This design comes from an exercise in tuning for a short achievable clock period and few clock cycles on the open sky130 flow, not from production work.
The RTL was checked by simulation tests, not by an equivalence proof against the original design.
Not every run is shown, and edits may drop behaviour that the tests do not exercise.
Power figures rest on the tool's default switching activity, not on a simulated workload.

**design/flow/run.sh**
```bash
#!/bin/bash
# synth_recipe.tcl (not shown) runs the flow's synth.tcl, then flattens the netlist and writes it again
# the make line also repeats each setting of config.mk as NAME=value (left out here)
make -C /OpenROAD-flow-scripts/flow DESIGN_CONFIG=/design/flow/config.mk WORK_HOME=/design/flow/orfs CLKGATE_MAP_FILE= SYNTH_SCRIPT=/design/flow/synth_recipe.tcl finish
```
**design/flow/config.mk**
```make
export PLATFORM = sky130hd
export DESIGN_NAME = MIPS_CPU
export DESIGN_NICKNAME = MIPS_CPU
export VERILOG_FILES = /design/flow/design.v
export SDC_FILE = /design/flow/constraint.sdc
export NUM_CORES = 4
export LEC_CHECK = 0
export CAP_MARGIN = 20
export CORE_MARGIN = 2
export CORE_UTILIZATION = 40
export SLEW_MARGIN = 20
```
**design/flow/constraint.sdc**
```tcl
create_clock -name core_clock -period 10.0 [get_ports {clk}]
set_input_delay 2.0000 -clock core_clock [delete_from_list [all_inputs] [get_ports {clk}]]
set_output_delay 2.0000 -clock core_clock [all_outputs]
set_load 0.01 [all_outputs]
```
**design/flow/design.v**
```verilog
module cla4_nov(din1, din2, carry_in, dout, carry_out);
  input	[3:0]	din1,din2;
  input		carry_in;
  output[3:0]	dout;
  output	carry_out;
  wire	[3:0]	din_and, din_or;
  wire	[4:0]	c;
  assign din_and[0] = din1[0] & din2[0];
  assign din_and[1] = din1[1] & din2[1];
  assign din_and[2] = din1[2] & din2[2];
  assign din_and[3] = din1[3] & din2[3];
  assign din_or[0] = din1[0] | din2[0];
  assign din_or[1] = din1[1] | din2[1];
  assign din_or[2] = din1[2] | din2[2];
  assign din_or[3] = din1[3] | din2[3];
  assign c[0] = carry_in;
  assign c[1] = din_and[0] | (din_or[0] & c[0]);
  assign c[2] = din_and[1] | (din_or[1] & din_and[0]) | (din_or[1] & din_or[0] & c[0]);  
  assign c[3] = din_and[2] | (din_or[2] & din_and[1]) | (din_or[2] & din_or[1] & din_and[0]) | (din_or[2] & din_or[1] & din_or[0] & c[0]);  
  assign c[4] = din_and[3] | (din_or[3] & din_and[2]) | (din_or[3] & din_or[2] & din_and[1]) | (din_or[3] & din_or[2] & din_or[1] & din_and[0]) | (din_or[3] & din_or[2] & din_or[1] & din_or[0] & c[0]); 
  assign dout[0] = din1[0] ^ din2[0] ^ c[0];
  assign dout[1] = din1[1] ^ din2[1] ^ c[1];
  assign dout[2] = din1[2] ^ din2[2] ^ c[2];
  assign dout[3] = din1[3] ^ din2[3] ^ c[3];
  assign carry_out = c[4];
endmodule
module cla4_nov_nco(din1, din2, carry_in, dout);
  input	[3:0]	din1,din2;
  input		carry_in;
  output[3:0]	dout;
  wire	[2:0]	din_and, din_or;
  wire	[3:0]	c;
  assign din_and[0] = din1[0] & din2[0];
  assign din_and[1] = din1[1] & din2[1];
  assign din_and[2] = din1[2] & din2[2];
  assign din_or[0] = din1[0] | din2[0];
  assign din_or[1] = din1[1] | din2[1];
  assign din_or[2] = din1[2] | din2[2];
  assign c[0] = carry_in;
  assign c[1] = din_and[0] | (din_or[0] & c[0]);
  assign c[2] = din_and[1] | (din_or[1] & din_and[0]) | (din_or[1] & din_or[0] & c[0]);  
  assign c[3] = din_and[2] | (din_or[2] & din_and[1]) | (din_or[2] & din_or[1] & din_and[0]) | (din_or[2] & din_or[1] & din_or[0] & c[0]);  
  assign dout[0] = din1[0] ^ din2[0] ^ c[0];
  assign dout[1] = din1[1] ^ din2[1] ^ c[1];
  assign dout[2] = din1[2] ^ din2[2] ^ c[2];
  assign dout[3] = din1[3] ^ din2[3] ^ c[3];
endmodule
module csa8_nov(din1, din2, carry_in, dout, carry_out);
  input	[7:0]	din1,din2;
  input		carry_in;
  output[7:0]	dout;
  output	carry_out;
  wire	[3:0]	sum1, sum2;
  wire		sel, cout1, cout2;
  cla4_nov a0(.din1(din1[3:0]), .din2(din2[3:0]), .carry_in(carry_in), .dout(dout[3:0]), .carry_out(sel));
  cla4_nov a1(.din1(din1[7:4]), .din2(din2[7:4]), .carry_in(1'b0), .dout(sum1), .carry_out(cout1));
  cla4_nov a2(.din1(din1[7:4]), .din2(din2[7:4]), .carry_in(1'b1), .dout(sum2), .carry_out(cout2));
  assign carry_out = (sel == 1'b1) ? cout2 : cout1;
  assign dout[7:4] = (sel == 1'b1) ? sum2 : sum1;
endmodule
module csa8_nov_nco(din1, din2, carry_in, dout);
  input	[7:0]	din1,din2;
  input		carry_in;
  output[7:0]	dout;
  wire	[3:0]	sum1, sum2;
  wire		sel;
  cla4_nov a0(.din1(din1[3:0]), .din2(din2[3:0]), .carry_in(carry_in), .dout(dout[3:0]), .carry_out(sel));
  cla4_nov_nco a1(.din1(din1[7:4]), .din2(din2[7:4]), .carry_in(1'b0), .dout(sum1));
  cla4_nov_nco a2(.din1(din1[7:4]), .din2(din2[7:4]), .carry_in(1'b1), .dout(sum2));
  assign dout[7:4] = (sel == 1'b1) ? sum2 : sum1;
endmodule
module csa16_nov(din1, din2, carry_in, dout, carry_out);
  input	[15:0]	din1,din2;
  input		carry_in;
  output[15:0]	dout;
  output	carry_out;
  wire	[7:0]	sum1, sum2;
  wire		sel, cout1, cout2;
  csa8_nov a0(.din1(din1[7:0]), .din2(din2[7:0]), .carry_in(carry_in), .dout(dout[7:0]), .carry_out(sel));
  csa8_nov a1(.din1(din1[15:8]), .din2(din2[15:8]), .carry_in(1'b0), .dout(sum1), .carry_out(cout1));
  csa8_nov a2(.din1(din1[15:8]), .din2(din2[15:8]), .carry_in(1'b1), .dout(sum2), .carry_out(cout2));
  assign carry_out = (sel == 1'b1) ? cout2 : cout1;
  assign dout[15:8] = (sel == 1'b1) ? sum2 : sum1;
endmodule
module csa16_nov_nco(din1, din2, carry_in, dout);
  input	[15:0]	din1,din2;
  input		carry_in;
  output[15:0]	dout;
  wire	[7:0]	sum1, sum2;
  wire		sel;
  csa8_nov a0(.din1(din1[7:0]), .din2(din2[7:0]), .carry_in(carry_in), .dout(dout[7:0]), .carry_out(sel));
  csa8_nov_nco a1(.din1(din1[15:8]), .din2(din2[15:8]), .carry_in(1'b0), .dout(sum1));
  csa8_nov_nco a2(.din1(din1[15:8]), .din2(din2[15:8]), .carry_in(1'b1), .dout(sum2));
  assign dout[15:8] = (sel == 1'b1) ? sum2 : sum1;
endmodule
module csa32_nov_nco(din1, din2, carry_in, dout);
  input	[31:0]	din1,din2;
  input		carry_in;
  output[31:0]	dout;
  wire	[15:0]	sum1, sum2;
  wire		sel;
  csa16_nov a0(.din1(din1[15:0]), .din2(din2[15:0]), .carry_in(carry_in), .dout(dout[15:0]), .carry_out(sel));
  csa16_nov_nco a1(.din1(din1[31:16]), .din2(din2[31:16]), .carry_in(1'b0), .dout(sum1));
  csa16_nov_nco a2(.din1(din1[31:16]), .din2(din2[31:16]), .carry_in(1'b1), .dout(sum2));
  assign dout[31:16] = (sel == 1'b1) ? sum2 : sum1;
endmodule
module ALU (Input1, Input2, EXE_CMD, aluOut);
  input [32-1:0] Input1, Input2;
  input [4-1:0] EXE_CMD;
  output reg [32-1:0] aluOut;
  wire            adder_sub;
  wire    [32-1:0]  bus_b;
  wire    [32-1:0]  bus_add;
  wire    [32-1:0]  bus_and, bus_or, bus_xor, bus_nor;
  wire    [32-1:0]  bus_logic;
  wire    [32-1:0]  bus_slt;
  always@(bus_logic or bus_add or bus_slt or
          EXE_CMD)
  begin
      case(EXE_CMD)
          4'b0000: aluOut = bus_add;       
          4'b0001: aluOut = bus_add;       
          4'b0010: aluOut = bus_add;       
          4'b0011: aluOut = bus_add;       
          4'b0100: aluOut = bus_logic;     
          4'b0101: aluOut = bus_logic;     
          4'b0110: aluOut = bus_logic;     
          4'b0111: aluOut = bus_logic;     
          4'b1000: aluOut = bus_add;       
          4'b1001: aluOut = bus_add;       
          4'b1010: aluOut = bus_slt;       
          4'b1011: aluOut = bus_slt;       
          4'b1100: aluOut = bus_logic;     
          4'b1101: aluOut = bus_logic;     
          4'b1110: aluOut = bus_logic;     
          default: aluOut = 32'hxxxx_xxxx;
      endcase
  end        
  assign  adder_sub = (EXE_CMD[2:1]==2'b01) ? 1'b1 : 1'b0 ;
  assign  bus_b=(adder_sub)?~Input2:Input2;
  csa32_nov_nco   u_adder32(
                    .din1          (Input1),
                    .din2          (bus_b),
                    .carry_in      (adder_sub),
                    .dout          (bus_add)
                  );
  assign  bus_and=Input1&Input2;
  assign  bus_or=Input1|Input2;
  assign  bus_xor=Input1^Input2;
  assign  bus_nor = ~(Input1|Input2);
  assign  bus_logic = (EXE_CMD[1:0]==2'b00)?bus_and:
                      (EXE_CMD[1:0]==2'b01)?bus_or:
                      (EXE_CMD[1:0]==2'b10)?bus_xor:
                      (EXE_CMD[1:0]==2'b11)?bus_nor:
                      32'b0;
  assign  bus_slt[32-1:1]=31'b0;
  assign  bus_slt[0] = (EXE_CMD[0]&({Input1[32-1],Input2[32-1]}==2'b01))?1'b1:
                        (EXE_CMD[0]&({Input1[32-1],Input2[32-1]}==2'b10))?1'b0:
                        (~EXE_CMD[0]&(Input1[32-1]^Input2[32-1]))?Input1[32-1]:
                        bus_add[32-1];
endmodule
module shifter(dout, din, sd,   sn);
        output  [31:0]  dout;
        input   [31:0]  din;
        input           sd;      
        input   [4:0]   sn;      
	wire	[31:0]	sl1, sl2, sl3, sl4, sl5;
	wire	[31:0]	sr1, sr2, sr3, sr4, sr5;
	wire	[31:0]	sl_result;	 
	wire	[31:0]	sr_result;	 
	wire		sr_value;
	reg	[31:0]	dout;	
	assign	sl1 = (sn[4]==1'b1) 
	               ? {din[15:0], 16'b0}
	               : din ;
	assign	sl2 = (sn[3]==1'b1) 
	               ? {sl1[23:0], 8'b0}
	               : sl1 ;
	assign	sl3 = (sn[2]==1'b1) 
	               ? {sl2[27:0], 4'b0}
	               : sl2 ;
	assign	sl4 = (sn[1]==1'b1) 
	               ? {sl3[29:0], 2'b0}
	               : sl3 ;	               
	assign	sl5 = (sn[0]==1'b1) 
	               ? {sl4[30:0], 1'b0}
	               : sl4 ;
	assign	sl_result = sl5;
	assign	sr_value = 1'b0 ;
	assign	sr1 = (sn[4]==1'b0) 
			? din
			: (sr_value) 
			? {16'b1111_1111_1111_1111, din[31:16]}
			: {16'b0000_0000_0000_0000, din[31:16]} ;
	assign	sr2 = (sn[3]==1'b0) 
			? sr1
			: (sr_value) 
			? {8'b1111_1111, sr1[31:8]}
			: {8'b0000_0000, sr1[31:8]} ;
	assign	sr3 = (sn[2]==1'b0) 
			? sr2
			: (sr_value) 
			? {4'b1111, sr2[31:4]}
			: {4'b0000, sr2[31:4]} ;
	assign	sr4 = (sn[1]==1'b0) 
			? sr3
			: (sr_value) 
			? {2'b11, sr3[31:2]}
			: {2'b00, sr3[31:2]} ;	               
	assign	sr5 = (sn[0]==1'b0) 
			? sr4
			: (sr_value) 
			? {1'b1, sr4[31:1]}
			: {1'b0, sr4[31:1]} ;	 
	assign	sr_result = sr5;
	always@(sd or sl_result or sr_result)
	begin
	    if(sd==1'b0) 		 
	    	dout = sl_result ;
	    else 			 
	    	dout = sr_result ;
	end	               
endmodule
module Mux32 (in1, in2, sel, out);
  input sel;
  input [31:0] in1, in2;
  output [31:0] out;
  assign out = (sel == 1'b0) ? in1 : in2;
endmodule  
module Mux5 (in1, in2, sel, out);
  input sel;
  input [4:0] in1, in2;
  output [4:0] out;
  assign out = (sel == 1'b0) ? in1 : in2;
endmodule  
module Mux_3input32 (in1, in2, in3, sel, out);
  input [31:0] in1, in2, in3;
  input [1:0] sel;
  output [31:0] out;
  assign out = (sel == 2'd0) ? in1 :
               (sel == 2'd1) ? in2 : in3;
endmodule  
module signExtend (in, out);
  input [15:0] in;
  output [32-1:0] out;
  assign out = (in[15] == 1'b1) ? {16'b1111111111111111, in} : {16'b0000000000000000, in};
endmodule  
module Register (clk, rst, writeEn, regIn, regOut);
  input clk, rst, writeEn;
  input [32-1:0] regIn;
  output [32-1:0] regOut;
  reg [32-1:0] regOut;
  always @ (posedge clk or posedge rst) begin
    if (rst) regOut <= 32'd0;
    else if (writeEn) regOut <= regIn;
  end
endmodule  
module controller ( hazard_detected, instruction, Branch_En, is_imm, ST_or_BNE, WB_EN, Mem_Read_EN, Mem_Write_EN, Shift_Direction, Result_sel, Branch_CMD, EXE_CMD );
  input hazard_detected;
  input [32-1:0] instruction;
  output Branch_En;
  output is_imm, WB_EN, Mem_Read_EN, Mem_Write_EN;
  output Shift_Direction, Result_sel; 
  output [1:0] Branch_CMD;
  output [4-1:0] EXE_CMD;  
  output ST_or_BNE;
    wire            nop_ins;
    wire            arith_reg_ins;
    wire            shift_ins;
    wire            SLL_ins;
    wire            SRL_ins;
    wire            arith_imm_ins;    
    wire            LW_ins;
    wire            SW_ins;
    wire            branch_ins;
    wire            BEQ_ins;
    wire            BNE_ins;
    wire            J_ins;
        assign  nop_ins = (instruction[31:0]==32'b0) ? 1'b1 : 1'b0 ;
        assign  arith_reg_ins = (instruction[31:26]==6'b0)&(instruction[10:4]==7'b0000010);
        assign  shift_ins = SLL_ins  |
                            SRL_ins  ;
        assign  SLL_ins   = (instruction[31:26]==6'b000000)&
                            (instruction[25:21]==5'b00000)&
                            (instruction[5:3]==3'b000)&
                            (instruction[2:0]==3'b000);
        assign  SRL_ins   = (instruction[31:26]==6'b000000)&
                            (instruction[25:21]==5'b00000)&
                            (instruction[5:3]==3'b000)&
                            (instruction[2:0]==3'b010);
        assign  arith_imm_ins = (instruction[31:29]==3'b001);
        assign  LW_ins  = (instruction[31:26]==6'b100011);
        assign  SW_ins    = (instruction[31:26]==6'b101011);
        assign  branch_ins = BEQ_ins |
                              BNE_ins ;
        assign  BEQ_ins    = (instruction[31:26]==6'b000100);
        assign  BNE_ins    = (instruction[31:26]==6'b000101);
        assign  J_ins      = (instruction[31:26]==6'b000010);
    assign  Branch_En = J_ins | branch_ins;
	  assign  Branch_CMD = J_ins ? 2'b10 :
                         BEQ_ins ? 2'b11 :
                         BNE_ins ? 2'b01 :
                         2'b00 ;
    assign  is_imm = arith_imm_ins|LW_ins|SW_ins|branch_ins|J_ins; 
    assign  ST_or_BNE = SW_ins|branch_ins; 
    assign  EXE_CMD[3] = (arith_reg_ins&instruction[3])|
                           (arith_imm_ins&instruction[29]);
    assign  EXE_CMD[2] = (arith_reg_ins&instruction[2])|
                           (arith_imm_ins&instruction[28]);
    assign  EXE_CMD[1] = (arith_reg_ins&instruction[1])|
                           (arith_imm_ins&instruction[27]);
    assign  EXE_CMD[0] = (arith_reg_ins&instruction[0])|
                           (arith_imm_ins&instruction[26]);
    assign  Shift_Direction = instruction[1];
    assign  Result_sel = shift_ins;
    assign  Mem_Write_EN = SW_ins & ~hazard_detected;
    assign  Mem_Read_EN = LW_ins & ~hazard_detected;
    assign      WB_EN = ((LW_ins)|
                        (shift_ins&(~nop_ins))|
                        (arith_reg_ins)|
                        (arith_imm_ins)) & ~hazard_detected;
endmodule   
module conditionChecker (Rs_Value, Rt_Value, branch_CMD, branch_Cond);
  input [32-1: 0] Rs_Value, Rt_Value;
  input [1:0] branch_CMD;
  output reg branch_Cond;
  always @ (*) begin
    case (branch_CMD)
      2'b10: branch_Cond = 1'b1;
      2'b11: branch_Cond = (Rs_Value == Rt_Value) ? 1'b1 : 1'b0;
      2'b01: branch_Cond = (Rs_Value != Rt_Value) ? 1'b1 : 1'b0;
      default: branch_Cond = 1'b0;
    endcase
  end
endmodule  
module forwarding_EXE (EXE_Rs, EXE_Rt, EXE_Store_Value, MEM_Dest, WB_Dest, MEM_WB_EN, WB_WB_EN, EXE_is_imm, ALU_src1_sel, ALU_src2_sel, Store_Value_sel);
  input [5-1:0] EXE_Rs, EXE_Rt, EXE_Store_Value, MEM_Dest, WB_Dest;
  input MEM_WB_EN, WB_WB_EN, EXE_is_imm;
  output reg [2-1:0] ALU_src1_sel, ALU_src2_sel, Store_Value_sel;
  always @ (EXE_Rs or EXE_Rt or EXE_Store_Value or MEM_Dest or WB_Dest or MEM_WB_EN or WB_WB_EN or EXE_is_imm) begin
    if (MEM_WB_EN & EXE_Store_Value == MEM_Dest & MEM_Dest != 5'b0)
      Store_Value_sel = 2'd1;
    else if (WB_WB_EN & EXE_Store_Value == WB_Dest & WB_Dest != 5'b0)
      Store_Value_sel = 2'd2;
    else
      Store_Value_sel = 2'd0;
    if (MEM_WB_EN & EXE_Rs == MEM_Dest & MEM_Dest != 5'b0) 
      ALU_src1_sel = 2'd1;
    else if (WB_WB_EN & EXE_Rs == WB_Dest & WB_Dest != 5'b0) 
      ALU_src1_sel = 2'd2;
    else
      ALU_src1_sel = 2'd0;
    if (MEM_WB_EN & EXE_Rt == MEM_Dest & MEM_Dest != 5'b0 & ~EXE_is_imm) 
      ALU_src2_sel = 2'd1;
    else if (WB_WB_EN & EXE_Rt == WB_Dest & WB_Dest != 5'b0 & ~EXE_is_imm) 
      ALU_src2_sel = 2'd2;
    else
      ALU_src2_sel = 2'd0;
  end
endmodule
module hazard_detection( ID_Rs, ID_Rt, EXE_Dest, MEM_Dest, Branch_CMD, ID_is_imm, ST_or_BNE, EXE_WB_EN, MEM_WB_EN, EXE_Mem_Read_EN, hazard_detected );
  input [5-1:0] ID_Rs, ID_Rt, EXE_Dest, MEM_Dest;
  input [1:0] Branch_CMD;
  input ID_is_imm, EXE_WB_EN, MEM_WB_EN, EXE_Mem_Read_EN;
  input ST_or_BNE;
  output hazard_detected;
  wire   instr_is_branch, load_use_hazard, branch_hazard;
  assign instr_is_branch = (Branch_CMD == 2'b11 | Branch_CMD == 2'b01);
  assign load_use_hazard = EXE_Mem_Read_EN & (ID_Rs == EXE_Dest | ( ( (~ID_is_imm) || ST_or_BNE ) & ID_Rt == EXE_Dest));
  assign branch_hazard = instr_is_branch & (EXE_WB_EN & (ID_Rs == EXE_Dest | ID_Rt == EXE_Dest) |  
                                            (MEM_WB_EN & (ID_Rs == MEM_Dest | ID_Rt == MEM_Dest) ) ); 
  assign hazard_detected = load_use_hazard | branch_hazard; 
endmodule
module regFile (clk, rst, readreg1, readreg2, writereg, writeData, writeEn, readdata1, readdata2);
  input clk, rst, writeEn;
  input [5-1:0] readreg1, readreg2, writereg;
  input [32-1:0] writeData;
  output [32-1:0] readdata1, readdata2;
  reg [32-1:0] regMem [0:32-1];  
  integer i;
  always @ (negedge clk or posedge rst) begin
    if (rst) begin
      for (i = 0; i < 32; i = i + 1)
        regMem[i] <= 0;
	    end
    else if (writeEn && writereg != 5'd0) regMem[writereg] <= writeData;
  end
  assign readdata1 = regMem[readreg1];
  assign readdata2 = regMem[readreg2];
endmodule  
module IFStage (clk, rst, branch_Taken, branch_offset, freeze, Jump_Offset, ID_op, PC   );
  input clk, rst, branch_Taken, freeze;
  input [32-1:0] branch_offset;
  input [25:0]Jump_Offset;
  input [5:0]ID_op;
  output [32-1:0] PC ; 
  wire [32-1:0] PC_succeeded, PC_offset, PC_next, branch_offset_sl2;
  wire [32-1:0] PC_wire;
  Mux32 PCoffsetInput (
    .in1(branch_offset_sl2 + PC_wire),
    .in2({PC_wire[31:28], Jump_Offset, 2'b00}),
    .sel(ID_op == 6'd2), 
    .out(PC_offset)
  );
  Mux32 PCREGInput (
    .in1(PC_succeeded),
    .in2(PC_offset),
    .sel(branch_Taken), 
    .out(PC_next)
  );
  assign PC_succeeded = PC_wire + 32'd4;
  Register PCReg (  
    .clk(clk),
    .rst(rst),
    .writeEn(~freeze),
    .regIn(PC_next),
    .regOut(PC_wire) 
  );
  assign branch_offset_sl2 = branch_offset << 2;
  assign PC = PC_wire;
endmodule  
module IDStage (clk, rst, hazard_detected_in, instruction, Rs_Value, Rt_Value, 
                is_imm_out, Rs, Rt, ALU_Input1, ALU_Input2, branch_Taken, EXE_CMD, Mem_Read_EN, Mem_Write_EN, WB_EN, branch_CMD,ST_or_BNE_out, Dest,
                Shamt, Shift_Direction, Result_sel, Jump_Offset);
  input clk, rst, hazard_detected_in;
  input [32-1:0] instruction, Rs_Value, Rt_Value;
  output branch_Taken, Mem_Read_EN, Mem_Write_EN, WB_EN, is_imm_out; 
  output ST_or_BNE_out;
  output [1:0] branch_CMD;
  output [4-1:0] EXE_CMD;
  output [5-1:0] Rs, Rt, Dest;  
  output [32-1:0] ALU_Input1, ALU_Input2;
  output Shift_Direction, Result_sel;
  output [4:0] Shamt;
  output [25:0] Jump_Offset;
  wire [5-1:0] Rd;
  wire ControlUnit2and, Condition2and;
  wire [1:0] ControlUnit2Condition;
  wire Is_Imm, ST_or_BNE;
  wire [32-1:0] imm_signExt;
  wire [5-1:0] Rt_wire;
  controller controller(  
    .instruction(instruction),
    .hazard_detected(hazard_detected_in),
    .EXE_CMD(EXE_CMD),
    .Branch_CMD(ControlUnit2Condition),
    .is_imm(Is_Imm),
    .ST_or_BNE(ST_or_BNE),
    .WB_EN(WB_EN),
    .Mem_Read_EN(Mem_Read_EN),
    .Mem_Write_EN(Mem_Write_EN),
    .Branch_En(ControlUnit2and),
    .Shift_Direction(Shift_Direction),
    .Result_sel(Result_sel)
  );
  conditionChecker conditionChecker (
    .Rs_Value(Rs_Value),
    .Rt_Value(Rt_Value),
    .branch_CMD(ControlUnit2Condition),
    .branch_Cond(Condition2and)
  );
  signExtend signExtend(  
    .in(instruction[15:0]),
    .out(imm_signExt)
  );
  Mux32 mux_val2 (  
    .in1(Rt_Value),
    .in2(imm_signExt),
    .sel(Is_Imm),
    .out(ALU_Input2)
  );
  Mux5 mux_dest (  
    .in1(Rd),
    .in2(Rt_wire),
    .sel(Is_Imm),
    .out(Dest)
  );
  assign branch_Taken = ControlUnit2and && Condition2and;
  assign ALU_Input1 = Rs_Value;
  assign Rs = instruction[25:21];
  assign Rt_wire = instruction[20:16];
  assign Rt = Rt_wire;
  assign Rd = instruction[15:11];
  assign is_imm_out = Is_Imm;
  assign ST_or_BNE_out = ST_or_BNE;
  assign branch_CMD = ControlUnit2Condition;
  assign Shamt = instruction[10:6];
  assign Jump_Offset = instruction[25:0];
endmodule  
module EXEStage(  EXE_CMD, Shift_Direction, Result_sel, Shamt, ALU_src1_sel, ALU_src2_sel, Store_Value_sel, ALU_Input1, ALU_Input2, ALU_Result_MEM, Result_WB, Store_Value_in, ALU_Result, Store_Value);
input Shift_Direction, Result_sel;
input [4:0] Shamt;
input [1:0] ALU_src1_sel, ALU_src2_sel, Store_Value_sel;
input [32-1:0] ALU_Input1, ALU_Input2, ALU_Result_MEM, Result_WB, Store_Value_in;
input [4-1:0] EXE_CMD;
output [32-1:0] ALU_Result, Store_Value;
wire [32-1:0] mux1_out, mux2_out, ALU_Result_ALU , Shift_Result;
  Mux_3input32 mux_ALU_Input1 (
    .in1(ALU_Input1),
    .in2(ALU_Result_MEM),
    .in3(Result_WB),
    .sel(ALU_src1_sel),
    .out(mux1_out)
  );
  Mux_3input32 mux_ALU_Input2 (
    .in1(ALU_Input2),
    .in2(ALU_Result_MEM),
    .in3(Result_WB),
    .sel(ALU_src2_sel),
    .out(mux2_out)
  );
  Mux_3input32 mux_Store_Valueue (
    .in1(Store_Value_in),
    .in2(ALU_Result_MEM),
    .in3(Result_WB),
    .sel(Store_Value_sel),
    .out(Store_Value)
  );
  ALU ALU(
    .Input1(mux1_out),
    .Input2(mux2_out),
    .EXE_CMD(EXE_CMD),
    .aluOut(ALU_Result_ALU)
  );
  shifter shifter(
    .din(mux2_out),
    .sn(Shamt),
    .sd(Shift_Direction),
    .dout(Shift_Result)
  );
  Mux32 mux_ALU_Result (
    .in1(ALU_Result_ALU),
    .in2(Shift_Result),
    .sel(Result_sel),
    .out(ALU_Result)
  );
endmodule
module WBStage (Mem_Read_EN, Data_memory, ALU_Result, Result_WB);
  input Mem_Read_EN;
  input [32-1:0] Data_memory, ALU_Result;
  output [32-1:0] Result_WB;
  assign Result_WB = (Mem_Read_EN) ? Data_memory : ALU_Result;
endmodule  
module IF2ID (clk, rst, Flush, freeze,   instruction_in,
										      instruction);
  input clk, rst, Flush, freeze;
  input [32-1:0]   instruction_in;
  output reg [32-1:0]   instruction;
  always@(posedge clk or posedge rst)begin
    if(rst)begin
	  instruction <= 32'b0;
	end
	else begin
	  if(~freeze)begin
	    if(Flush)begin
		  instruction <= 32'b0;
		end
		else begin
		  instruction <= instruction_in;
		end
      end
	end
  end
endmodule
module ID2EXE(clk, rst, Dest_in, Rt_Value_in, ALU_Input1_in, ALU_Input2_in,   EXE_CMD_in, Mem_Read_EN_in, Mem_Write_EN_in, WB_EN_in,   Rs_in, Rt_in, is_imm_in, Shamt_in, Shift_Direction_in, Result_sel_in,
				 Dest,    Store_Value,  ALU_Input1,    ALU_Input2,        EXE_CMD,    Mem_Read_EN,    Mem_Write_EN,    WB_EN,         Rs,    Rt,   is_imm, Shamt, Shift_Direction, Result_sel);
  input clk, rst;
  input Mem_Read_EN_in, Mem_Write_EN_in, WB_EN_in, is_imm_in;
  input [4-1:0] EXE_CMD_in;
  input [5-1:0] Dest_in, Rs_in, Rt_in;
  input [32-1:0] Rt_Value_in, ALU_Input1_in, ALU_Input2_in;
  input [4:0] Shamt_in;
  input Shift_Direction_in, Result_sel_in;
  output reg Mem_Read_EN, Mem_Write_EN, WB_EN, is_imm;
  output reg [4-1:0] EXE_CMD;
  output reg [5-1:0] Dest, Rs, Rt;
  output reg [32-1:0] Store_Value, ALU_Input1, ALU_Input2;
  output reg [4:0] Shamt;
  output reg Shift_Direction, Result_sel;
  always@(posedge clk or posedge rst)begin
    if(rst)begin
	  Mem_Read_EN <= 1'b0;
	  Mem_Write_EN <= 1'b0;
	  WB_EN <= 1'b0;
	  EXE_CMD <= 4'b0;
	  Dest <= 5'b0;
	  Rs <= 5'b0;
	  Rt <= 5'b0;
	  Store_Value <= 32'b0;
	  ALU_Input1 <= 32'b0;
	  ALU_Input2 <= 32'b0;
	  Shamt <= 5'b0;
	  Shift_Direction <= 1'b0;
	  Result_sel <= 1'b0;
          is_imm <= 1'b0;
	end
	else begin
	  Mem_Read_EN <= Mem_Read_EN_in;
	  Mem_Write_EN <= Mem_Write_EN_in;
	  WB_EN <= WB_EN_in;
	  EXE_CMD <= EXE_CMD_in;
	  Dest <= Dest_in;
	  Rs <= Rs_in;
	  Rt <= Rt_in;
	  Store_Value <= Rt_Value_in;
	  ALU_Input1 <= ALU_Input1_in;
	  ALU_Input2 <= ALU_Input2_in;
	  Shamt <= Shamt_in;
	  Shift_Direction <= Shift_Direction_in;
	  Result_sel <= Result_sel_in;
          is_imm <= is_imm_in;
	end
  end
endmodule
module EXE2MEM (clk, rst, WB_EN_in, Mem_Read_EN_in, Mem_Write_EN_in,   ALU_Result_in, Store_Value_in, Dest_in,
                          WB_EN,    Mem_Read_EN,    Mem_Write_EN,       ALU_Result,    Store_Value,    Dest);
  input clk, rst;
  input WB_EN_in, Mem_Read_EN_in, Mem_Write_EN_in;
  input [5-1:0] Dest_in;
  input [32-1:0] ALU_Result_in, Store_Value_in;
  output reg WB_EN, Mem_Read_EN, Mem_Write_EN;
  output reg [5-1:0] Dest;
  output reg [32-1:0] ALU_Result, Store_Value;
  always @ (posedge clk or posedge rst)begin
    if(rst)begin
	WB_EN <= 1'b0;
	Mem_Read_EN <= 1'b0;
	Mem_Write_EN <= 1'b0;
	ALU_Result <= 32'b0;
	Store_Value <= 32'b0;
	Dest <= 5'b0;
	end
	else begin
	  WB_EN <= WB_EN_in;
	  Mem_Read_EN <= Mem_Read_EN_in;
	  Mem_Write_EN <= Mem_Write_EN_in;
	  ALU_Result <= ALU_Result_in;
	  Store_Value <= Store_Value_in;
	  Dest <= Dest_in;
	end
  end
endmodule
module MEM2WB(clk, rst, WB_EN_in, Mem_Read_EN_in, ALU_Result_in, Data_memory_in, Dest_in,
                        WB_EN,    Mem_Read_EN,    ALU_Result,    Data_memory,    Dest);
	input clk, rst;
	input WB_EN_in, Mem_Read_EN_in;
	input [32-1:0] ALU_Result_in, Data_memory_in;
	input [5-1:0] Dest_in;
	output reg WB_EN, Mem_Read_EN;
	output reg[32-1:0] ALU_Result, Data_memory;
	output reg[5-1:0] Dest;
	always@(posedge clk or posedge rst)begin
	  if(rst)begin
		WB_EN <= 1'b0;
                Mem_Read_EN <= 1'b0;
		ALU_Result <= 32'b0;
		Data_memory <= 32'b0;
		Dest <= 5'b0;
	  end
	  else begin
		WB_EN <= WB_EN_in;
		Mem_Read_EN <= Mem_Read_EN_in;
		ALU_Result <= ALU_Result_in;
		Data_memory <= Data_memory_in;
		Dest <= Dest_in;
	  end
	end
endmodule
module MIPS_CPU (clk, rst, Mem_Read_EN, Mem_Write_EN, ALU_Result, Store_Value, Data_memory_out,  instruction, addr);
	input clk, rst;
	wire [32-1:0]   inst_ID;
	wire [32-1:0] reg1_ID, reg2_ID, ST_value_EXE, ST_value_EXE2MEM, ST_value_MEM;
	wire [32-1:0] val1_ID, val1_EXE;
	wire [32-1:0] val2_ID, val2_EXE;
	wire [32-1:0] ALURes_EXE, ALURes_MEM, ALURes_WB;
	wire [32-1:0] dataMem_out_MEM, dataMem_out_WB;
	wire [32-1:0] WB_result;
	wire [5-1:0] dest_EXE, dest_MEM, dest_WB;  
	wire [5-1:0] src1_ID, src2_regFile_ID,   src2_forw_EXE, src1_forw_EXE;
	wire [4-1:0] EXE_CMD_ID, EXE_CMD_EXE;
	wire [2-1:0] val1_sel, val2_sel, ST_val_sel;
	wire [1:0] branch_comm;
	wire Br_Taken_ID, IF_Flush ;
	wire MEM_R_EN_ID, MEM_R_EN_EXE, MEM_R_EN_MEM, MEM_R_EN_WB;
	wire MEM_W_EN_ID, MEM_W_EN_EXE, MEM_W_EN_MEM;
	wire WB_EN_ID, WB_EN_EXE, WB_EN_MEM, WB_EN_WB;
	wire hazard_detected, is_imm_ID, ST_or_BNE;
	wire Shift_Direction_ID, Result_sel_ID, is_imm_EXE, Shift_Direction_EXE, Result_sel_EXE;
	wire [4:0] Dest_ID, Shamt_ID, Shamt_EXE;		
	wire [25:0] jump_offset;
	output Mem_Read_EN, Mem_Write_EN;
	output [32-1:0] ALU_Result, Store_Value;
        input [32-1:0]Data_memory_out;
	input [32-1:0] instruction;
	output [32-1:0] addr;
	regFile regFile(
		.clk(clk),
		.rst(rst),
		.readreg1(src1_ID),
		.readreg2(src2_regFile_ID),
		.writereg(dest_WB),
		.writeData(WB_result),
		.writeEn(WB_EN_WB),
		.readdata1(reg1_ID),
		.readdata2(reg2_ID)
	);
	hazard_detection hazard (
		.ID_is_imm(is_imm_ID),
		.ST_or_BNE(ST_or_BNE),
		.ID_Rs(src1_ID),
		.ID_Rt(src2_regFile_ID),
		.EXE_Dest(dest_EXE),
		.MEM_Dest(dest_MEM),
		.EXE_WB_EN(WB_EN_EXE),
		.MEM_WB_EN(WB_EN_MEM),
		.EXE_Mem_Read_EN(MEM_R_EN_EXE),
		.Branch_CMD(branch_comm),
		.hazard_detected(hazard_detected)
	);
	forwarding_EXE forwrding_EXE (
		.EXE_Rs(src1_forw_EXE),
		.EXE_Rt(src2_forw_EXE),
		.EXE_Store_Value(dest_EXE),
		.MEM_Dest(dest_MEM),
		.WB_Dest(dest_WB),
		.MEM_WB_EN(WB_EN_MEM),
		.WB_WB_EN(WB_EN_WB),
		.EXE_is_imm(is_imm_EXE), 
		.ALU_src1_sel(val1_sel),
		.ALU_src2_sel(val2_sel),
		.Store_Value_sel(ST_val_sel)
	);
	IFStage IFStage (
		.clk(clk),
		.rst(rst),
		.freeze(hazard_detected),
		.branch_Taken(Br_Taken_ID),
		.branch_offset(val2_ID),
		.Jump_Offset(jump_offset),
		.ID_op(inst_ID[31:26]),
		.PC(addr)
	);
	IDStage IDStage (
		.clk(clk),
		.rst(rst),
		.hazard_detected_in(hazard_detected),
		.instruction(inst_ID),
		.Rs_Value(reg1_ID),
		.Rt_Value(reg2_ID),
		.Rs(src1_ID),
		.Rt(src2_regFile_ID),
		.ALU_Input1(val1_ID),
		.ALU_Input2(val2_ID),
		.branch_Taken(Br_Taken_ID),
		.EXE_CMD(EXE_CMD_ID),
		.Mem_Read_EN(MEM_R_EN_ID),
		.Mem_Write_EN(MEM_W_EN_ID),
		.WB_EN(WB_EN_ID),
		.is_imm_out(is_imm_ID),
		.ST_or_BNE_out(ST_or_BNE),
		.branch_CMD(branch_comm),
		.Dest(Dest_ID),
		.Shamt(Shamt_ID),
		.Shift_Direction(Shift_Direction_ID),
		.Result_sel(Result_sel_ID),
		.Jump_Offset(jump_offset)
	);
	EXEStage EXEStage (
		.EXE_CMD(EXE_CMD_EXE),
		.ALU_src1_sel(val1_sel),
		.ALU_src2_sel(val2_sel),
		.Store_Value_sel(ST_val_sel),
		.ALU_Input1(val1_EXE),
		.ALU_Input2(val2_EXE),
		.ALU_Result_MEM(ALURes_MEM),
		.Result_WB(WB_result),
		.Store_Value_in(ST_value_EXE),
		.Shamt(Shamt_EXE),
		.Shift_Direction(Shift_Direction_EXE),
		.Result_sel(Result_sel_EXE),
		.ALU_Result(ALURes_EXE),
		.Store_Value(ST_value_EXE2MEM)
	);
	assign Mem_Read_EN = MEM_R_EN_MEM;
	assign Mem_Write_EN = MEM_W_EN_MEM;
	assign ALU_Result = ALURes_MEM;
	assign Store_Value = ST_value_MEM;
	assign dataMem_out_MEM = Data_memory_out;
	WBStage WBStage (
		.Mem_Read_EN(MEM_R_EN_WB),
		.Data_memory(dataMem_out_WB),
		.ALU_Result(ALURes_WB),
		.Result_WB(WB_result)
	);
	IF2ID IF2IDReg (
		.clk(clk),
		.rst(rst),
		.Flush(IF_Flush),
		.freeze(hazard_detected),
		.instruction_in(instruction),
		.instruction(inst_ID)
	);
	ID2EXE ID2EXEReg (
		.clk(clk),
		.rst(rst),
		.Dest_in(Dest_ID),
		.Rs_in(src1_ID),
		.Rt_in(src2_regFile_ID),
		.Rt_Value_in(reg2_ID),
		.ALU_Input1_in(val1_ID),
		.ALU_Input2_in(val2_ID),
		.EXE_CMD_in(EXE_CMD_ID),
		.Mem_Read_EN_in(MEM_R_EN_ID),
		.Mem_Write_EN_in(MEM_W_EN_ID),
		.WB_EN_in(WB_EN_ID),
		.is_imm_in(is_imm_ID),
		.Shamt_in(Shamt_ID),
		.Shift_Direction_in(Shift_Direction_ID),
		.Result_sel_in(Result_sel_ID),
		.Rs(src1_forw_EXE),
		.Rt(src2_forw_EXE),
		.Dest(dest_EXE),
		.Store_Value(ST_value_EXE),
		.ALU_Input1(val1_EXE),
		.ALU_Input2(val2_EXE),
		.EXE_CMD(EXE_CMD_EXE),
		.Mem_Read_EN(MEM_R_EN_EXE),
		.Mem_Write_EN(MEM_W_EN_EXE),
		.WB_EN(WB_EN_EXE),
		.is_imm(is_imm_EXE),
		.Shamt(Shamt_EXE),
		.Shift_Direction(Shift_Direction_EXE),
		.Result_sel(Result_sel_EXE)
	);
	EXE2MEM EXE2MEMReg (
		.clk(clk),
		.rst(rst),
		.WB_EN_in(WB_EN_EXE),
		.Mem_Read_EN_in(MEM_R_EN_EXE),
		.Mem_Write_EN_in(MEM_W_EN_EXE),
		.ALU_Result_in(ALURes_EXE),
		.Store_Value_in(ST_value_EXE2MEM),
		.Dest_in(dest_EXE),
		.WB_EN(WB_EN_MEM),
		.Mem_Read_EN(MEM_R_EN_MEM),
		.Mem_Write_EN(MEM_W_EN_MEM),
		.ALU_Result(ALURes_MEM),
		.Store_Value(ST_value_MEM),
		.Dest(dest_MEM)
	);
	MEM2WB MEM2WB(
		.clk(clk),
		.rst(rst),
		.WB_EN_in(WB_EN_MEM),
		.Mem_Read_EN_in(MEM_R_EN_MEM),
		.ALU_Result_in(ALURes_MEM),
		.Data_memory_in(dataMem_out_MEM),
		.Dest_in(dest_MEM),
		.WB_EN(WB_EN_WB),
		.Mem_Read_EN(MEM_R_EN_WB),
		.ALU_Result(ALURes_WB),
		.Data_memory(dataMem_out_WB),
		.Dest(dest_WB)
	);
	assign IF_Flush = Br_Taken_ID;
endmodule
```
run_1/final_congestion.png
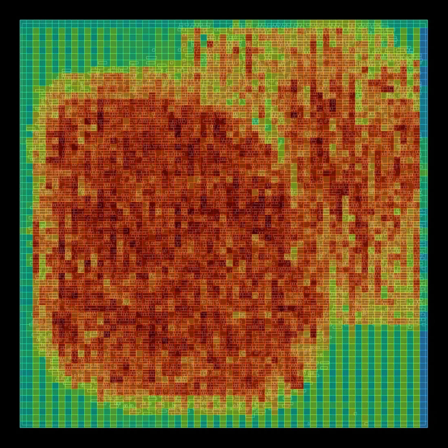
met3 GRT Util: 19.3%
GR Util All Layers: 42.2%

run_1/density.png
Scale bar: 100 um. The die is cut into 22 by 22 equal tiles; dark blue is low, red is high, 0 to 100% covered.
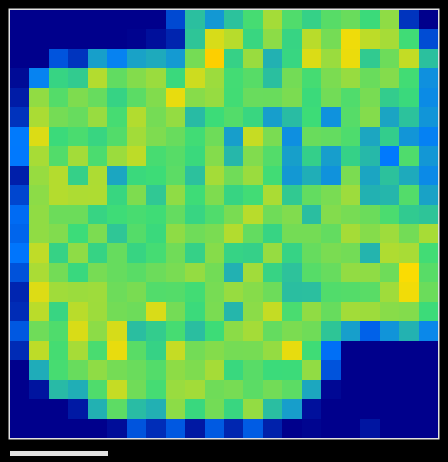
The fullest tile reaches 77%. The emptiest ninth of the die: south-east. 0.20% of the tiles are over 75% full. 12% of the tiles are nearly empty. The mean over all tiles is 44%.
post-route core utilization: 46.8%
initial core utilization: 40.3%
core area: 185000 sq um

==> flow_summary.toml, run 1 <==
[run_status]
status = "timing/DRC/antenna clean"

[synthesis]
synth_edf_count = 0
yosys.area.top_type = "dfrtn_1"
synth.avg_cell_area_sq_um = 8.63
ys_seq_area_share_pct = 45.4
ys_types = 96
syn_area_sq_um = 74700
yosys.area.top_type_share_pct = 34.3
ys_ff_latch = 1355
synthTopCellsByArea = "dfrtn_1 34%, dfrtp_1 11%, nand3_1 5.7%"
async_flop_share_pct = 100
synth-main-ff-cell = "dfrtn_1"
netlist_instances = 8652

[pwr]
p_leak_nw = 37.9
power.density_nw_per_um2 = 235
vdd_drop_max_mv = 0.195

[sta]
final_max_slew_viol_count = 0
setup_violations = 0
hold_viol = 0
slew_headroom_pct = 11.8
setup_ws_ns = 0.130
final.setup_skew_ns = 0.123
tightest_slew_ns = 1.32

[routing]
route.vias.total = 78600
vias_per_cell = 6.99
antenna_left = 0
first_pass_iters = 15
drtIter0Drc = 14700

[run]
max-cap-violations = 0

[placed_design]
dp_hpwl_mm = 265
dp_slack_ns = -0.336
globalplace.congestion = 1.01
dpl.cell_count = 10900
port_buffers = 161

[setup_path]
required_ns = 10.69
crit_fanout = 8
cp-start-kind = "flip-flop"
endpoint_kind = "flip-flop"
arrival_ns = 10.56
reg2reg_slack_ns = 0.13
critPathKind = "flip-flop to flip-flop"

[clock_tree]
worstSkewPairLatency_ns = 0.86
path_clk_slew_ns = 0.05
postCtsHoldBufs = 0
cts.path.max_buffers = 3
cts_tree = "done"
root_buffer = "clkbuf_16"
htree_levels = 4
cts-buffers-inserted = 157
clock-sinks = 1355

[floorplanning]
die_h_um = 436
die_area_sq_um = 190000
rows = 158
die_x_um = 436
pin_count = 164

[global_route]
grt_use_met1_pct = 50.9
met2_usage_pct = 58.2
grt_antenna_before_repair = 45
grt_pass1_wl_mm = 572
grt_pass1_vias = 72500
grt_max_degree = 95
grt_overflow = 0

[min_path]
min_path_type = "flip-flop to flip-flop"
whs_path_depth = 0

[finish]
nNetsFinal = 8847
syn2layout_area_growth_pct = 16.1
final_cell_count_no_fill = 11200
drive_gt1_share_pct = 11.6
nFillCells = 17900
Testbench counts for the RTL of run 1, summed over its fixed seeds: cycles 93,269.
run_1/metal_stack.png
Two of the layers only.
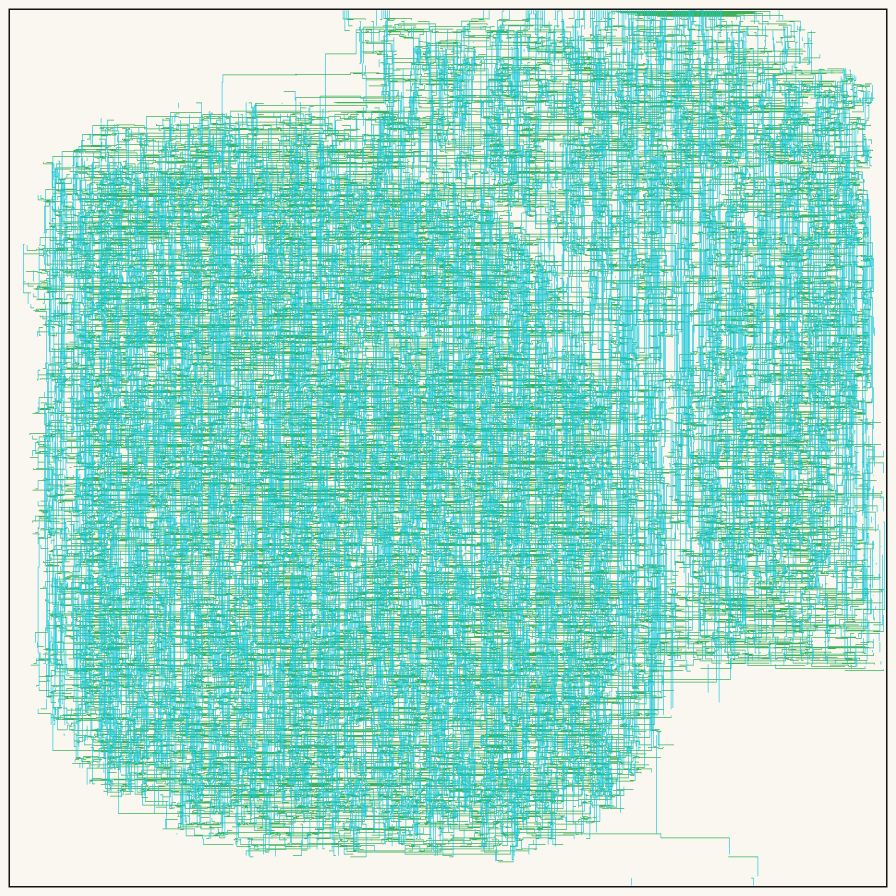
met1: marked green, wire length 143 mm. met2: marked cyan, wire length 163 mm.
WL/cell: 36.8 um
Routed WL: 414 mm

[run 1: placed cells by master (no fill, tap or decap), drive strengths merged, types with 22 or more instances in the layout]
cell type,synthesis,layout
clkbuf,662,228
nor3,69,69
a21oi,804,804
a21o,45,45
dfrtn,1024,1024
a221oi,32,32
a22oi,378,378
nor2b,26,26
nand2b,22,22
and2,28,28
nand2,766,766
inv,168,176
mux2i,118,118
dfrtp,331,331
clkinv,2,37
xor2,49,49
buf,181,488
o21ai,661,661
o31ai,39,39
o32a,58,58
a22o,51,51
ha,158,158
o211ai,34,34
or4,44,44
nand4,280,280
a211oi,33,33
xnor2,131,131
nand3,847,847
and3,265,265
nor2,881,881
a2111oi,65,65
a222oi,28,28
clkdlybuf4s50,0,161
nor4,38,38
[run 1: stage by stage]
stage	setup TNS [ns]	hold slack, ns	power, W	utilization (%)	area, sq um
6_report	0	0.348	0.0204	46.8	86700
5_1_grt	-0.0346	0.354	0.0210	46.7	86700
4_1_cts	0	0.346	0.0200	46.6	86500
3_5_place_dp	-1.43	0.346	0.0139	43.7	81000
3_3_place_gp	-1.51	0.340	0.0138	43.6	80900
2_1_floorplan	-	0.331	0.0109	-	74700
[run 1: cell usage after synthesis (all sizes together), types with 38 or more instances]
cell type  number
xor2           49
o32a           58
nor3           69
mux2i         118
dfrtp         331
clkbuf        662
nor4           38
buf           181
a2111oi        65
or4            44
ha            158
and3          265
nand4         280
o21ai         661
nand2         766
a22oi         378
a21o           45
nand3         847
nor2          881
a22o           51
xnor2         131
inv           168
dfrtn        1024
o31ai          39
a21oi         804
[run 1: where the power goes]
part	switching (W)	leakage [nW]	internal, W
logic	0.00394	17.2	0.00219
clock network	0.00259	2.65	0.00353
registers	0.00136	18.0	0.00676
total	0.00788	37.9	0.0125
[run 1: metal layers]
metal	routed length [um]	part of all wire (%)
met1	143000	35
met2	163000	39
met3	65500	16
met4	41700	10
met5	561	0.14
[run 1: timing repair]
item	in CTS	in global routing
pin swaps	1	16
gates resized for setup	11	31
endpoints found under the hold margin	0	0
setup endpoints to repair	6	8
buffers inserted	1	1
[run 1: cells by family after synthesis]
family / share of synthesized area (%)
AO/OA/AOI/OAI: 20.5
XOR/XNOR: 2.11
adder cells (fa/ha/maj): 2.78
buffers and inverters: 5.53
flip-flops: 45.4
multiplexers: 2.28
other: 0.00502
AND/OR/NAND/NOR: 21.4
[run 1: flip-flops by register name (all words and copies together), names as in the netlist, 5 cells and up]
signal                  count
EXE2MEMReg.ALU_Result      32
EXE2MEMReg.Dest             5
EXE2MEMReg.Store_Value     32
ID2EXEReg.ALU_Input1       32
ID2EXEReg.ALU_Input2       32
ID2EXEReg.Dest              5
ID2EXEReg.Rs                5
ID2EXEReg.Rt                5
ID2EXEReg.Shamt             5
ID2EXEReg.Store_Value      32
IF2IDReg.instruction       32
IFStage.PCReg.regOut       30
MEM2WB.ALU_Result          32
MEM2WB.Data_memory         32
MEM2WB.Dest                 5
regFile.regMem           1024
[run 1: final cells by class]
cell class / count / area [sq um] / area share [%]
diodes: 21 / 52.6 / 0.0606
flip-flops and latches: 1355 / 33900 / 39.1
clock inverters: 57 / 682 / 0.787
repair buffers: 649 / 5880 / 6.78
clock buffers: 228 / 4690 / 5.40
multi-input cells: 6285 / 37700 / 43.5
well taps: 2480 / 3100 / 3.58
inverters: 170 / 642 / 0.740
[run 1: worst paths after layout]
path	from	to
min in group asynchronous	rst	MEM2WB.ALU_Result[19]
max in group asynchronous	rst	regFile.regMem[27][31]
worst max-delay path	regFile.regMem[18][27]	IFStage.PCReg.regOut[6]
worst min-delay path	regFile.regMem[0][3]	regFile.regMem[0][3]
worst max register to register	regFile.regMem[18][27]	IFStage.PCReg.regOut[6]
worst min register to register	regFile.regMem[0][3]	regFile.regMem[0][3]
[run 1: worst max-delay path: stages, from the launching register on]
cell       delay, ns
dfrtn_1         0.37
and3_1          0.15
a2111oi_0       0.57
nand4_1         0.19
o32a_1          0.74
xnor2_1         0.59
nand3_1         0.50
nor3_1          0.43
and4_1          0.26
or2_1           0.31
buf_4           0.23
nor3_1          0.06
o41ai_1         0.37
run_1/pins.png
Pins as bars across the die edge, other pins in grey.
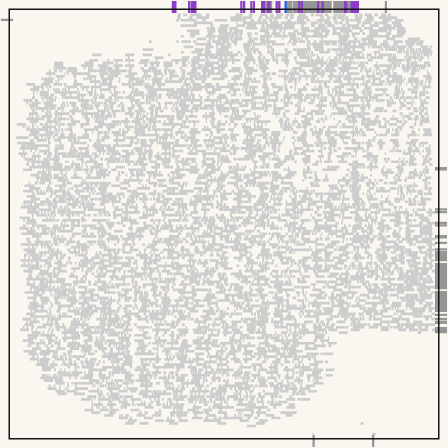

## Run 2: files that changed since run 1, shown whole
removed: design/flow/run.sh
==> design/flow/design.v <==
module ks_add #(parameter W = 32, parameter L = 5) (x, y, ci, s, co);
  input  [W-1:0] x, y;
  input          ci;
  output [W-1:0] s;
  output         co;
  wire [W*(L+1)-1:0] g, p;
  wire [W-1:0]       hx = x ^ y;
  assign g[0] = (x[0] & y[0]) | (hx[0] & ci);
  assign p[0] = 1'b0;
  genvar i, l;
  generate
    for (i = 1; i < W; i = i + 1) begin : lv0
      assign g[i] = x[i] & y[i];
      assign p[i] = hx[i];
    end
    for (l = 1; l <= L; l = l + 1) begin : lv
      for (i = 0; i < W; i = i + 1) begin : bt
        if (i >= (1 << (l-1))) begin : op
          assign g[l*W+i] = g[(l-1)*W+i] | (p[(l-1)*W+i] & g[(l-1)*W+i-(1<<(l-1))]);
          assign p[l*W+i] = p[(l-1)*W+i] & p[(l-1)*W+i-(1<<(l-1))];
        end else begin : pass
          assign g[l*W+i] = g[(l-1)*W+i];
          assign p[l*W+i] = p[(l-1)*W+i];
        end
      end
    end
  endgenerate
  assign s  = hx ^ {g[L*W+W-2 -: W-1], ci};
  assign co = g[L*W+W-1];
endmodule
module MIPS_CPU (clk, rst, Mem_Read_EN, Mem_Write_EN, ALU_Result, Store_Value, Data_memory_out, instruction, addr);
  input         clk, rst;
  output        Mem_Read_EN, Mem_Write_EN;
  output [31:0] ALU_Result, Store_Value;
  input  [31:0] Data_memory_out;
  input  [31:0] instruction;
  output [31:0] addr;
  localparam BHB = 6;       
  integer i;
  reg [31:0] pc;
  reg [31:0] x_a;           
  reg [31:0] x_b;           
  reg [31:0] x_c;           
  reg [4:0]  x_fa, x_fb, x_fc;
  reg        x_la, x_lb, x_lc;  
  reg        x_stall;       
  reg [4:0]  x_dest;
  reg        x_wen, x_load, x_store, x_beq, x_bne, x_pred, x_st;
  reg [3:0]  x_kind;        
  reg [31:0] x_alt;         
  reg [BHB-1:0] x_bi;       
  reg [1:0]  x_ctr;         
  reg [4:0]  x_sh;
  reg        x_and, x_or, x_xor, x_nor, x_slt, x_srl, x_sft;
  reg [31:0] m_sum, m_diff, m_oth, m_sv;
  reg        m_lt;
  reg [3:0]  m_kind;
  reg [4:0]  m_dest;
  reg        m_wen, m_load, m_store;
  reg           u_en;
  reg [1:0]     u_ctr;
  reg [BHB-1:0] u_bi;
  reg [31:0] rf [1:31];
  reg [31:1] rf_v;
  reg [1:0] bht [0:(1<<BHB)-1];
  wire [31:0] m_val = ({32{m_kind[0]}} & m_sum)
                    | ({32{m_kind[1]}} & m_diff)
                    | ({32{m_kind[2]}} & m_oth)
                    | {31'b0, m_kind[3] & m_lt};
  wire [31:0] m_res = m_load ? Data_memory_out : m_val;
  assign addr         = pc;
  assign ALU_Result   = m_sum;
  assign Store_Value  = m_sv;
  assign Mem_Read_EN  = m_load;
  assign Mem_Write_EN = m_store;
  wire stall = x_stall;
  function [31:0] fwd;
    input [31:0] v;
    input [4:0]  f;
    input [31:0] s1, s2, s3;
    input        s4;
    fwd = ({32{f[0]}} & v) | ({32{f[1]}} & s1) | ({32{f[2]}} & s2) | ({32{f[3]}} & s3)
        | {31'b0, f[4] & s4};
  endfunction
  wire [31:0] a = fwd(x_a, x_fa, m_sum, m_diff, m_oth, m_lt);
  wire [31:0] b = fwd(x_b, x_fb, m_sum, m_diff, m_oth, m_lt);
  wire [31:0] c = fwd(x_c, x_fc, m_sum, m_diff, m_oth, m_lt);
  wire [31:0] sum, diff;
  wire        sum_co, diff_co;
  ks_add #(32) u_sum  (.x(a), .y(c),  .ci(1'b0), .s(sum),  .co(sum_co));
  ks_add #(32) u_diff (.x(a), .y(~c), .ci(1'b1), .s(diff), .co(diff_co));
  wire        lt_u = ~diff_co;
  wire        lt_s = (a[31] ^ c[31]) ? a[31] : lt_u;
  wire        lt   = x_slt ? lt_s : lt_u;
  wire [31:0] lg   = ({32{x_and}} & (a & c))
                   | ({32{x_or}}  & (a | c))
                   | ({32{x_xor}} & (a ^ c))
                   | ({32{x_nor}} & ~(a | c));
  wire [31:0] sft  = x_srl ? (b >> x_sh) : (b << x_sh);
  wire [31:0] oth  = x_sft ? sft : lg;
  wire eq      = (a == b);
  wire taken   = (x_beq & eq) | (x_bne & ~eq);
  wire mispred = (x_beq | x_bne) & (taken != x_pred) & ~stall;
  wire [5:0]  op    = instruction[31:26];
  wire [5:0]  fn    = instruction[5:0];
  wire [4:0]  rs    = instruction[25:21];
  wire [4:0]  rt    = instruction[20:16];
  wire [4:0]  rd    = instruction[15:11];
  wire [31:0] simm  = {{16{instruction[15]}}, instruction[15:0]};
  wire d_r     = (op == 6'b000000);
  wire d_ialu  = (op[5:3] == 3'b001);
  wire d_lw    = (op == 6'b100011);
  wire d_sw    = (op == 6'b101011);
  wire d_beq   = (op == 6'b000100);
  wire d_bne   = (op == 6'b000101);
  wire d_j     = (op == 6'b000010);
  wire d_br    = d_beq | d_bne;
  wire [4:0] d_dest = d_r ? rd : rt;
  wire       d_wen  = (d_r | d_ialu | d_lw) & (d_dest != 5'd0);
  wire       d_imm  = ~d_r;
  wire       d_ua   = ~d_j;
  wire       d_ub   = d_r | d_br | d_sw;
  wire d_add  = (d_r & (fn[5:1] == 5'b10000)) | (d_ialu & (op[2:1] == 2'b00)) | d_lw | d_sw;
  wire d_sub  = d_r & (fn[5:1] == 5'b10001);
  wire d_and  = (d_r & (fn == 6'b100100)) | (d_ialu & (op[2:0] == 3'b100));
  wire d_or   = (d_r & (fn == 6'b100101)) | (d_ialu & (op[2:0] == 3'b101));
  wire d_xor  = (d_r & (fn == 6'b100110)) | (d_ialu & (op[2:0] == 3'b110));
  wire d_nor  = (d_r & (fn == 6'b100111));
  wire d_slt  = (d_r & (fn == 6'b101010)) | (d_ialu & (op[2:0] == 3'b010));
  wire d_sltu = (d_r & (fn == 6'b101011)) | (d_ialu & (op[2:0] == 3'b011));
  wire d_sll  = d_r & (fn == 6'b000000);
  wire d_srl  = d_r & (fn == 6'b000010);
  wire [3:0] d_kind = {d_slt | d_sltu, d_sll | d_srl | d_and | d_or | d_xor | d_nor, d_sub, d_add};
  wire hit_a = x_wen && (x_dest == rs);
  wire hit_b = x_wen && (x_dest == rt);
  wire [3:0] kx = x_load ? 4'b0 : x_kind;
  wire [31:0] rf_a = (rs == 5'd0) ? 32'd0 : (rf[rs] & {32{rf_v[rs]}});
  wire [31:0] rf_b = (rt == 5'd0) ? 32'd0 : (rf[rt] & {32{rf_v[rt]}});
  wire [31:0] rv_a = (m_wen && m_dest == rs) ? m_res : rf_a;
  wire [31:0] rv_b = (m_wen && m_dest == rt) ? m_res : rf_b;
  wire [BHB-1:0] f_bi = pc[BHB+1:2];
  wire [1:0]  f_ctr   = bht[f_bi];
  wire        d_st    = instruction[15];
  wire        d_pred  = d_br & (d_st ^ f_ctr[1]);
  wire [31:0] pc4     = pc + 32'd4;
  wire [13:0] hi_inc  = pc4[31:18] + 14'd1;
  wire [13:0] hi_dec  = pc4[31:18] - 14'd1;
  wire [15:0] lo_sum;
  wire        lo_co;
  ks_add #(16, 4) u_tgt (.x(pc4[17:2]), .y(instruction[15:0]), .ci(1'b0), .s(lo_sum), .co(lo_co));
  wire [13:0] hi_t    = (d_st ^ lo_co) ? (lo_co ? hi_inc : hi_dec) : pc4[31:18];
  wire [31:0] target  = {hi_t, lo_sum, 2'b00};
  wire [31:0] jtarg   = {pc4[31:28], instruction[25:0], 2'b00};
  wire [31:0] pred_pc = d_j ? jtarg : (d_pred ? target : pc4);
  always @(posedge clk or posedge rst) begin
    if (rst) begin
      pc <= 32'd0;
    end else if (!stall) begin
      pc <= mispred ? x_alt : pred_pc;
    end
  end
  always @(posedge clk) begin
    if (stall) begin
      if (x_la) x_a <= m_res;
      if (x_lb) x_b <= m_res;
      if (x_lc) x_c <= m_res;
    end else begin
      x_a    <= rv_a;
      x_b    <= rv_b;
      x_c    <= d_imm ? simm : rv_b;
      x_dest <= d_dest;
      x_sh   <= instruction[10:6];
      x_alt  <= d_pred ? pc4 : target;
      x_bi   <= f_bi;
      x_ctr  <= f_ctr;
      x_st   <= d_st;
      x_kind <= d_kind;
      x_and <= d_and; x_or <= d_or; x_xor <= d_xor; x_nor <= d_nor;
      x_slt <= d_slt; x_srl <= d_srl; x_sft <= d_sll | d_srl;
    end
  end
  always @(posedge clk or posedge rst) begin
    if (rst) begin
      x_fa <= 5'd1; x_fb <= 5'd1; x_fc <= 5'd1;
      x_la <= 1'b0; x_lb <= 1'b0; x_lc <= 1'b0; x_stall <= 1'b0;
      x_wen <= 1'b0; x_load <= 1'b0; x_store <= 1'b0;
      x_beq <= 1'b0; x_bne <= 1'b0; x_pred <= 1'b0;
    end else if (stall) begin
      x_fa <= 5'd1; x_fb <= 5'd1; x_fc <= 5'd1;
      x_la <= 1'b0; x_lb <= 1'b0; x_lc <= 1'b0; x_stall <= 1'b0;
    end else begin
      x_fa <= (hit_a & ~x_load) ? {kx, 1'b0} : 5'd1;
      x_fb <= (hit_b & ~x_load) ? {kx, 1'b0} : 5'd1;
      x_fc <= (hit_b & ~x_load & ~d_imm) ? {kx, 1'b0} : 5'd1;
      x_la <= hit_a & x_load;
      x_lb <= hit_b & x_load;
      x_lc <= hit_b & x_load & ~d_imm;
      if (mispred) begin
        x_wen <= 1'b0; x_load <= 1'b0; x_store <= 1'b0;
        x_beq <= 1'b0; x_bne <= 1'b0; x_pred <= 1'b0;
        x_stall <= 1'b0;
      end else begin
        x_wen <= d_wen; x_load <= d_lw; x_store <= d_sw;
        x_beq <= d_beq; x_bne <= d_bne; x_pred <= d_pred;
        x_stall <= x_load & ((hit_a & d_ua) | (hit_b & d_ub));
      end
    end
  end
  always @(posedge clk) begin
    m_sum  <= sum;
    m_diff <= diff;
    m_oth  <= oth;
    m_lt   <= lt;
    m_sv   <= b;
    m_kind <= x_kind;
    m_dest <= x_dest;
  end
  always @(posedge clk or posedge rst) begin
    if (rst) begin
      m_wen <= 1'b0; m_load <= 1'b0; m_store <= 1'b0;
    end else begin
      m_wen   <= x_wen & ~stall;
      m_load  <= x_load & ~stall;
      m_store <= x_store & ~stall;
    end
  end
  always @(posedge clk or posedge rst) begin
    if (rst) begin
      u_en <= 1'b0;
    end else begin
      u_en <= (x_beq | x_bne) & ~stall;
    end
  end
  always @(posedge clk) begin
    u_bi  <= x_bi;
    if (taken ^ x_st)
      u_ctr <= (x_ctr == 2'b11) ? 2'b11 : x_ctr + 2'b01;
    else
      u_ctr <= (x_ctr == 2'b00) ? 2'b00 : x_ctr - 2'b01;
  end
  always @(posedge clk or posedge rst) begin
    if (rst) begin
      for (i = 0; i < (1<<BHB); i = i + 1) bht[i] <= 2'b01;
    end else if (u_en) begin
      bht[u_bi] <= u_ctr;
    end
  end
  always @(posedge clk or posedge rst) begin
    if (rst) begin
      rf_v <= 31'd0;
    end else if (m_wen) begin
      rf_v[m_dest] <= 1'b1;
    end
  end
  always @(posedge clk) begin
    if (m_wen) rf[m_dest] <= m_res;
  end
endmodule
==> design/flow/flow/run.sh <==
#!/bin/bash
set -euo pipefail
bash standard.sh SETUP_SLACK_MARGIN=6.6 finish > std_flow.log 2>&1
==> design/flow/standard.sh <==
#!/bin/bash
# synth_recipe.tcl (not shown) runs the flow's synth.tcl, then flattens the netlist and writes it again
# the make line also repeats each setting of config.mk as NAME=value (left out here)
make -C /OpenROAD-flow-scripts/flow DESIGN_CONFIG=/design/flow/config.mk WORK_HOME=/design/flow/orfs CLKGATE_MAP_FILE= SYNTH_SCRIPT=/design/flow/synth_recipe.tcl "${@:-finish}"
==> design/flow/config.mk <==
export PLATFORM = sky130hd
export DESIGN_NAME = MIPS_CPU
export DESIGN_NICKNAME = MIPS_CPU
export VERILOG_FILES = /design/flow/design.v
export SDC_FILE = /design/flow/constraint.sdc
export NUM_CORES = 4
export LEC_CHECK = 0
export CAP_MARGIN = 20
export CELL_PAD_IN_SITES_DETAIL_PLACEMENT = 1
export CELL_PAD_IN_SITES_GLOBAL_PLACEMENT = 2
export CORE_MARGIN = 2
export CORE_UTILIZATION = 25
export PLACE_DENSITY = 0.45
export SLEW_MARGIN = 20
run_2/pins.png
Pins as bars across the die edge, other pins in grey.
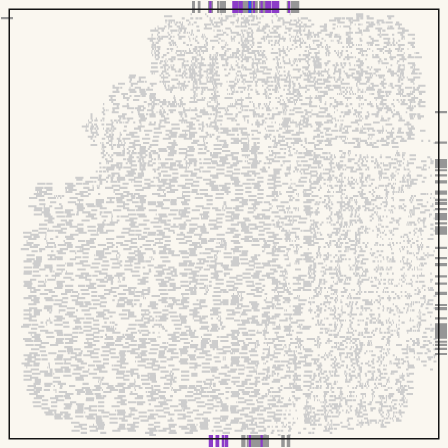
instruction: marked purple, pins 32, direction input, edge 23 north, 9 south. Mem_Write_EN: marked blue, pins 1, direction output, edge north.
All pins by edge: 67 north, 60 east, 36 south, 1 west.
die height: 570 um
Buffers on Ports: 163
width of the die: 570 um

run_2/registers.png
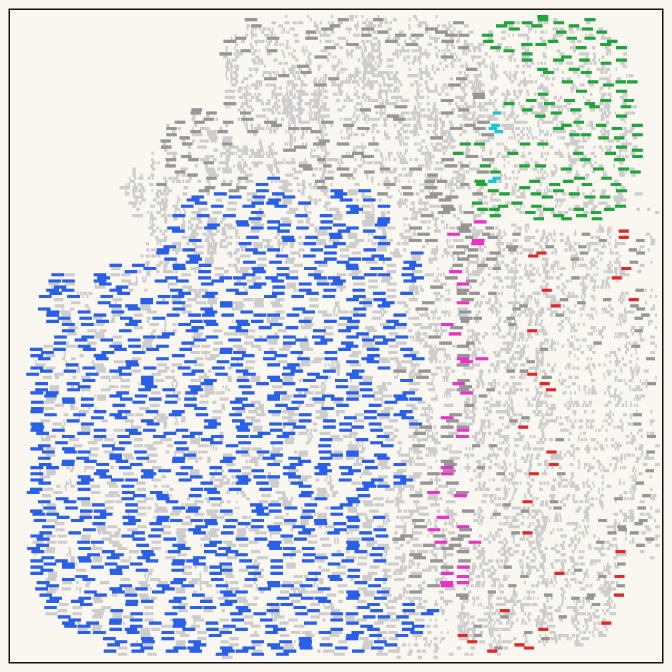
m_sum: marked red, flops 31. x_c: marked magenta, flops 32. rf: marked blue, flops 992. u_bi: marked cyan, flops 6, where north-east. bht: marked green, flops 128, where north-east.
Another 326 sequential cells are not coloured.
sequential share of cell area: 41.1%
post-route core utilization: 33.0%
Flop+latch power: 0.00766 W
flip-flop and latch area: 43200 sq um

run_2/density.png
Scale bar: 200 um. The die is cut into 29 by 29 equal tiles; dark blue is low, red is high, 0 to 100% covered.
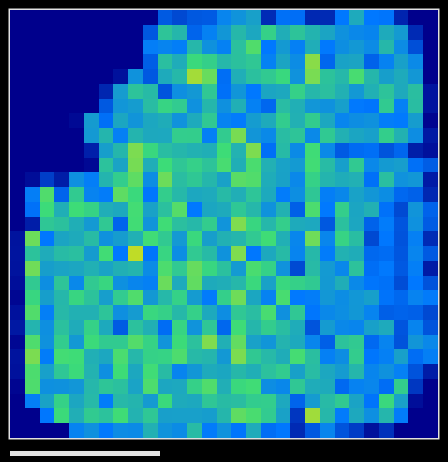
13% of the tiles are nearly empty. The emptiest ninth of the die: north-west. The fullest tile reaches 67%. The mean over all tiles is 31%.
core area: 319000 sq um
initial core utilization: 25.2%

==> run 2 against run 1 <==
Still clean on timing, DRC and antenna. Worst hold slack lost 0.0066 ns. Final area up 21%. Clock skew down 0.013 ns. Sequential share of layout area grew 1.9 points. Power up 4.9%. Via count down 27%. Critical path type is now primary input to flip-flop. Critical endpoint is now x_alt[31]. Largest power group unchanged. Highest routed layer unchanged.
==> flow_summary.toml, run 2 <==
[run_status]
status = "timing/DRC/antenna clean"

[clock_tree]
path_clk_slew_ns = 0.06
worstSkewPairLatency_ns = 0.90
htree_levels = 4
cts.path.max_buffers = 4
clock-sinks = 1515
cts_tree = "done"
cts-buffers-inserted = 195

[global_route]
grt_max_degree = 119
grt_antenna_before_repair = 26

[finish]
largest_reg_flops = 992
regMostFlops = "rf"
top_regs = "rf (992), bht (128)"
nFillCells = 33100
nNetsFinal = 6731
final_common_cell = "edfxtp_1"

[setup_path]
crit_buf_inv = 2
crit_fanout = 5
path_cells = "buf_12 > ha_4 > fa_2 > a21oi_2 > nand4b_1 > a21oi_2 > a211o_1 > and4_4 > nor2_4 > ha_4 > a21o_1 > a21oi_2 > inv_2 > o2111ai_4 > a31oi_4 > a211o_1 > a21oi_2 > mux2i_2 > nor2_1 > xnor2_1"
critPathKind = "primary input to flip-flop"
max_stage_delay_ns = 0.35
cpLargestDelayFamily = "compound AO/OA/AOI/OAI gates"
arrival_ns = 5.78
slowest_stage = "fa_2"

[synthesis]
yosys.area.top_type_share_pct = 43.1
syn_area_sq_um = 80100
yosys.area.top_type = "edfxtp_1"
ys_ff_latch = 1515
yosysMostFrequentCell = "edfxtp_1"
synth_edf_count = 1150

[sta]
setup_violations = 0
final.setup_skew_ns = 0.110
slew_headroom_pct = 22.7
setup_ws_ns = 4.77
final_max_slew_viol_count = 0

[floorplanning]
pin_count = 164
die_area_sq_um = 325000

[placed_design]
dpl.cell_count = 9963
dp_hpwl_mm = 234

[pwr]
seqPwrFrac_pct = 35.9
power.density_nw_per_um2 = 203
clockPowerShare_pct = 33.8
total_power_w = 0.0214

[routing]
first_pass_iters = 6
vias_per_cell = 5.31

[min_path]
min_path_type = "flip-flop to flip-flop"
Testbench counts for the RTL of run 2, summed over its fixed seeds: cycles 78,562.
## run 2: cell families after synthesis
kind of cell,share of synthesized area [%]
fa+ha+maj,2.37
xor+xnor,1.91
buf+inv,3.11
flops,53.7
simple gates,6.20
mux,22.0
compound gates,10.7
## run 2: power by group through the flow
stage	registers, W	logic [W]	clock network [W]
final	0.00766	0.00647	0.00723
after global routing	0.00769	0.00687	0.00763
after CTS	0.00764	0.00603	0.00742
after detailed placement	0.00777	0.00444	0
after global placement	0.00777	0.00444	0
after floorplan	0.00757	0.00278	0
## run 2: worst register-to-register path, cell delays in order, from the launching register on
cell	delay, ns
dfrtp_2	0.38
buf_12	0.10
nand4_1	0.24
or2_4	0.37
nor2_4	0.14
xnor2_2	0.16
ha_4	0.25
a21o_1	0.21
a21oi_4	0.20
nand2_2	0.08
a211o_1	0.34
and4_4	0.19
nor2_4	0.23
ha_4	0.26
a21o_1	0.19
a21oi_2	0.15
inv_2	0.07
o2111ai_4	0.24
a31oi_4	0.13
a211o_1	0.29
a21oi_2	0.16
mux2i_2	0.30
nor2_1	0.08
xnor2_1	0.13
## run 2: stage by stage
stage	hold slack (ns)	area [sq um]
after CTS	0.343	102000
after floorplan	0.323	81200
after detailed placement	0.332	87900
after global routing	0.346	105000
final	0.341	105000
after global placement	0.328	87800
## run 2: timing repair
item,in CTS,in global routing
pin swaps,163,180
buffers inserted,360,125
endpoints found under the setup margin,520,398
gates cloned,39,4
gates resized for setup,1468,315
## run 2: routing by layer
metal  global-route usage, %  part of all wire [%]
met1                    30.4                    44
met2                    39.8                    50
met3                    2.27                   3.4
met4                    6.08                   2.9
met5                       0                0.0034
## run 2: final timing paths
kind,start,cells after the start,slack (ns),endpoint
max,instruction[0],20,4.77,x_alt[31]
min,x_bi[5],0,0.34,u_bi[5]
max reg2reg,pc[6],23,4.82,x_alt[31]
min reg2reg,x_bi[5],0,0.34,u_bi[5]
max in group asynchronous,rst,4,6.93,pc[15]
min in group asynchronous,rst,3,1.73,bht[45][1]
## run 2: layout make-up
class / instances / area [sq um] / share of cell area, %
Sequential cell: 1515 / 43200 / 41.1
Clock buffer: 262 / 5410 / 5.14
Timing Repair Buffer: 878 / 9740 / 9.25
Clock inverter: 96 / 1030 / 0.981
Inverter: 203 / 830 / 0.788
Antenna cell: 7 / 17.5 / 0.0166
Tap cell: 4180 / 5230 / 4.97
Multi-Input combinational cell: 3724 / 39800 / 37.8
run_2/final_congestion.png
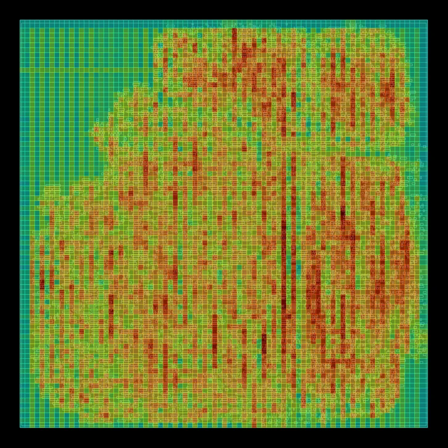

==> run 3, diff against run 2 <==
--- a/design/flow/design.v
+++ b/design/flow/design.v
@@ -134,21 +134,27 @@
   wire hit_a = x_wen && (x_dest == rs);
   wire hit_b = x_wen && (x_dest == rt);
   wire [3:0] kx = x_load ? 4'b0 : x_kind;
-  wire [31:0] rf_a = (rs == 5'd0) ? 32'd0 : (rf[rs] & {32{rf_v[rs]}});
-  wire [31:0] rf_b = (rt == 5'd0) ? 32'd0 : (rf[rt] & {32{rf_v[rt]}});
-  wire [31:0] rv_a = (m_wen && m_dest == rs) ? m_res : rf_a;
-  wire [31:0] rv_b = (m_wen && m_dest == rt) ? m_res : rf_b;
+  reg [31:0] rf_n [0:31];
+  always @(*) begin
+    rf_n[0] = 32'd0;
+    for (i = 1; i < 32; i = i + 1)
+      rf_n[i] = (m_wen && m_dest == i) ? m_res : (rf[i] & {32{rf_v[i]}});
+  end
+  wire [31:0] rv_a = rf_n[rs];
+  wire [31:0] rv_b = rf_n[rt];
   wire [BHB-1:0] f_bi = pc[BHB+1:2];
   wire [1:0]  f_ctr   = bht[f_bi];
   wire        d_st    = instruction[15];
   wire        d_pred  = d_br & (d_st ^ f_ctr[1]);
-  wire [31:0] pc4     = pc + 32'd4;
-  wire [13:0] hi_inc  = pc4[31:18] + 14'd1;
-  wire [13:0] hi_dec  = pc4[31:18] - 14'd1;
+  wire [13:0] pc_hi   = pc[31:18];
+  wire [13:0] hi_inc  = pc_hi + 14'd1;
+  wire [13:0] hi_dec  = pc_hi - 14'd1;
+  wire [16:0] lo_inc  = {1'b0, pc[17:2]} + 17'd1;
+  wire [31:0] pc4     = {lo_inc[16] ? hi_inc : pc_hi, lo_inc[15:0], 2'b00};
   wire [15:0] lo_sum;
   wire        lo_co;
-  ks_add #(16, 4) u_tgt (.x(pc4[17:2]), .y(instruction[15:0]), .ci(1'b0), .s(lo_sum), .co(lo_co));
-  wire [13:0] hi_t    = (d_st ^ lo_co) ? (lo_co ? hi_inc : hi_dec) : pc4[31:18];
+  ks_add #(16, 4) u_tgt (.x(pc[17:2]), .y(instruction[15:0]), .ci(1'b1), .s(lo_sum), .co(lo_co));
+  wire [13:0] hi_t    = (d_st ^ lo_co) ? (lo_co ? hi_inc : hi_dec) : pc_hi;
   wire [31:0] target  = {hi_t, lo_sum, 2'b00};
   wire [31:0] jtarg   = {pc4[31:28], instruction[25:0], 2'b00};
   wire [31:0] pred_pc = d_j ? jtarg : (d_pred ? target : pc4);
run_3/final_congestion.png
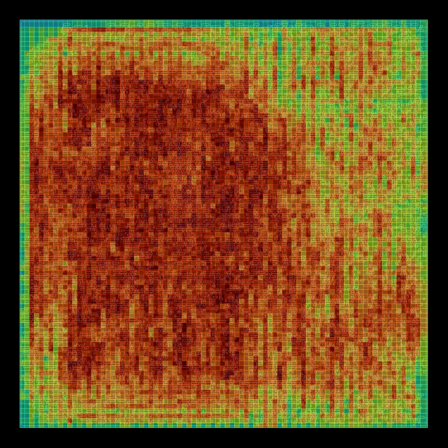
post-route core utilization: 38.9%
GR Util All Layers: 46.2%

run_3/pins.png
Pins as bars across the die edge, other pins in grey.
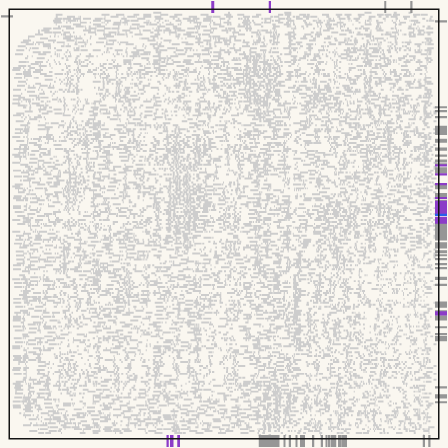
instruction: marked purple, pins 32, direction input, edge 24 east, 5 south, 3 north. Mem_Write_EN: marked blue, pins 1, direction output, edge east.
All pins by edge: 102 east, 56 south, 5 north, 1 west.
width of the die: 590 um
Buffers on Ports: 161
die height: 590 um

run_3/density.png
Scale bar: 200 um. The die is cut into 29 by 29 equal tiles; dark blue is low, red is high, 0 to 100% covered.
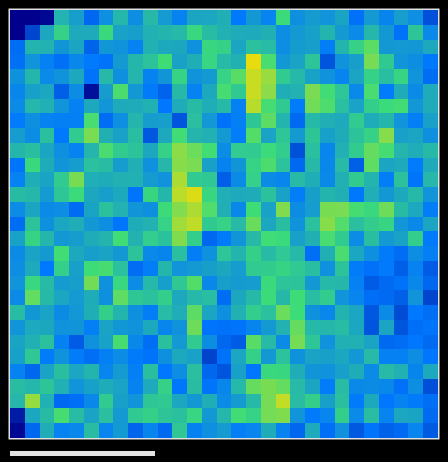
The mean over all tiles is 37%. The fullest tile reaches 72%. 0.60% of the tiles are nearly empty.
initial core utilization: 25.1%
core area: 342000 sq um

==> run 3 against run 2 <==
Final cell count increased by 39%. Clock skew decreased by 0.025 ns. Clock-buffer cell count unchanged. First-iteration DRC count increased to 3.2 times the previous value. Worst setup slack improved by 0.99 ns. Via count increased by 77%. Fmax increased by 23%. Sequential power increased by 2%. Still clean. Area after synthesis increased by 7.1%. Non-clock buffer count increased by 1046.
==> flow_summary.toml, run 3 <==
[pwr]
clockPowerShare_pct = 34.1
seqPwrFrac_pct = 33.8
p_leak_nw = 45.8
total_power_w = 0.0231
power.density_nw_per_um2 = 173
p_int_w = 0.0145
p_sw_share_pct = 37.3
vdd_drop_max_mv = 0.212

[setup_path]
cpLargestDelayFamily = "compound AO/OA/AOI/OAI gates"
r2r_cells = 17
critical_path_depth = 17
reg2reg_slack_ns = 5.76
max_stage_delay_ns = 0.72
path_cells = "buf_12 > buf_12 > buf_8 > buf_6 > buf_6 > a222oi_1 > a21o_4 > buf_12 > nor2_4 > a31oi_2 > o22ai_1 > or4_1 > nor4_2 > nand4_1 > buf_6 > o21ai_2 > o21ai_1"
crit_fanout = 7
critPathKind = "flip-flop to flip-flop"
required_ns = 10.69
arrival_ns = 4.93
rr_startpoint = "m_kind[1]"
endpoint_kind = "flip-flop"
slowest_stage = "a222oi_1"

[routing]
drt-total-wl_mm = 840
antenna_left = 0
vias_per_cell = 6.79
first_pass_iters = 8
route.vias.total = 102000

[synthesis]
synth_common_cells = "1148 x edfxtp_1, 1053 x nor2_1, 718 x clkbuf_1"
synth_edf_count = 1148
syn_area_sq_um = 85800
yosysMostFrequentCell = "edfxtp_1"
synth.avg_cell_area_sq_um = 9.58
yosys.area.top_type = "edfxtp_1"
ys_seq_area_share_pct = 50.0
ys_types = 94
yosys.area.top_type_share_pct = 40.2
synthTopCellsByArea = "edfxtp_1 40%, a31oi_1 4.7%, nor2_1 4.6%"

[global_route]
grt_antenna_before_repair = 102
grt_overflow = 0
grt_pass1_vias = 95800
grt_max_degree = 117
grt_pass1_wl_mm = 1050

[clock_tree]
clock-sinks = 1511
root_buffer = "clkbuf_16"
worstSkewPairLatency_ns = 1.02
cts.path.max_buffers = 4
htree_levels = 4
cts_tree = "done"
postCtsHoldBufs = 0
cts-buffers-inserted = 203

[finish]
final_common_cell = "edfxtp_1"
drive_gt1_share_pct = 43.0
nFillCells = 36400
layout_common_cells = "1148 x edfxtp_1, 976 x buf_4, 790 x nor2_1, 456 x nand2_1, 453 x nand3_1"
nNetsFinal = 10500
final_cell_count_no_fill = 15100
largest_reg_flops = 992
syn2layout_area_growth_pct = 55.3

[run_status]
status = "timing/DRC/antenna clean"

[min_path]
min_path_type = "flip-flop to flip-flop"

[sta]
slew_headroom_pct = 4.37
final.setup_skew_ns = 0.0846
hold_viol = 0
setup_violations = 0
tightest_slew_ns = 1.43

[floorplanning]
die_area_sq_um = 348000
pin_count = 164
rows = 215

[placed_design]
dpl.cell_count = 13200
dp_hpwl_mm = 494
Testbench counts for the RTL of run 3, summed over its fixed seeds: cycles 78,562.
==> run 3: cell types whose count changed in the layout (fill, tap and decap cells not counted), sizes merged, moves of 63 or more <==
cell,before,now
buf,808,1839
nor2,336,1053
a31oi,25,649
mux4,580,7
o22ai,19,469
nand3,45,467
o21ai,222,634
nand2,432,634
a221oi,59,177
mux2i,233,127
a22oi,214,296
diode,7,71
nor4,22,85
==> run 3: how the worst min path moves through the flow <==
stage / from / endpoint / slack [ns] / cells past startpoint
after global placement: x_bi[1] / u_bi[1] / 0.33 / 0
after CTS: x_bi[5] / u_bi[5] / 0.33 / 0
after detailed placement: x_bi[5] / u_bi[5] / 0.33 / 0
final: x_bi[5] / u_bi[5] / 0.33 / 0
after global routing: x_bi[5] / u_bi[5] / 0.34 / 0
after floorplan: x_bi[0] / u_bi[0] / 0.32 / 0
==> run 3: cell type report <==
| type | instances | area [sq um] | share of cell area [%] |
|---|---|---|---|
| clock inverter | 113 | 1200 | 0.898 |
| tap | 4557 | 5700 | 4.28 |
| timing repair inverter | 2 | 15.0 | 0.0113 |
| inverter | 219 | 918 | 0.689 |
| sequential | 1511 | 43200 | 32.4 |
| multi-input combinational | 6395 | 53000 | 39.8 |
| clock buffer | 262 | 5580 | 4.18 |
| antenna | 71 | 178 | 0.133 |
| timing repair buffer | 1924 | 23500 | 17.6 |
==> run 3: worst register-to-register path: cells and delay by family, from the launching register on <==
kind            cells  cell delay [ns]
flops               1             0.33
compound gates      6             1.64
buf+inv             7             1.07
simple gates        4             0.93
==> run 3: what timing repair did <==
action / 4_1_cts / 5_1_grt
resized for setup: 3319 / 999
setup buffers: 1023 / 200
endpoints found under the hold margin: 0 / 0
pin swaps: 570 / 436
cloned: 129 / 19
setup endpoints to repair: 1791 / 570
==> run 3: stage by stage <==
step | hold WS (ns) | instance area (sq um) | util, % | worst slack, ns
final | 0.332 | 133000 | 38.9 | 5.76
after global routing | 0.345 | 133000 | 38.9 | 5.66
after CTS | 0.330 | 126000 | 36.8 | 5.88
after detailed placement | 0.328 | 94600 | 27.6 | 2.99
after global placement | 0.328 | 94500 | 27.6 | 3.02
after floorplan | 0.323 | 88600 | - | 5.21
==> run 3: cells by family (layout without fill, tap and decap cells) <==
logic type / count (synthesis) / count (layout) / synth area share (%)
xor gates and xnor gates: 158 / 158 / 1.61
AOI/OAI and AO/OA: 3076 / 3078 / 23.4
adders and majority gates: 135 / 135 / 1.99
and+or+nand+nor: 2690 / 2713 / 14.2
other: 1 / 73 / 0.00437
buffers and inverters: 1082 / 2520 / 4.92
muxes: 308 / 309 / 3.93
DFF: 1511 / 1511 / 50.0
==> run 3: power groups by stage <==
stage,clock (W),combinational [W],sequential (W)
floorplan,0,0.00255,0.00751
global route,0.00811,0.00751,0.00781
global placement,0,0.00470,0.00796
finish,0.00788,0.00740,0.00781
CTS,0.00791,0.00673,0.00777
detailed placement,0,0.00472,0.00796
==> run 3: metal layers <==
layer  track usage, %  share of wire [%]  up-vias  wire, um
met4             38.1                 10       46     86400
met2             66.1                 41     8461    341000
met1             54.7                 37    53100    311000
met3             17.4                 12     3139    101000
li1                 -                  -    37400         -
met5             1.49               0.15        -      1280
run_3/metal_stack.png
Two of the layers only.
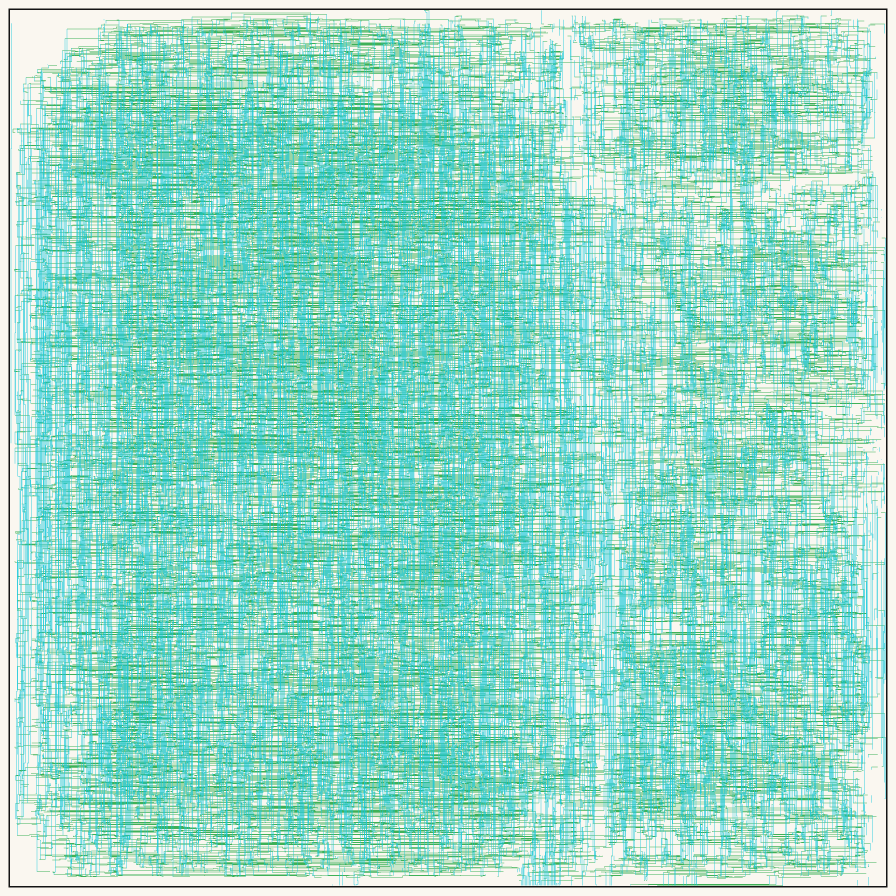

==> run 4: a larger rewrite; changed files in full <==
==> design/flow/design.v <==
module ks_add #(parameter W = 32, parameter L = 5) (x, y, ci, s, co);
  input  [W-1:0] x, y;
  input          ci;
  output [W-1:0] s;
  output         co;
  wire [W*(L+1)-1:0] g, p;
  wire [W-1:0]       hx = x ^ y;
  assign g[0] = (x[0] & y[0]) | (hx[0] & ci);
  assign p[0] = 1'b0;
  genvar i, l;
  generate
    for (i = 1; i < W; i = i + 1) begin : lv0
      assign g[i] = x[i] & y[i];
      assign p[i] = hx[i];
    end
    for (l = 1; l <= L; l = l + 1) begin : lv
      for (i = 0; i < W; i = i + 1) begin : bt
        if (i >= (1 << (l-1))) begin : op
          assign g[l*W+i] = g[(l-1)*W+i] | (p[(l-1)*W+i] & g[(l-1)*W+i-(1<<(l-1))]);
          assign p[l*W+i] = p[(l-1)*W+i] & p[(l-1)*W+i-(1<<(l-1))];
        end else begin : pass
          assign g[l*W+i] = g[(l-1)*W+i];
          assign p[l*W+i] = p[(l-1)*W+i];
        end
      end
    end
  endgenerate
  assign s  = hx ^ {g[L*W+W-2 -: W-1], ci};
  assign co = g[L*W+W-1];
endmodule
module MIPS_CPU (clk, rst, Mem_Read_EN, Mem_Write_EN, ALU_Result, Store_Value, Data_memory_out, instruction, addr);
  input         clk, rst;
  output        Mem_Read_EN, Mem_Write_EN;
  output [31:0] ALU_Result, Store_Value;
  input  [31:0] Data_memory_out;
  input  [31:0] instruction;
  output [31:0] addr;
  localparam BHB = 6;       
  integer i;
  reg [31:0] pc;            
  reg [31:0] pcn;           
  reg [31:0] x_a;           
  reg [31:0] x_b;           
  reg [31:0] x_c;           
  reg [4:0]  x_fa, x_fb, x_fc;
  reg [31:0] x_asn, x_csn, x_ad, x_cd, x_ae, x_be;
  reg [4:0]  x_fas, x_fcs, x_fad, x_fcd, x_fae, x_fbe;
  reg        x_la, x_lb, x_lc;  
  reg        x_stall;       
  reg [4:0]  x_dest;
  reg        x_wen, x_load, x_store, x_beq, x_bne, x_pred, x_st;
  reg [3:0]  x_kind;        
  reg [31:0] x_alt;         
  reg [BHB-1:0] x_bi;       
  reg [1:0]  x_ctr;         
  reg [4:0]  x_sh;
  reg        x_and, x_or, x_xor, x_nor, x_slt, x_srl, x_sft;
  reg [31:0] m_sum, m_diff, m_oth, m_sv;
  reg [31:0] m_addrn;       
  reg        m_lt;
  reg [3:0]  m_kind;
  reg [2:0]  m_kindn;       
  reg [4:0]  m_dest;
  reg        m_wen, m_load, m_store;
  reg           u_en;
  reg [1:0]     u_ctr;
  reg [BHB-1:0] u_bi;
  reg [31:0] rf [1:31];
  reg [31:1] rf_v;
  reg [1:0] bht [0:(1<<BHB)-1];
  wire [31:0] m_val = ({{16{~m_kindn[0]}}, {16{m_kind[0]}}} & m_sum)
                    | ({{16{~m_kindn[1]}}, {16{m_kind[1]}}} & m_diff)
                    | ({{16{~m_kindn[2]}}, {16{m_kind[2]}}} & m_oth)
                    | {31'b0, m_kind[3] & m_lt};
  wire [31:0] m_res = m_load ? Data_memory_out : m_val;
  assign addr         = pc;
  assign ALU_Result   = ~m_addrn;
  assign Store_Value  = m_sv;
  assign Mem_Read_EN  = m_load;
  assign Mem_Write_EN = m_store;
  wire stall = x_stall;
  function [31:0] fwd;
    input [31:0] v;
    input [4:0]  f;
    input [31:0] s1, s2, s3;
    input        s4;
    fwd = ({32{f[0]}} & v) | ({32{f[1]}} & s1) | ({32{f[2]}} & s2) | ({32{f[3]}} & s3)
        | {31'b0, f[4] & s4};
  endfunction
  wire [31:0] a = fwd(x_a, x_fa, m_sum, m_diff, m_oth, m_lt);
  wire [31:0] b = fwd(x_b, x_fb, m_sum, m_diff, m_oth, m_lt);
  wire [31:0] c = fwd(x_c, x_fc, m_sum, m_diff, m_oth, m_lt);
  wire [31:0] a_s = fwd(~x_asn, x_fas, m_sum, m_diff, m_oth, m_lt);
  wire [31:0] c_s = fwd(~x_csn, x_fcs, m_sum, m_diff, m_oth, m_lt);
  wire [31:0] a_d = fwd(x_ad, x_fad, m_sum, m_diff, m_oth, m_lt);
  wire [31:0] c_d = fwd(x_cd, x_fcd, m_sum, m_diff, m_oth, m_lt);
  wire [31:0] a_e = fwd(x_ae, x_fae, m_sum, m_diff, m_oth, m_lt);
  wire [31:0] b_e = fwd(x_be, x_fbe, m_sum, m_diff, m_oth, m_lt);
  wire [31:0] sum, diff;
  wire        sum_co, diff_co;
  ks_add #(32) u_sum  (.x(a_s), .y(c_s),  .ci(1'b0), .s(sum),  .co(sum_co));
  ks_add #(32) u_diff (.x(a_d), .y(~c_d), .ci(1'b1), .s(diff), .co(diff_co));
  wire        lt_u = ~diff_co;
  wire        lt_s = (a_d[31] ^ c_d[31]) ? a_d[31] : lt_u;
  wire        lt   = x_slt ? lt_s : lt_u;
  wire [31:0] lg   = ({32{x_and}} & (a & c))
                   | ({32{x_or}}  & (a | c))
                   | ({32{x_xor}} & (a ^ c))
                   | ({32{x_nor}} & ~(a | c));
  wire [31:0] sft  = x_srl ? (b >> x_sh) : (b << x_sh);
  wire [31:0] oth  = x_sft ? sft : lg;
  wire eq      = (a_e == b_e);
  wire taken   = (x_beq & eq) | (x_bne & ~eq);
  wire mispred = (x_beq | x_bne) & (taken != x_pred) & ~stall;
  wire [5:0]  op    = instruction[31:26];
  wire [5:0]  fn    = instruction[5:0];
  wire [4:0]  rs    = instruction[25:21];
  wire [4:0]  rt    = instruction[20:16];
  wire [4:0]  rd    = instruction[15:11];
  wire [31:0] simm  = {{16{instruction[15]}}, instruction[15:0]};
  wire d_r     = (op == 6'b000000);
  wire d_ialu  = (op[5:3] == 3'b001);
  wire d_lw    = (op == 6'b100011);
  wire d_sw    = (op == 6'b101011);
  wire d_beq   = (op == 6'b000100);
  wire d_bne   = (op == 6'b000101);
  wire d_j     = (op == 6'b000010);
  wire d_br    = d_beq | d_bne;
  wire [4:0] d_dest = d_r ? rd : rt;
  wire       d_wen  = (d_r | d_ialu | d_lw) & (d_dest != 5'd0);
  wire       d_imm  = ~d_r;
  wire       d_ua   = ~d_j;
  wire       d_ub   = d_r | d_br | d_sw;
  wire d_add  = (d_r & (fn[5:1] == 5'b10000)) | (d_ialu & (op[2:1] == 2'b00)) | d_lw | d_sw;
  wire d_sub  = d_r & (fn[5:1] == 5'b10001);
  wire d_and  = (d_r & (fn == 6'b100100)) | (d_ialu & (op[2:0] == 3'b100));
  wire d_or   = (d_r & (fn == 6'b100101)) | (d_ialu & (op[2:0] == 3'b101));
  wire d_xor  = (d_r & (fn == 6'b100110)) | (d_ialu & (op[2:0] == 3'b110));
  wire d_nor  = (d_r & (fn == 6'b100111));
  wire d_slt  = (d_r & (fn == 6'b101010)) | (d_ialu & (op[2:0] == 3'b010));
  wire d_sltu = (d_r & (fn == 6'b101011)) | (d_ialu & (op[2:0] == 3'b011));
  wire d_sll  = d_r & (fn == 6'b000000);
  wire d_srl  = d_r & (fn == 6'b000010);
  wire [3:0] d_kind = {d_slt | d_sltu, d_sll | d_srl | d_and | d_or | d_xor | d_nor, d_sub, d_add};
  wire       d_ks   = d_add;
  wire       d_kd   = d_sub | d_slt | d_sltu;
  wire hit_a = x_wen && (x_dest == rs);
  wire hit_b = x_wen && (x_dest == rt);
  wire [3:0] kx = x_load ? 4'b0 : x_kind;
  reg [31:0] rf_n [0:31];
  always @(*) begin
    rf_n[0] = 32'd0;
    for (i = 1; i < 32; i = i + 1)
      rf_n[i] = (m_wen && m_dest == i) ? m_res : (rf[i] & {32{rf_v[i]}});
  end
  wire [31:0] rv_a = rf_n[rs];
  wire [31:0] rv_b = rf_n[rt];
  wire [BHB-1:0] f_bi = pci[BHB+1:2];
  wire [1:0]  f_ctr   = bht[f_bi];
  wire        d_st    = instruction[15];
  wire        d_pred  = d_br & (d_st ^ f_ctr[1]);
  wire [31:0] pci     = ~pcn;
  wire [13:0] pc_hi   = pci[31:18];
  wire [13:0] hi_inc  = pc_hi + 14'd1;
  wire [13:0] hi_dec  = pc_hi - 14'd1;
  wire [16:0] lo_inc  = {1'b0, pci[17:2]} + 17'd1;
  wire [31:0] pc4     = {lo_inc[16] ? hi_inc : pc_hi, lo_inc[15:0], 2'b00};
  wire [15:0] lo_sum;
  wire        lo_co;
  ks_add #(16, 4) u_tgt (.x(pci[17:2]), .y(instruction[15:0]), .ci(1'b1), .s(lo_sum), .co(lo_co));
  wire [13:0] hi_t    = (d_st ^ lo_co) ? (lo_co ? hi_inc : hi_dec) : pc_hi;
  wire [31:0] target  = {hi_t, lo_sum, 2'b00};
  wire [31:0] jtarg   = {pc4[31:28], instruction[25:0], 2'b00};
  wire [31:0] pred_pc = d_j ? jtarg : (d_pred ? target : pc4);
  wire        x_br   = x_beq | x_bne;
  wire        q      = ~(x_beq ^ x_pred);
  wire [31:0] pc_eq1 = stall ? pci : ((x_br & ~q) ? x_alt : pred_pc);
  wire [31:0] pc_eq0 = stall ? pci : ((x_br &  q) ? x_alt : pred_pc);
  wire [31:0] pc_nxt = eq ? pc_eq1 : pc_eq0;
  always @(posedge clk or posedge rst) begin
    if (rst) begin
      pc  <= 32'd0;
      pcn <= 32'hffffffff;
    end else begin
      pc  <= pc_nxt;
      pcn <= ~pc_nxt;
    end
  end
  always @(posedge clk) begin
    if (stall) begin
      x_a   <= x_la ? m_res : a;
      x_b   <= x_lb ? m_res : b;
      x_c   <= x_lc ? m_res : c;
      x_asn <= x_la ? ~m_res : ~a_s;
      x_csn <= x_lc ? ~m_res : ~c_s;
      x_ad  <= x_la ? m_res : a_d;
      x_cd  <= x_lc ? m_res : c_d;
      x_ae  <= x_la ? m_res : a_e;
      x_be  <= x_lb ? m_res : b_e;
    end else begin
      x_a    <= rv_a;
      x_b    <= rv_b;
      x_c    <= d_imm ? simm : rv_b;
      x_asn  <= ~rv_a;
      x_csn  <= ~(d_imm ? simm : rv_b);
      x_ad   <= d_kd ? rv_a : 32'd0;
      x_cd   <= d_kd ? (d_imm ? simm : rv_b) : 32'd0;
      x_ae   <= d_br ? rv_a : 32'd0;
      x_be   <= d_br ? rv_b : 32'd0;
      x_dest <= d_dest;
      x_sh   <= instruction[10:6];
      x_alt  <= d_pred ? pc4 : target;
      x_bi   <= f_bi;
      x_ctr  <= f_ctr;
      x_st   <= d_st;
      x_kind <= d_kind;
      x_and <= d_and; x_or <= d_or; x_xor <= d_xor; x_nor <= d_nor;
      x_slt <= d_slt; x_srl <= d_srl; x_sft <= d_sll | d_srl;
    end
  end
  always @(posedge clk or posedge rst) begin
    if (rst) begin
      x_fa <= 5'd1; x_fb <= 5'd1; x_fc <= 5'd1;
      x_fas <= 5'd1; x_fcs <= 5'd1; x_fad <= 5'd1; x_fcd <= 5'd1; x_fae <= 5'd1; x_fbe <= 5'd1;
      x_la <= 1'b0; x_lb <= 1'b0; x_lc <= 1'b0; x_stall <= 1'b0;
      x_wen <= 1'b0; x_load <= 1'b0; x_store <= 1'b0;
      x_beq <= 1'b0; x_bne <= 1'b0; x_pred <= 1'b0;
    end else if (stall) begin
      x_fa <= 5'd1; x_fb <= 5'd1; x_fc <= 5'd1;
      x_fas <= 5'd1; x_fcs <= 5'd1; x_fad <= 5'd1; x_fcd <= 5'd1; x_fae <= 5'd1; x_fbe <= 5'd1;
      x_la <= 1'b0; x_lb <= 1'b0; x_lc <= 1'b0; x_stall <= 1'b0;
    end else begin
      x_fa <= (hit_a & ~x_load) ? {kx, 1'b0} : 5'd1;
      x_fb <= (hit_b & ~x_load) ? {kx, 1'b0} : 5'd1;
      x_fc <= (hit_b & ~x_load & ~d_imm) ? {kx, 1'b0} : 5'd1;
      x_fas <= (d_ks & hit_a & ~x_load) ? {kx, 1'b0} : 5'd1;
      x_fcs <= (d_ks & hit_b & ~x_load & ~d_imm) ? {kx, 1'b0} : 5'd1;
      x_fad <= (d_kd & hit_a & ~x_load) ? {kx, 1'b0} : 5'd1;
      x_fcd <= (d_kd & hit_b & ~x_load & ~d_imm) ? {kx, 1'b0} : 5'd1;
      x_fae <= (d_br & hit_a & ~x_load) ? {kx, 1'b0} : 5'd1;
      x_fbe <= (d_br & hit_b & ~x_load) ? {kx, 1'b0} : 5'd1;
      x_la <= hit_a & x_load;
      x_lb <= hit_b & x_load;
      x_lc <= hit_b & x_load & ~d_imm;
      if (mispred) begin
        x_wen <= 1'b0; x_load <= 1'b0; x_store <= 1'b0;
        x_beq <= 1'b0; x_bne <= 1'b0; x_pred <= 1'b0;
        x_stall <= 1'b0;
      end else begin
        x_wen <= d_wen; x_load <= d_lw; x_store <= d_sw;
        x_beq <= d_beq; x_bne <= d_bne; x_pred <= d_pred;
        x_stall <= x_load & ((hit_a & d_ua) | (hit_b & d_ub));
      end
    end
  end
  always @(posedge clk) begin
    m_sum  <= sum;
    m_addrn <= ~sum;
    m_diff <= diff;
    m_oth  <= oth;
    m_lt   <= lt;
    m_sv   <= b;
    m_kind <= x_kind;
    m_kindn <= ~x_kind[2:0];
    m_dest <= x_dest;
  end
  always @(posedge clk or posedge rst) begin
    if (rst) begin
      m_wen <= 1'b0; m_load <= 1'b0; m_store <= 1'b0;
    end else begin
      m_wen   <= x_wen & ~stall;
      m_load  <= x_load & ~stall;
      m_store <= x_store & ~stall;
    end
  end
  always @(posedge clk or posedge rst) begin
    if (rst) begin
      u_en <= 1'b0;
    end else begin
      u_en <= (x_beq | x_bne) & ~stall;
    end
  end
  always @(posedge clk) begin
    u_bi  <= x_bi;
    if (taken ^ x_st)
      u_ctr <= (x_ctr == 2'b11) ? 2'b11 : x_ctr + 2'b01;
    else
      u_ctr <= (x_ctr == 2'b00) ? 2'b00 : x_ctr - 2'b01;
  end
  always @(posedge clk or posedge rst) begin
    if (rst) begin
      for (i = 0; i < (1<<BHB); i = i + 1) bht[i] <= 2'b01;
    end else if (u_en) begin
      bht[u_bi] <= u_ctr;
    end
  end
  always @(posedge clk or posedge rst) begin
    if (rst) begin
      rf_v <= 31'd0;
    end else if (m_wen) begin
      rf_v[m_dest] <= 1'b1;
    end
  end
  always @(posedge clk) begin
    if (m_wen) rf[m_dest] <= m_res;
  end
endmodule
==> design/flow/config.mk <==
export PLATFORM = sky130hd
export DESIGN_NAME = MIPS_CPU
export DESIGN_NICKNAME = MIPS_CPU
export VERILOG_FILES = /design/flow/design.v
export SDC_FILE = /design/flow/constraint.sdc
export NUM_CORES = 4
export LEC_CHECK = 0
export CAP_MARGIN = 20
export CELL_PAD_IN_SITES_DETAIL_PLACEMENT = 1
export CELL_PAD_IN_SITES_GLOBAL_PLACEMENT = 2
export CORE_MARGIN = 2
export CORE_UTILIZATION = 25
export PLACE_DENSITY = 0.45
export SLEW_MARGIN = 20
export TNS_END_PERCENT = 10
run_4/metal_stack.png
Two of the layers only.
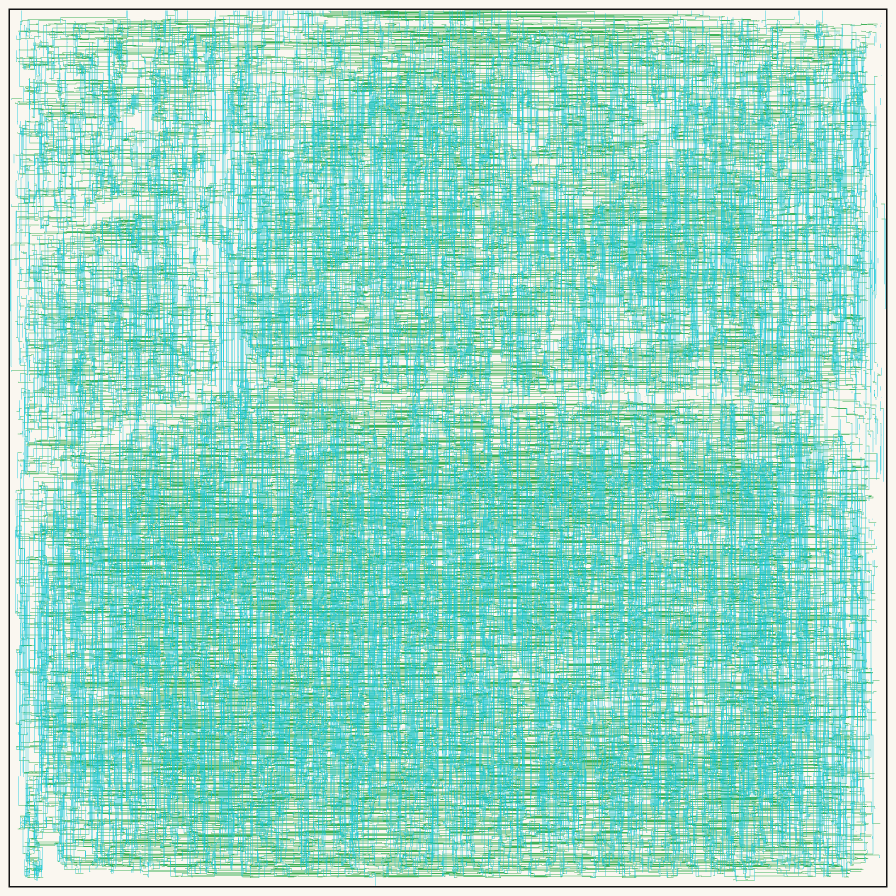
met2: marked cyan, wire length 375 mm. met1: marked green, wire length 385 mm.
via count: 118000
WL/cell: 54.9 um
GR Util All Layers: 44.8%
Routed WL: 964 mm

run_4/final_congestion.png
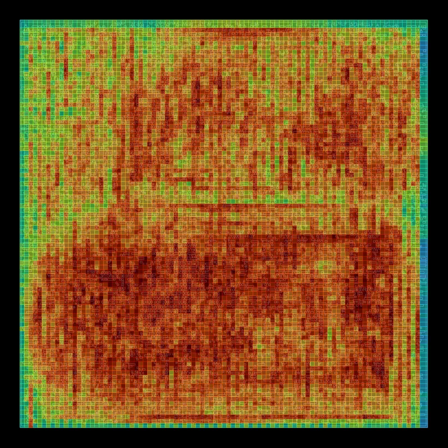
post-route core utilization: 35.9%
GRT Max-Usage Layer: met2
met3 GRT Util: 17.6%
met2 usage: 61.0%
met1 Use GR: 58.3%

==> run 4 against run 3 <==
Final area increased by 8.5%. Clock-buffer cell count increased by 68. Worst setup slack got worse by 0.072 ns. Synthesized cell count increased by 21%. Sequential share of layout area increased by 0.98 points. Critical endpoint is now m_lt. Largest cell class unchanged.
==> flow_summary.toml, run 4 <==
[setup_path]
rr_startpoint = "x_fcd[0]"
cpLargestDelayFamily = "compound AO/OA/AOI/OAI gates"
crit_fanout = 7
reg2reg_slack_ns = 5.69
crit_path_frequent_cell = "a31oi_4"
slowest_stage = "dfstp_4"
crit_buf_inv = 3
required_ns = 10.89
r2r_end = "m_lt"
critPathKind = "flip-flop to flip-flop"
r2r_cells = 16
max_stage_delay_ns = 0.52
cp-start-kind = "flip-flop"
endpoint_kind = "flip-flop"
arrival_ns = 5.20
path_cells = "buf_16 > a22o_1 > a221oi_4 > ha_1 > nor2b_4 > o2111ai_4 > nand3_2 > nand4_1 > buf_6 > a31oi_4 > buf_6 > a221o_1 > a211o_1 > a31oi_4 > nor2_4 > a31oi_4"

[min_path]
whs_path_depth = 0
hold_path_startpoint = "x_bi[3]"
min_path_type = "flip-flop to flip-flop"
hold_end = "u_bi[3]"

[pwr]
p_leak_nw = 51.2
p_int_w = 0.0162
seqPwrFrac_pct = 36.0
p_sw_share_pct = 36.4
p_switching_w = 0.00928
power.density_nw_per_um2 = 176
vdd_drop_max_mv = 0.139
total_power_w = 0.0255
combPwrFrac_pct = 27.4
clockPowerShare_pct = 36.6

[finish]
final_common_cell = "edfxtp_1"
final_cell_area_sq_um = 145000
drive_gt1_share_pct = 31.7
multiInputGateArea_sq_um = 57900
nNetsFinal = 12100
largest_reg_flops = 992
final_cell_count_no_fill = 17500
nFillCells = 43800
regMostFlops = "rf"
syn2layout_area_growth_pct = 43.1
layout_common_cells = "1052 x edfxtp_1, 924 x buf_4, 833 x o21ai_0, 772 x nand2_1, 723 x nand3_1"
regArea_sq_um = 48300
top_regs = "rf (992), bht (128)"

[floorplanning]
rows = 233
die_area_sq_um = 410000
pin_count = 164
coreArea_sq_um = 403000
start_util_pct = 25.1

[clock_tree]
cts_tree = "done"
cts-buffers-inserted = 241
htree_levels = 4
root_buffer = "clkbuf_16"
cts.path.max_buffers = 4
worstSkewPairLatency_ns = 1.04

[synthesis]
synth-main-ff-cell = "edfxtp_1"
yosys.area.top_type = "edfxtp_1"
synth_edf_count = 1052
netlist_instances = 10800
ys_types = 105
synth.avg_cell_area_sq_um = 9.35
ys_ff_latch = 1803
syn_area_sq_um = 101000
yosysMostFrequentCell = "o21ai_0"
yosys.area.top_type_share_pct = 31.2
synth_common_cells = "1139 x o21ai_0, 1052 x edfxtp_1, 949 x clkbuf_1"
ys_seq_area_share_pct = 47.6
async_flop_share_pct = 15.6
synthTopCellsByArea = "edfxtp_1 31%, dfxtp_1 9.3%, o21ai_0 5.6%"

[placed_design]
globalplace.congestion = 0.990
dpl.cell_count = 15800
placed_area_sq_um = 111000
dp_hpwl_mm = 576

[global_route]
grt_pass1_vias = 110000
grt_pass1_wl_mm = 1200
grt_overflow = 0
grt_antenna_before_repair = 121

[run]
max-cap-violations = 0

[sta]
setup_violations = 0
tightest_slew_ns = 1.37
slew_headroom_pct = 8.48
setup_tns_ns = 0
final_max_slew_viol_count = 0
final.setup_skew_ns = 0.0513

[routing]
antenna_left = 0
first_pass_iters = 10
drtIter0Drc = 18800
vias_per_cell = 6.71

[run_status]
status = "timing/DRC/antenna clean"
Testbench counts for the RTL of run 4, summed over its fixed seeds: cycles 78,562.
run_4/pins.png
Pins as bars across the die edge, other pins in grey.
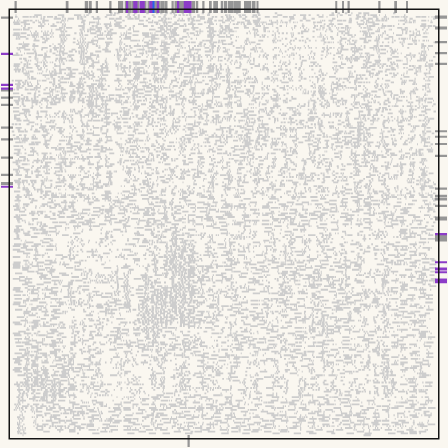
instruction: marked purple, pins 32, direction input, edge 20 north, 8 east, 4 west. Mem_Write_EN: marked blue, pins 1, direction output, edge north.
width of the die: 640 um
Buffers on Ports: 163
die height: 640 um

==> run 4: cell types whose count changed after synthesis, sizes merged, moves of 150 or more <==
cell / previous run / this run
dfxtp: 145 / 469
o22ai: 469 / 244
nand3: 467 / 742
a22o: 26 / 176
o21ai: 634 / 1149
nand2: 613 / 905
a22oi: 296 / 661
a31oi: 649 / 353
nor2: 1053 / 780
clkbuf: 718 / 950
==> run 4: power groups by stage <==
stage / clock, W / sequential, W / combinational (W)
after floorplan: 0 / 0.00876 / 0.00270
after global placement: 0 / 0.00926 / 0.00511
after detailed placement: 0 / 0.00927 / 0.00512
after CTS: 0.00940 / 0.00913 / 0.00644
after global routing: 0.00964 / 0.00919 / 0.00713
final: 0.00934 / 0.00917 / 0.00698
==> run 4: layout make-up <==
cell class	instances	share of cell area, %
Inverter	289	0.795
Timing Repair Buffer	1858	15.4
Sequential cell	1803	33.4
Clock buffer	330	4.61
Tap cell	5405	4.67
Antenna cell	82	0.142
Clock inverter	117	0.926
Multi-Input combinational cell	7663	40.0
==> run 4: worst max path at each step <==
| stage | startpoint | end | slack [ns] | cells after the start |
|---|---|---|---|---|
| 2_1_floorplan | rst | bht[0][1] | 4.35 | 1 |
| 3_3_place_gp | instruction[16] | x_cd[31] | 1.76 | 10 |
| 3_5_place_dp | instruction[21] | x_a[5] | 3.10 | 10 |
| 4_1_cts | x_fas[1] | m_sum[31] | 5.79 | 20 |
| 5_1_grt | x_fcs[0] | m_sum[31] | 5.64 | 21 |
| 6_report | x_fcd[0] | m_lt | 5.69 | 16 |
==> run 4: metal layers <==
metal  global-route usage, %  vias up  wire (um)
li1                        -    43700          -
met1                    58.3    61900     385000
met2                    61.0     9509     375000
met3                    17.6     2587     122000
met4                    28.8       54      80700
met5                   0.461        -        612
==> run 4: worst register-to-register path: cells and delay by family, from the launching register on <==
family	cells	cell delay, ns
DFF	1	0.52
and+or+nand+nor	4	0.50
adders and majority gates	1	0.31
AOI/OAI and AO/OA	8	2.39
buffers and inverters	3	0.48
==> run 4: kinds of logic (layout without fill, tap and decap cells) <==
kind of cell | after synthesis | count (layout) | synth area share [%]
buffers and inverters | 1372 | 2594 | 5.26
AO/OA/AOI/OAI | 3893 | 3893 | 25.9
XOR/XNOR | 162 | 162 | 1.40
AND/OR/NAND/NOR | 3077 | 3099 | 14.0
adder cells (fa/ha/maj) | 166 | 166 | 2.07
multiplexers | 343 | 343 | 3.73
other | 0 | 82 | 0
flip-flops | 1803 | 1803 | 47.6
==> run 4: metrics by stage <==
step	setup WS [ns]	hold slack (ns)
after global placement	1.76	0.326
after floorplan	4.35	0.323
after global routing	5.64	0.358
after detailed placement	3.10	0.329
after CTS	5.79	0.343
final	5.69	0.342
==> run 4: timing repair <==
| action | in CTS | in global routing |
|---|---|---|
| setup endpoints to repair | 1894 | 920 |
| setup buffers | 865 | 202 |
| hold endpoints to repair | 0 | 0 |
| hold buffers | 0 | 0 |
| gates cloned | 100 | 20 |
| resized for setup | 2538 | 631 |
| pin swaps | 478 | 183 |
run_4/registers.png
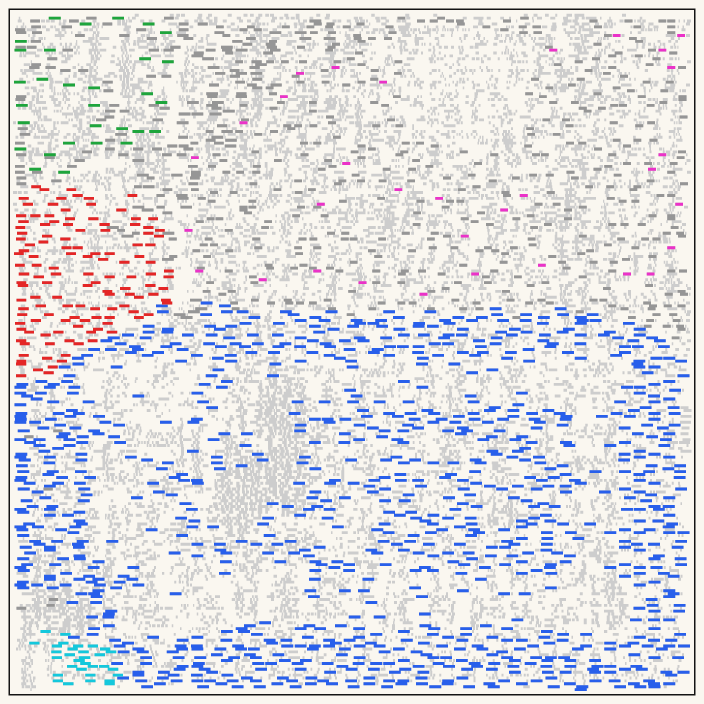

==> run 5, diff against run 4 <==
--- a/design/flow/design.v
+++ b/design/flow/design.v
@@ -45,12 +45,12 @@
   reg [4:0]  x_fa, x_fb, x_fc;
   reg [31:0] x_asn, x_csn, x_ad, x_cd, x_ae, x_be;
   reg [4:0]  x_fas, x_fcs, x_fad, x_fcd, x_fae, x_fbe;
-  reg        x_la, x_lb, x_lc;  
-  reg        x_stall;       
   reg [4:0]  x_dest;
   reg        x_wen, x_load, x_store, x_beq, x_bne, x_pred, x_st;
   reg [3:0]  x_kind;        
-  reg [31:0] x_alt;         
+  reg [31:0] x_tgt;         
+  reg [31:0] x_pc4;         
+  reg        x_bad;         
   reg [BHB-1:0] x_bi;       
   reg [1:0]  x_ctr;         
   reg [4:0]  x_sh;
@@ -62,6 +62,7 @@
   reg [2:0]  m_kindn;       
   reg [4:0]  m_dest;
   reg        m_wen, m_load, m_store;
+  reg        m_loadn;       
   reg           u_en;
   reg [1:0]     u_ctr;
   reg [BHB-1:0] u_bi;
@@ -72,13 +73,12 @@
                     | ({{16{~m_kindn[1]}}, {16{m_kind[1]}}} & m_diff)
                     | ({{16{~m_kindn[2]}}, {16{m_kind[2]}}} & m_oth)
                     | {31'b0, m_kind[3] & m_lt};
-  wire [31:0] m_res = m_load ? Data_memory_out : m_val;
+  wire [31:0] m_res = m_loadn ? m_val : Data_memory_out;
   assign addr         = pc;
   assign ALU_Result   = ~m_addrn;
   assign Store_Value  = m_sv;
   assign Mem_Read_EN  = m_load;
   assign Mem_Write_EN = m_store;
-  wire stall = x_stall;
   function [31:0] fwd;
     input [31:0] v;
     input [4:0]  f;
@@ -111,7 +111,7 @@
   wire [31:0] oth  = x_sft ? sft : lg;
   wire eq      = (a_e == b_e);
   wire taken   = (x_beq & eq) | (x_bne & ~eq);
-  wire mispred = (x_beq | x_bne) & (taken != x_pred) & ~stall;
+  wire mispred = (x_beq | x_bne) & ((taken != x_pred) | (taken & x_pred & x_bad));
   wire [5:0]  op    = instruction[31:26];
   wire [5:0]  fn    = instruction[5:0];
   wire [4:0]  rs    = instruction[25:21];
@@ -147,6 +147,7 @@
   wire hit_a = x_wen && (x_dest == rs);
   wire hit_b = x_wen && (x_dest == rt);
   wire [3:0] kx = x_load ? 4'b0 : x_kind;
+  wire stall = x_load & ((hit_a & d_ua) | (hit_b & d_ub));
   reg [31:0] rf_n [0:31];
   always @(*) begin
     rf_n[0] = 32'd0;
@@ -171,11 +172,21 @@
   wire [13:0] hi_t    = (d_st ^ lo_co) ? (lo_co ? hi_inc : hi_dec) : pc_hi;
   wire [31:0] target  = {hi_t, lo_sum, 2'b00};
   wire [31:0] jtarg   = {pc4[31:28], instruction[25:0], 2'b00};
-  wire [31:0] pred_pc = d_j ? jtarg : (d_pred ? target : pc4);
+  wire [9:0]  l10_sum;
+  wire        l10_co;
+  ks_add #(10, 4) u_t10 (.x(pci[11:2]), .y(instruction[9:0]), .ci(1'b1), .s(l10_sum), .co(l10_co));
+  wire [31:0] ptarget = {pci[31:12], l10_sum, 2'b00};
+  wire        d_bad   = ~(((instruction[15:10] == 6'b000000) & ~l10_co) |
+                          ((instruction[15:10] == 6'b111111) &  l10_co));
+  wire [31:0] pred_pc = d_j ? jtarg : (d_pred ? ptarget : pc4);
   wire        x_br   = x_beq | x_bne;
   wire        q      = ~(x_beq ^ x_pred);
-  wire [31:0] pc_eq1 = stall ? pci : ((x_br & ~q) ? x_alt : pred_pc);
-  wire [31:0] pc_eq0 = stall ? pci : ((x_br &  q) ? x_alt : pred_pc);
+  wire        red1   = x_br & ((x_beq != x_pred) | (x_beq & x_pred & x_bad));
+  wire        red0   = x_br & ((x_bne != x_pred) | (x_bne & x_pred & x_bad));
+  wire [31:0] alt1   = x_beq ? x_tgt : x_pc4;
+  wire [31:0] alt0   = x_bne ? x_tgt : x_pc4;
+  wire [31:0] pc_eq1 = red1 ? alt1 : (stall ? pci : pred_pc);
+  wire [31:0] pc_eq0 = red0 ? alt0 : (stall ? pci : pred_pc);
   wire [31:0] pc_nxt = eq ? pc_eq1 : pc_eq0;
   always @(posedge clk or posedge rst) begin
     if (rst) begin
@@ -187,17 +198,7 @@
     end
   end
   always @(posedge clk) begin
-    if (stall) begin
-      x_a   <= x_la ? m_res : a;
-      x_b   <= x_lb ? m_res : b;
-      x_c   <= x_lc ? m_res : c;
-      x_asn <= x_la ? ~m_res : ~a_s;
-      x_csn <= x_lc ? ~m_res : ~c_s;
-      x_ad  <= x_la ? m_res : a_d;
-      x_cd  <= x_lc ? m_res : c_d;
-      x_ae  <= x_la ? m_res : a_e;
-      x_be  <= x_lb ? m_res : b_e;
-    end else begin
+    begin
       x_a    <= rv_a;
       x_b    <= rv_b;
       x_c    <= d_imm ? simm : rv_b;
@@ -209,7 +210,9 @@
       x_be   <= d_br ? rv_b : 32'd0;
       x_dest <= d_dest;
       x_sh   <= instruction[10:6];
-      x_alt  <= d_pred ? pc4 : target;
+      x_tgt  <= target;
+      x_pc4  <= pc4;
+      x_bad  <= d_bad;
       x_bi   <= f_bi;
       x_ctr  <= f_ctr;
       x_st   <= d_st;
@@ -222,13 +225,8 @@
     if (rst) begin
       x_fa <= 5'd1; x_fb <= 5'd1; x_fc <= 5'd1;
       x_fas <= 5'd1; x_fcs <= 5'd1; x_fad <= 5'd1; x_fcd <= 5'd1; x_fae <= 5'd1; x_fbe <= 5'd1;
-      x_la <= 1'b0; x_lb <= 1'b0; x_lc <= 1'b0; x_stall <= 1'b0;
       x_wen <= 1'b0; x_load <= 1'b0; x_store <= 1'b0;
       x_beq <= 1'b0; x_bne <= 1'b0; x_pred <= 1'b0;
-    end else if (stall) begin
-      x_fa <= 5'd1; x_fb <= 5'd1; x_fc <= 5'd1;
-      x_fas <= 5'd1; x_fcs <= 5'd1; x_fad <= 5'd1; x_fcd <= 5'd1; x_fae <= 5'd1; x_fbe <= 5'd1;
-      x_la <= 1'b0; x_lb <= 1'b0; x_lc <= 1'b0; x_stall <= 1'b0;
     end else begin
       x_fa <= (hit_a & ~x_load) ? {kx, 1'b0} : 5'd1;
       x_fb <= (hit_b & ~x_load) ? {kx, 1'b0} : 5'd1;
@@ -239,17 +237,12 @@
       x_fcd <= (d_kd & hit_b & ~x_load & ~d_imm) ? {kx, 1'b0} : 5'd1;
       x_fae <= (d_br & hit_a & ~x_load) ? {kx, 1'b0} : 5'd1;
       x_fbe <= (d_br & hit_b & ~x_load) ? {kx, 1'b0} : 5'd1;
-      x_la <= hit_a & x_load;
-      x_lb <= hit_b & x_load;
-      x_lc <= hit_b & x_load & ~d_imm;
-      if (mispred) begin
+      if (mispred | stall) begin
         x_wen <= 1'b0; x_load <= 1'b0; x_store <= 1'b0;
         x_beq <= 1'b0; x_bne <= 1'b0; x_pred <= 1'b0;
-        x_stall <= 1'b0;
       end else begin
         x_wen <= d_wen; x_load <= d_lw; x_store <= d_sw;
         x_beq <= d_beq; x_bne <= d_bne; x_pred <= d_pred;
-        x_stall <= x_load & ((hit_a & d_ua) | (hit_b & d_ub));
       end
     end
   end
@@ -266,18 +259,19 @@
   end
   always @(posedge clk or posedge rst) begin
     if (rst) begin
-      m_wen <= 1'b0; m_load <= 1'b0; m_store <= 1'b0;
+      m_wen <= 1'b0; m_load <= 1'b0; m_store <= 1'b0; m_loadn <= 1'b1;
     end else begin
-      m_wen   <= x_wen & ~stall;
-      m_load  <= x_load & ~stall;
-      m_store <= x_store & ~stall;
+      m_wen   <= x_wen;
+      m_load  <= x_load;
+      m_loadn <= ~x_load;
+      m_store <= x_store;
     end
   end
   always @(posedge clk or posedge rst) begin
     if (rst) begin
       u_en <= 1'b0;
     end else begin
-      u_en <= (x_beq | x_bne) & ~stall;
+      u_en <= x_beq | x_bne;
     end
   end
   always @(posedge clk) begin
--- a/design/flow/config.mk
+++ b/design/flow/config.mk
@@ -12,4 +12,3 @@
 export CORE_UTILIZATION = 25
 export PLACE_DENSITY = 0.45
 export SLEW_MARGIN = 20
-export TNS_END_PERCENT = 10
run_5/registers.png
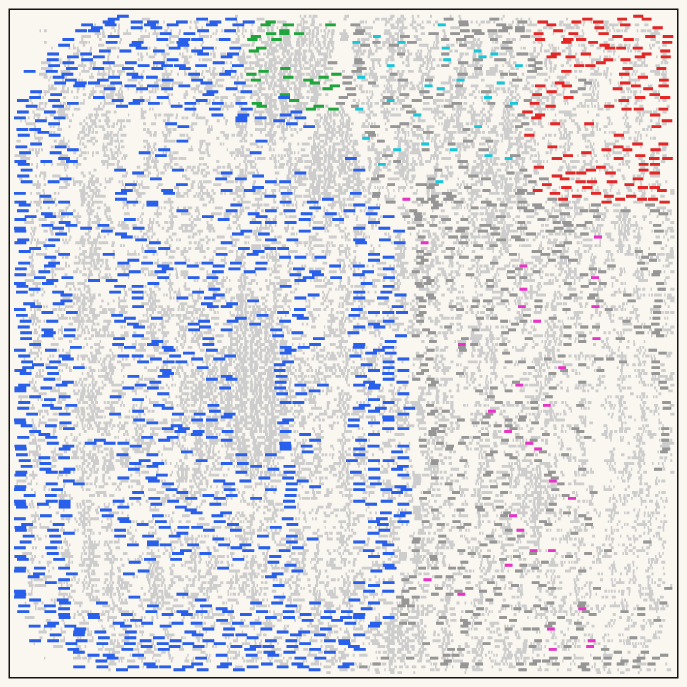
x_pc4: marked cyan, flops 30. bht: marked red, flops 128, where north-east. rf_v: marked green, flops 31, where north. x_c: marked magenta, flops 32. rf: marked blue, flops 992.
Another 618 sequential cells are not coloured.
flip-flop and latch area: 48300 sq um
post-route core utilization: 39.7%

run_5/pins.png
Pins as bars across the die edge, other pins in grey.
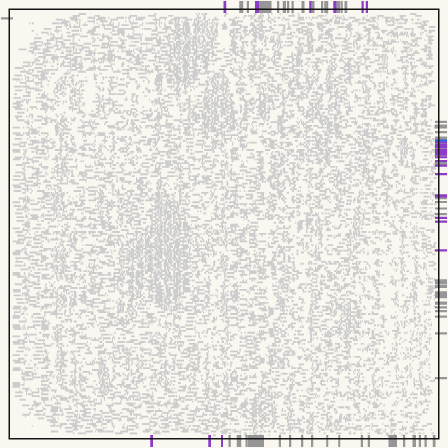
Mem_Write_EN: marked blue, pins 1, direction output, edge east. instruction: marked purple, pins 32, direction input, edge 17 east, 10 north, 5 south.
width of the die: 625 um
die height: 625 um

run_5/final_congestion.png
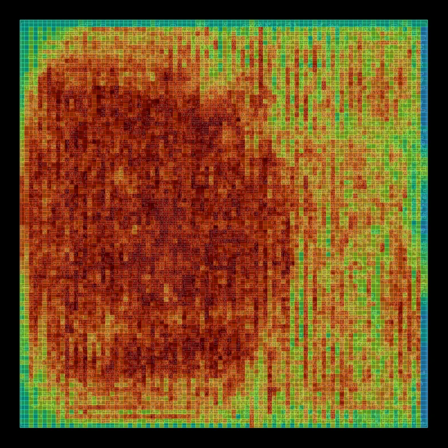
GR Util All Layers: 44.3%
met3 GRT Util: 16.9%
met2 usage: 64.5%

==> run 5 against run 4 <==
Non-clock buffer count grew 513. Clock-buffer cell count shrank 16. First-iteration DRC count shrank 14%. Sequential share of layout area shrank 1.6 points. Still clean. Combinational power shrank 0.7%.
==> flow_summary.toml, run 5 <==
[routing]
antenna_left = 0
wl_met3_mm = 104
routed.top_layer = "met5"
first_pass_iters = 8
drt-total-wl_mm = 904

[floorplanning]
die_area_sq_um = 390000
coreArea_sq_um = 383000
rows = 227

[pwr]
vdd_drop_max_mv = 0.163
combPwrFrac_pct = 27.2
clockPowerShare_pct = 36.7
seqPwrFrac_pct = 36.1
p_switching_w = 0.00913
p_leak_nw = 54.6

[placed_design]
globalplace.congestion = 0.972
port_buffers = 163

[setup_path]
arrival_ns = 4.91
slowest_stage = "dfstp_4"
path_cells = "a222oi_1 > inv_1 > a221oi_2 > ha_2 > fa_2 > nor2b_2 > o31a_1 > o2111a_1 > a311oi_4 > o21ai_1 > buf_4 > a41oi_4 > a21oi_4 > a21oi_2 > nand2b_1 > a31oi_1 > buf_4"
endpoint = "m_lt"
crit_fanout = 2
startpoint = "x_fad[0]"
crit_buf_inv = 3
reg2reg_slack_ns = 5.99
r2r_cells = 17
crit_path_frequent_cell = "buf_4"
critical_path_depth = 17

[sta]
setup_tns_ns = 0
slew_headroom_pct = 9.79
tightest_slew_ns = 1.35

[run]
max-cap-violations = 0

[synthesis]
synth_common_cells = "1091 x nor2_1, 992 x edfxtp_1, 825 x clkbuf_1"
synthTopCellsByArea = "edfxtp_1 31%, dfxtp_1 12%, dfrtp_1 4.5%"
ys_ff_latch = 1831
yosys.area.top_type = "edfxtp_1"
syn_area_sq_um = 96300
yosysMostFrequentCell = "nor2_1"
netlist_instances = 10100
ys_seq_area_share_pct = 50.0

[clock_tree]
clock-sinks = 1831
cts_tree = "done"

[finish]
final_cell_count_no_fill = 17100
top_regs = "rf (992), bht (128)"
regMostFlops = "rf"
syn2layout_area_growth_pct = 58.0

[global_route]
grt_pass1_vias = 105000
grt_antenna_before_repair = 99

[run_status]
status = "timing/DRC/antenna clean"
Testbench counts for the RTL of run 5, summed over its fixed seeds: cycles 78,562.
run 5: cell count changes after synthesis, sizes merged, moves of 227 or more:
cell and delta:
nand3 -227, nand2 -238, nor2 +312, a31oi +245, o21ai -474, a22oi -259
run 5: power groups by stage:
stage	Sequential, W	Combinational (W)	Clock, W
final	0.00920	0.00693	0.00934
after global routing	0.00922	0.00701	0.00965
after CTS	0.00914	0.00619	0.00940
after detailed placement	0.00928	0.00466	0
after global placement	0.00926	0.00465	0
after floorplan	0.00875	0.00251	0
run 5: cell type report:
type / count / area (sq um)
fill: 40400 / 231000
timing repair buffer: 2371 / 29200
multi-input combinational: 6964 / 58500
antenna: 89 / 223
clock buffer: 314 / 6590
clock inverter: 131 / 1500
sequential: 1831 / 48300
tap: 5038 / 6300
inverter: 373 / 1490
run 5: worst min path at each step:
stage	from	slack, ns	end	cells past startpoint
floorplan	x_bi[0]	0.31	u_bi[0]	0
global placement	x_bi[2]	0.31	u_bi[2]	0
detailed placement	x_bi[2]	0.31	u_bi[2]	0
CTS	x_bi[2]	0.33	u_bi[2]	0
global route	x_bi[2]	0.34	u_bi[2]	0
finish	x_bi[2]	0.33	u_bi[2]	0
run 5: what timing repair did:
action / in CTS / in global routing
resized for setup: 3360 / 1226
pin swaps: 612 / 575
endpoints found under the setup margin: 1966 / 730
cloned: 145 / 19
buffers inserted: 1185 / 459
run 5: cells by family after synthesis:
kind of cell	after synthesis	synth area share, %
adder cells (fa/ha/maj)	170	2.22
AO/OA/AOI/OAI	3394	23.8
XOR/XNOR	172	1.56
AND/OR/NAND/NOR	2876	13.6
buffers and inverters	1365	5.44
multiplexers	303	3.43
flip-flops	1831	50.0
run 5: per-stage QoR:
stage          cell area [sq um]  util, %  total power, W
6_report                  152000     39.7          0.0255
5_1_grt                   152000     39.7          0.0259
4_1_cts                   142000     37.0          0.0247
3_5_place_dp              106000     27.8          0.0139
3_3_place_gp              106000     27.8          0.0139
2_1_floorplan             100000        -          0.0113

[separate check: timing with driven ports]
In the flow no input, the clock included, has a driving cell. The finished layouts below were timed again as built, in two steps.
Step 1 sets driving cells, clkbuf_16 on the clock port and buf_2 on the other inputs (assumed; they add their load-dependent delay and slew).
Step 2 adds t to the input delays and takes it off the output delays; t is the mean of the earliest and latest rising clock arrival at the registers after step 1. Input paths then give back, and output paths get back, about the clock's delay inside the block.
Slacks: ideal ports / drivers / drivers and shift; pairs: ideal ports / drivers.
run	t, ns	setup WS [ns]	worst slew at a driven data input, ns
run 2	0.941	4.774 / 4.818 / 3.879	0.37
run 3	1.073	5.762 / 5.762 / 4.854	0.27
run 4	1.133	5.690 / 5.656 / 4.523	0.39
run 5	1.119	5.989 / 5.989 / 4.968	0.19
After both steps every run listed still meets setup and hold. For run 4, which loses most, drivers alone change the setup slack by -0.034 ns; drivers and shift together by -1.167 ns.
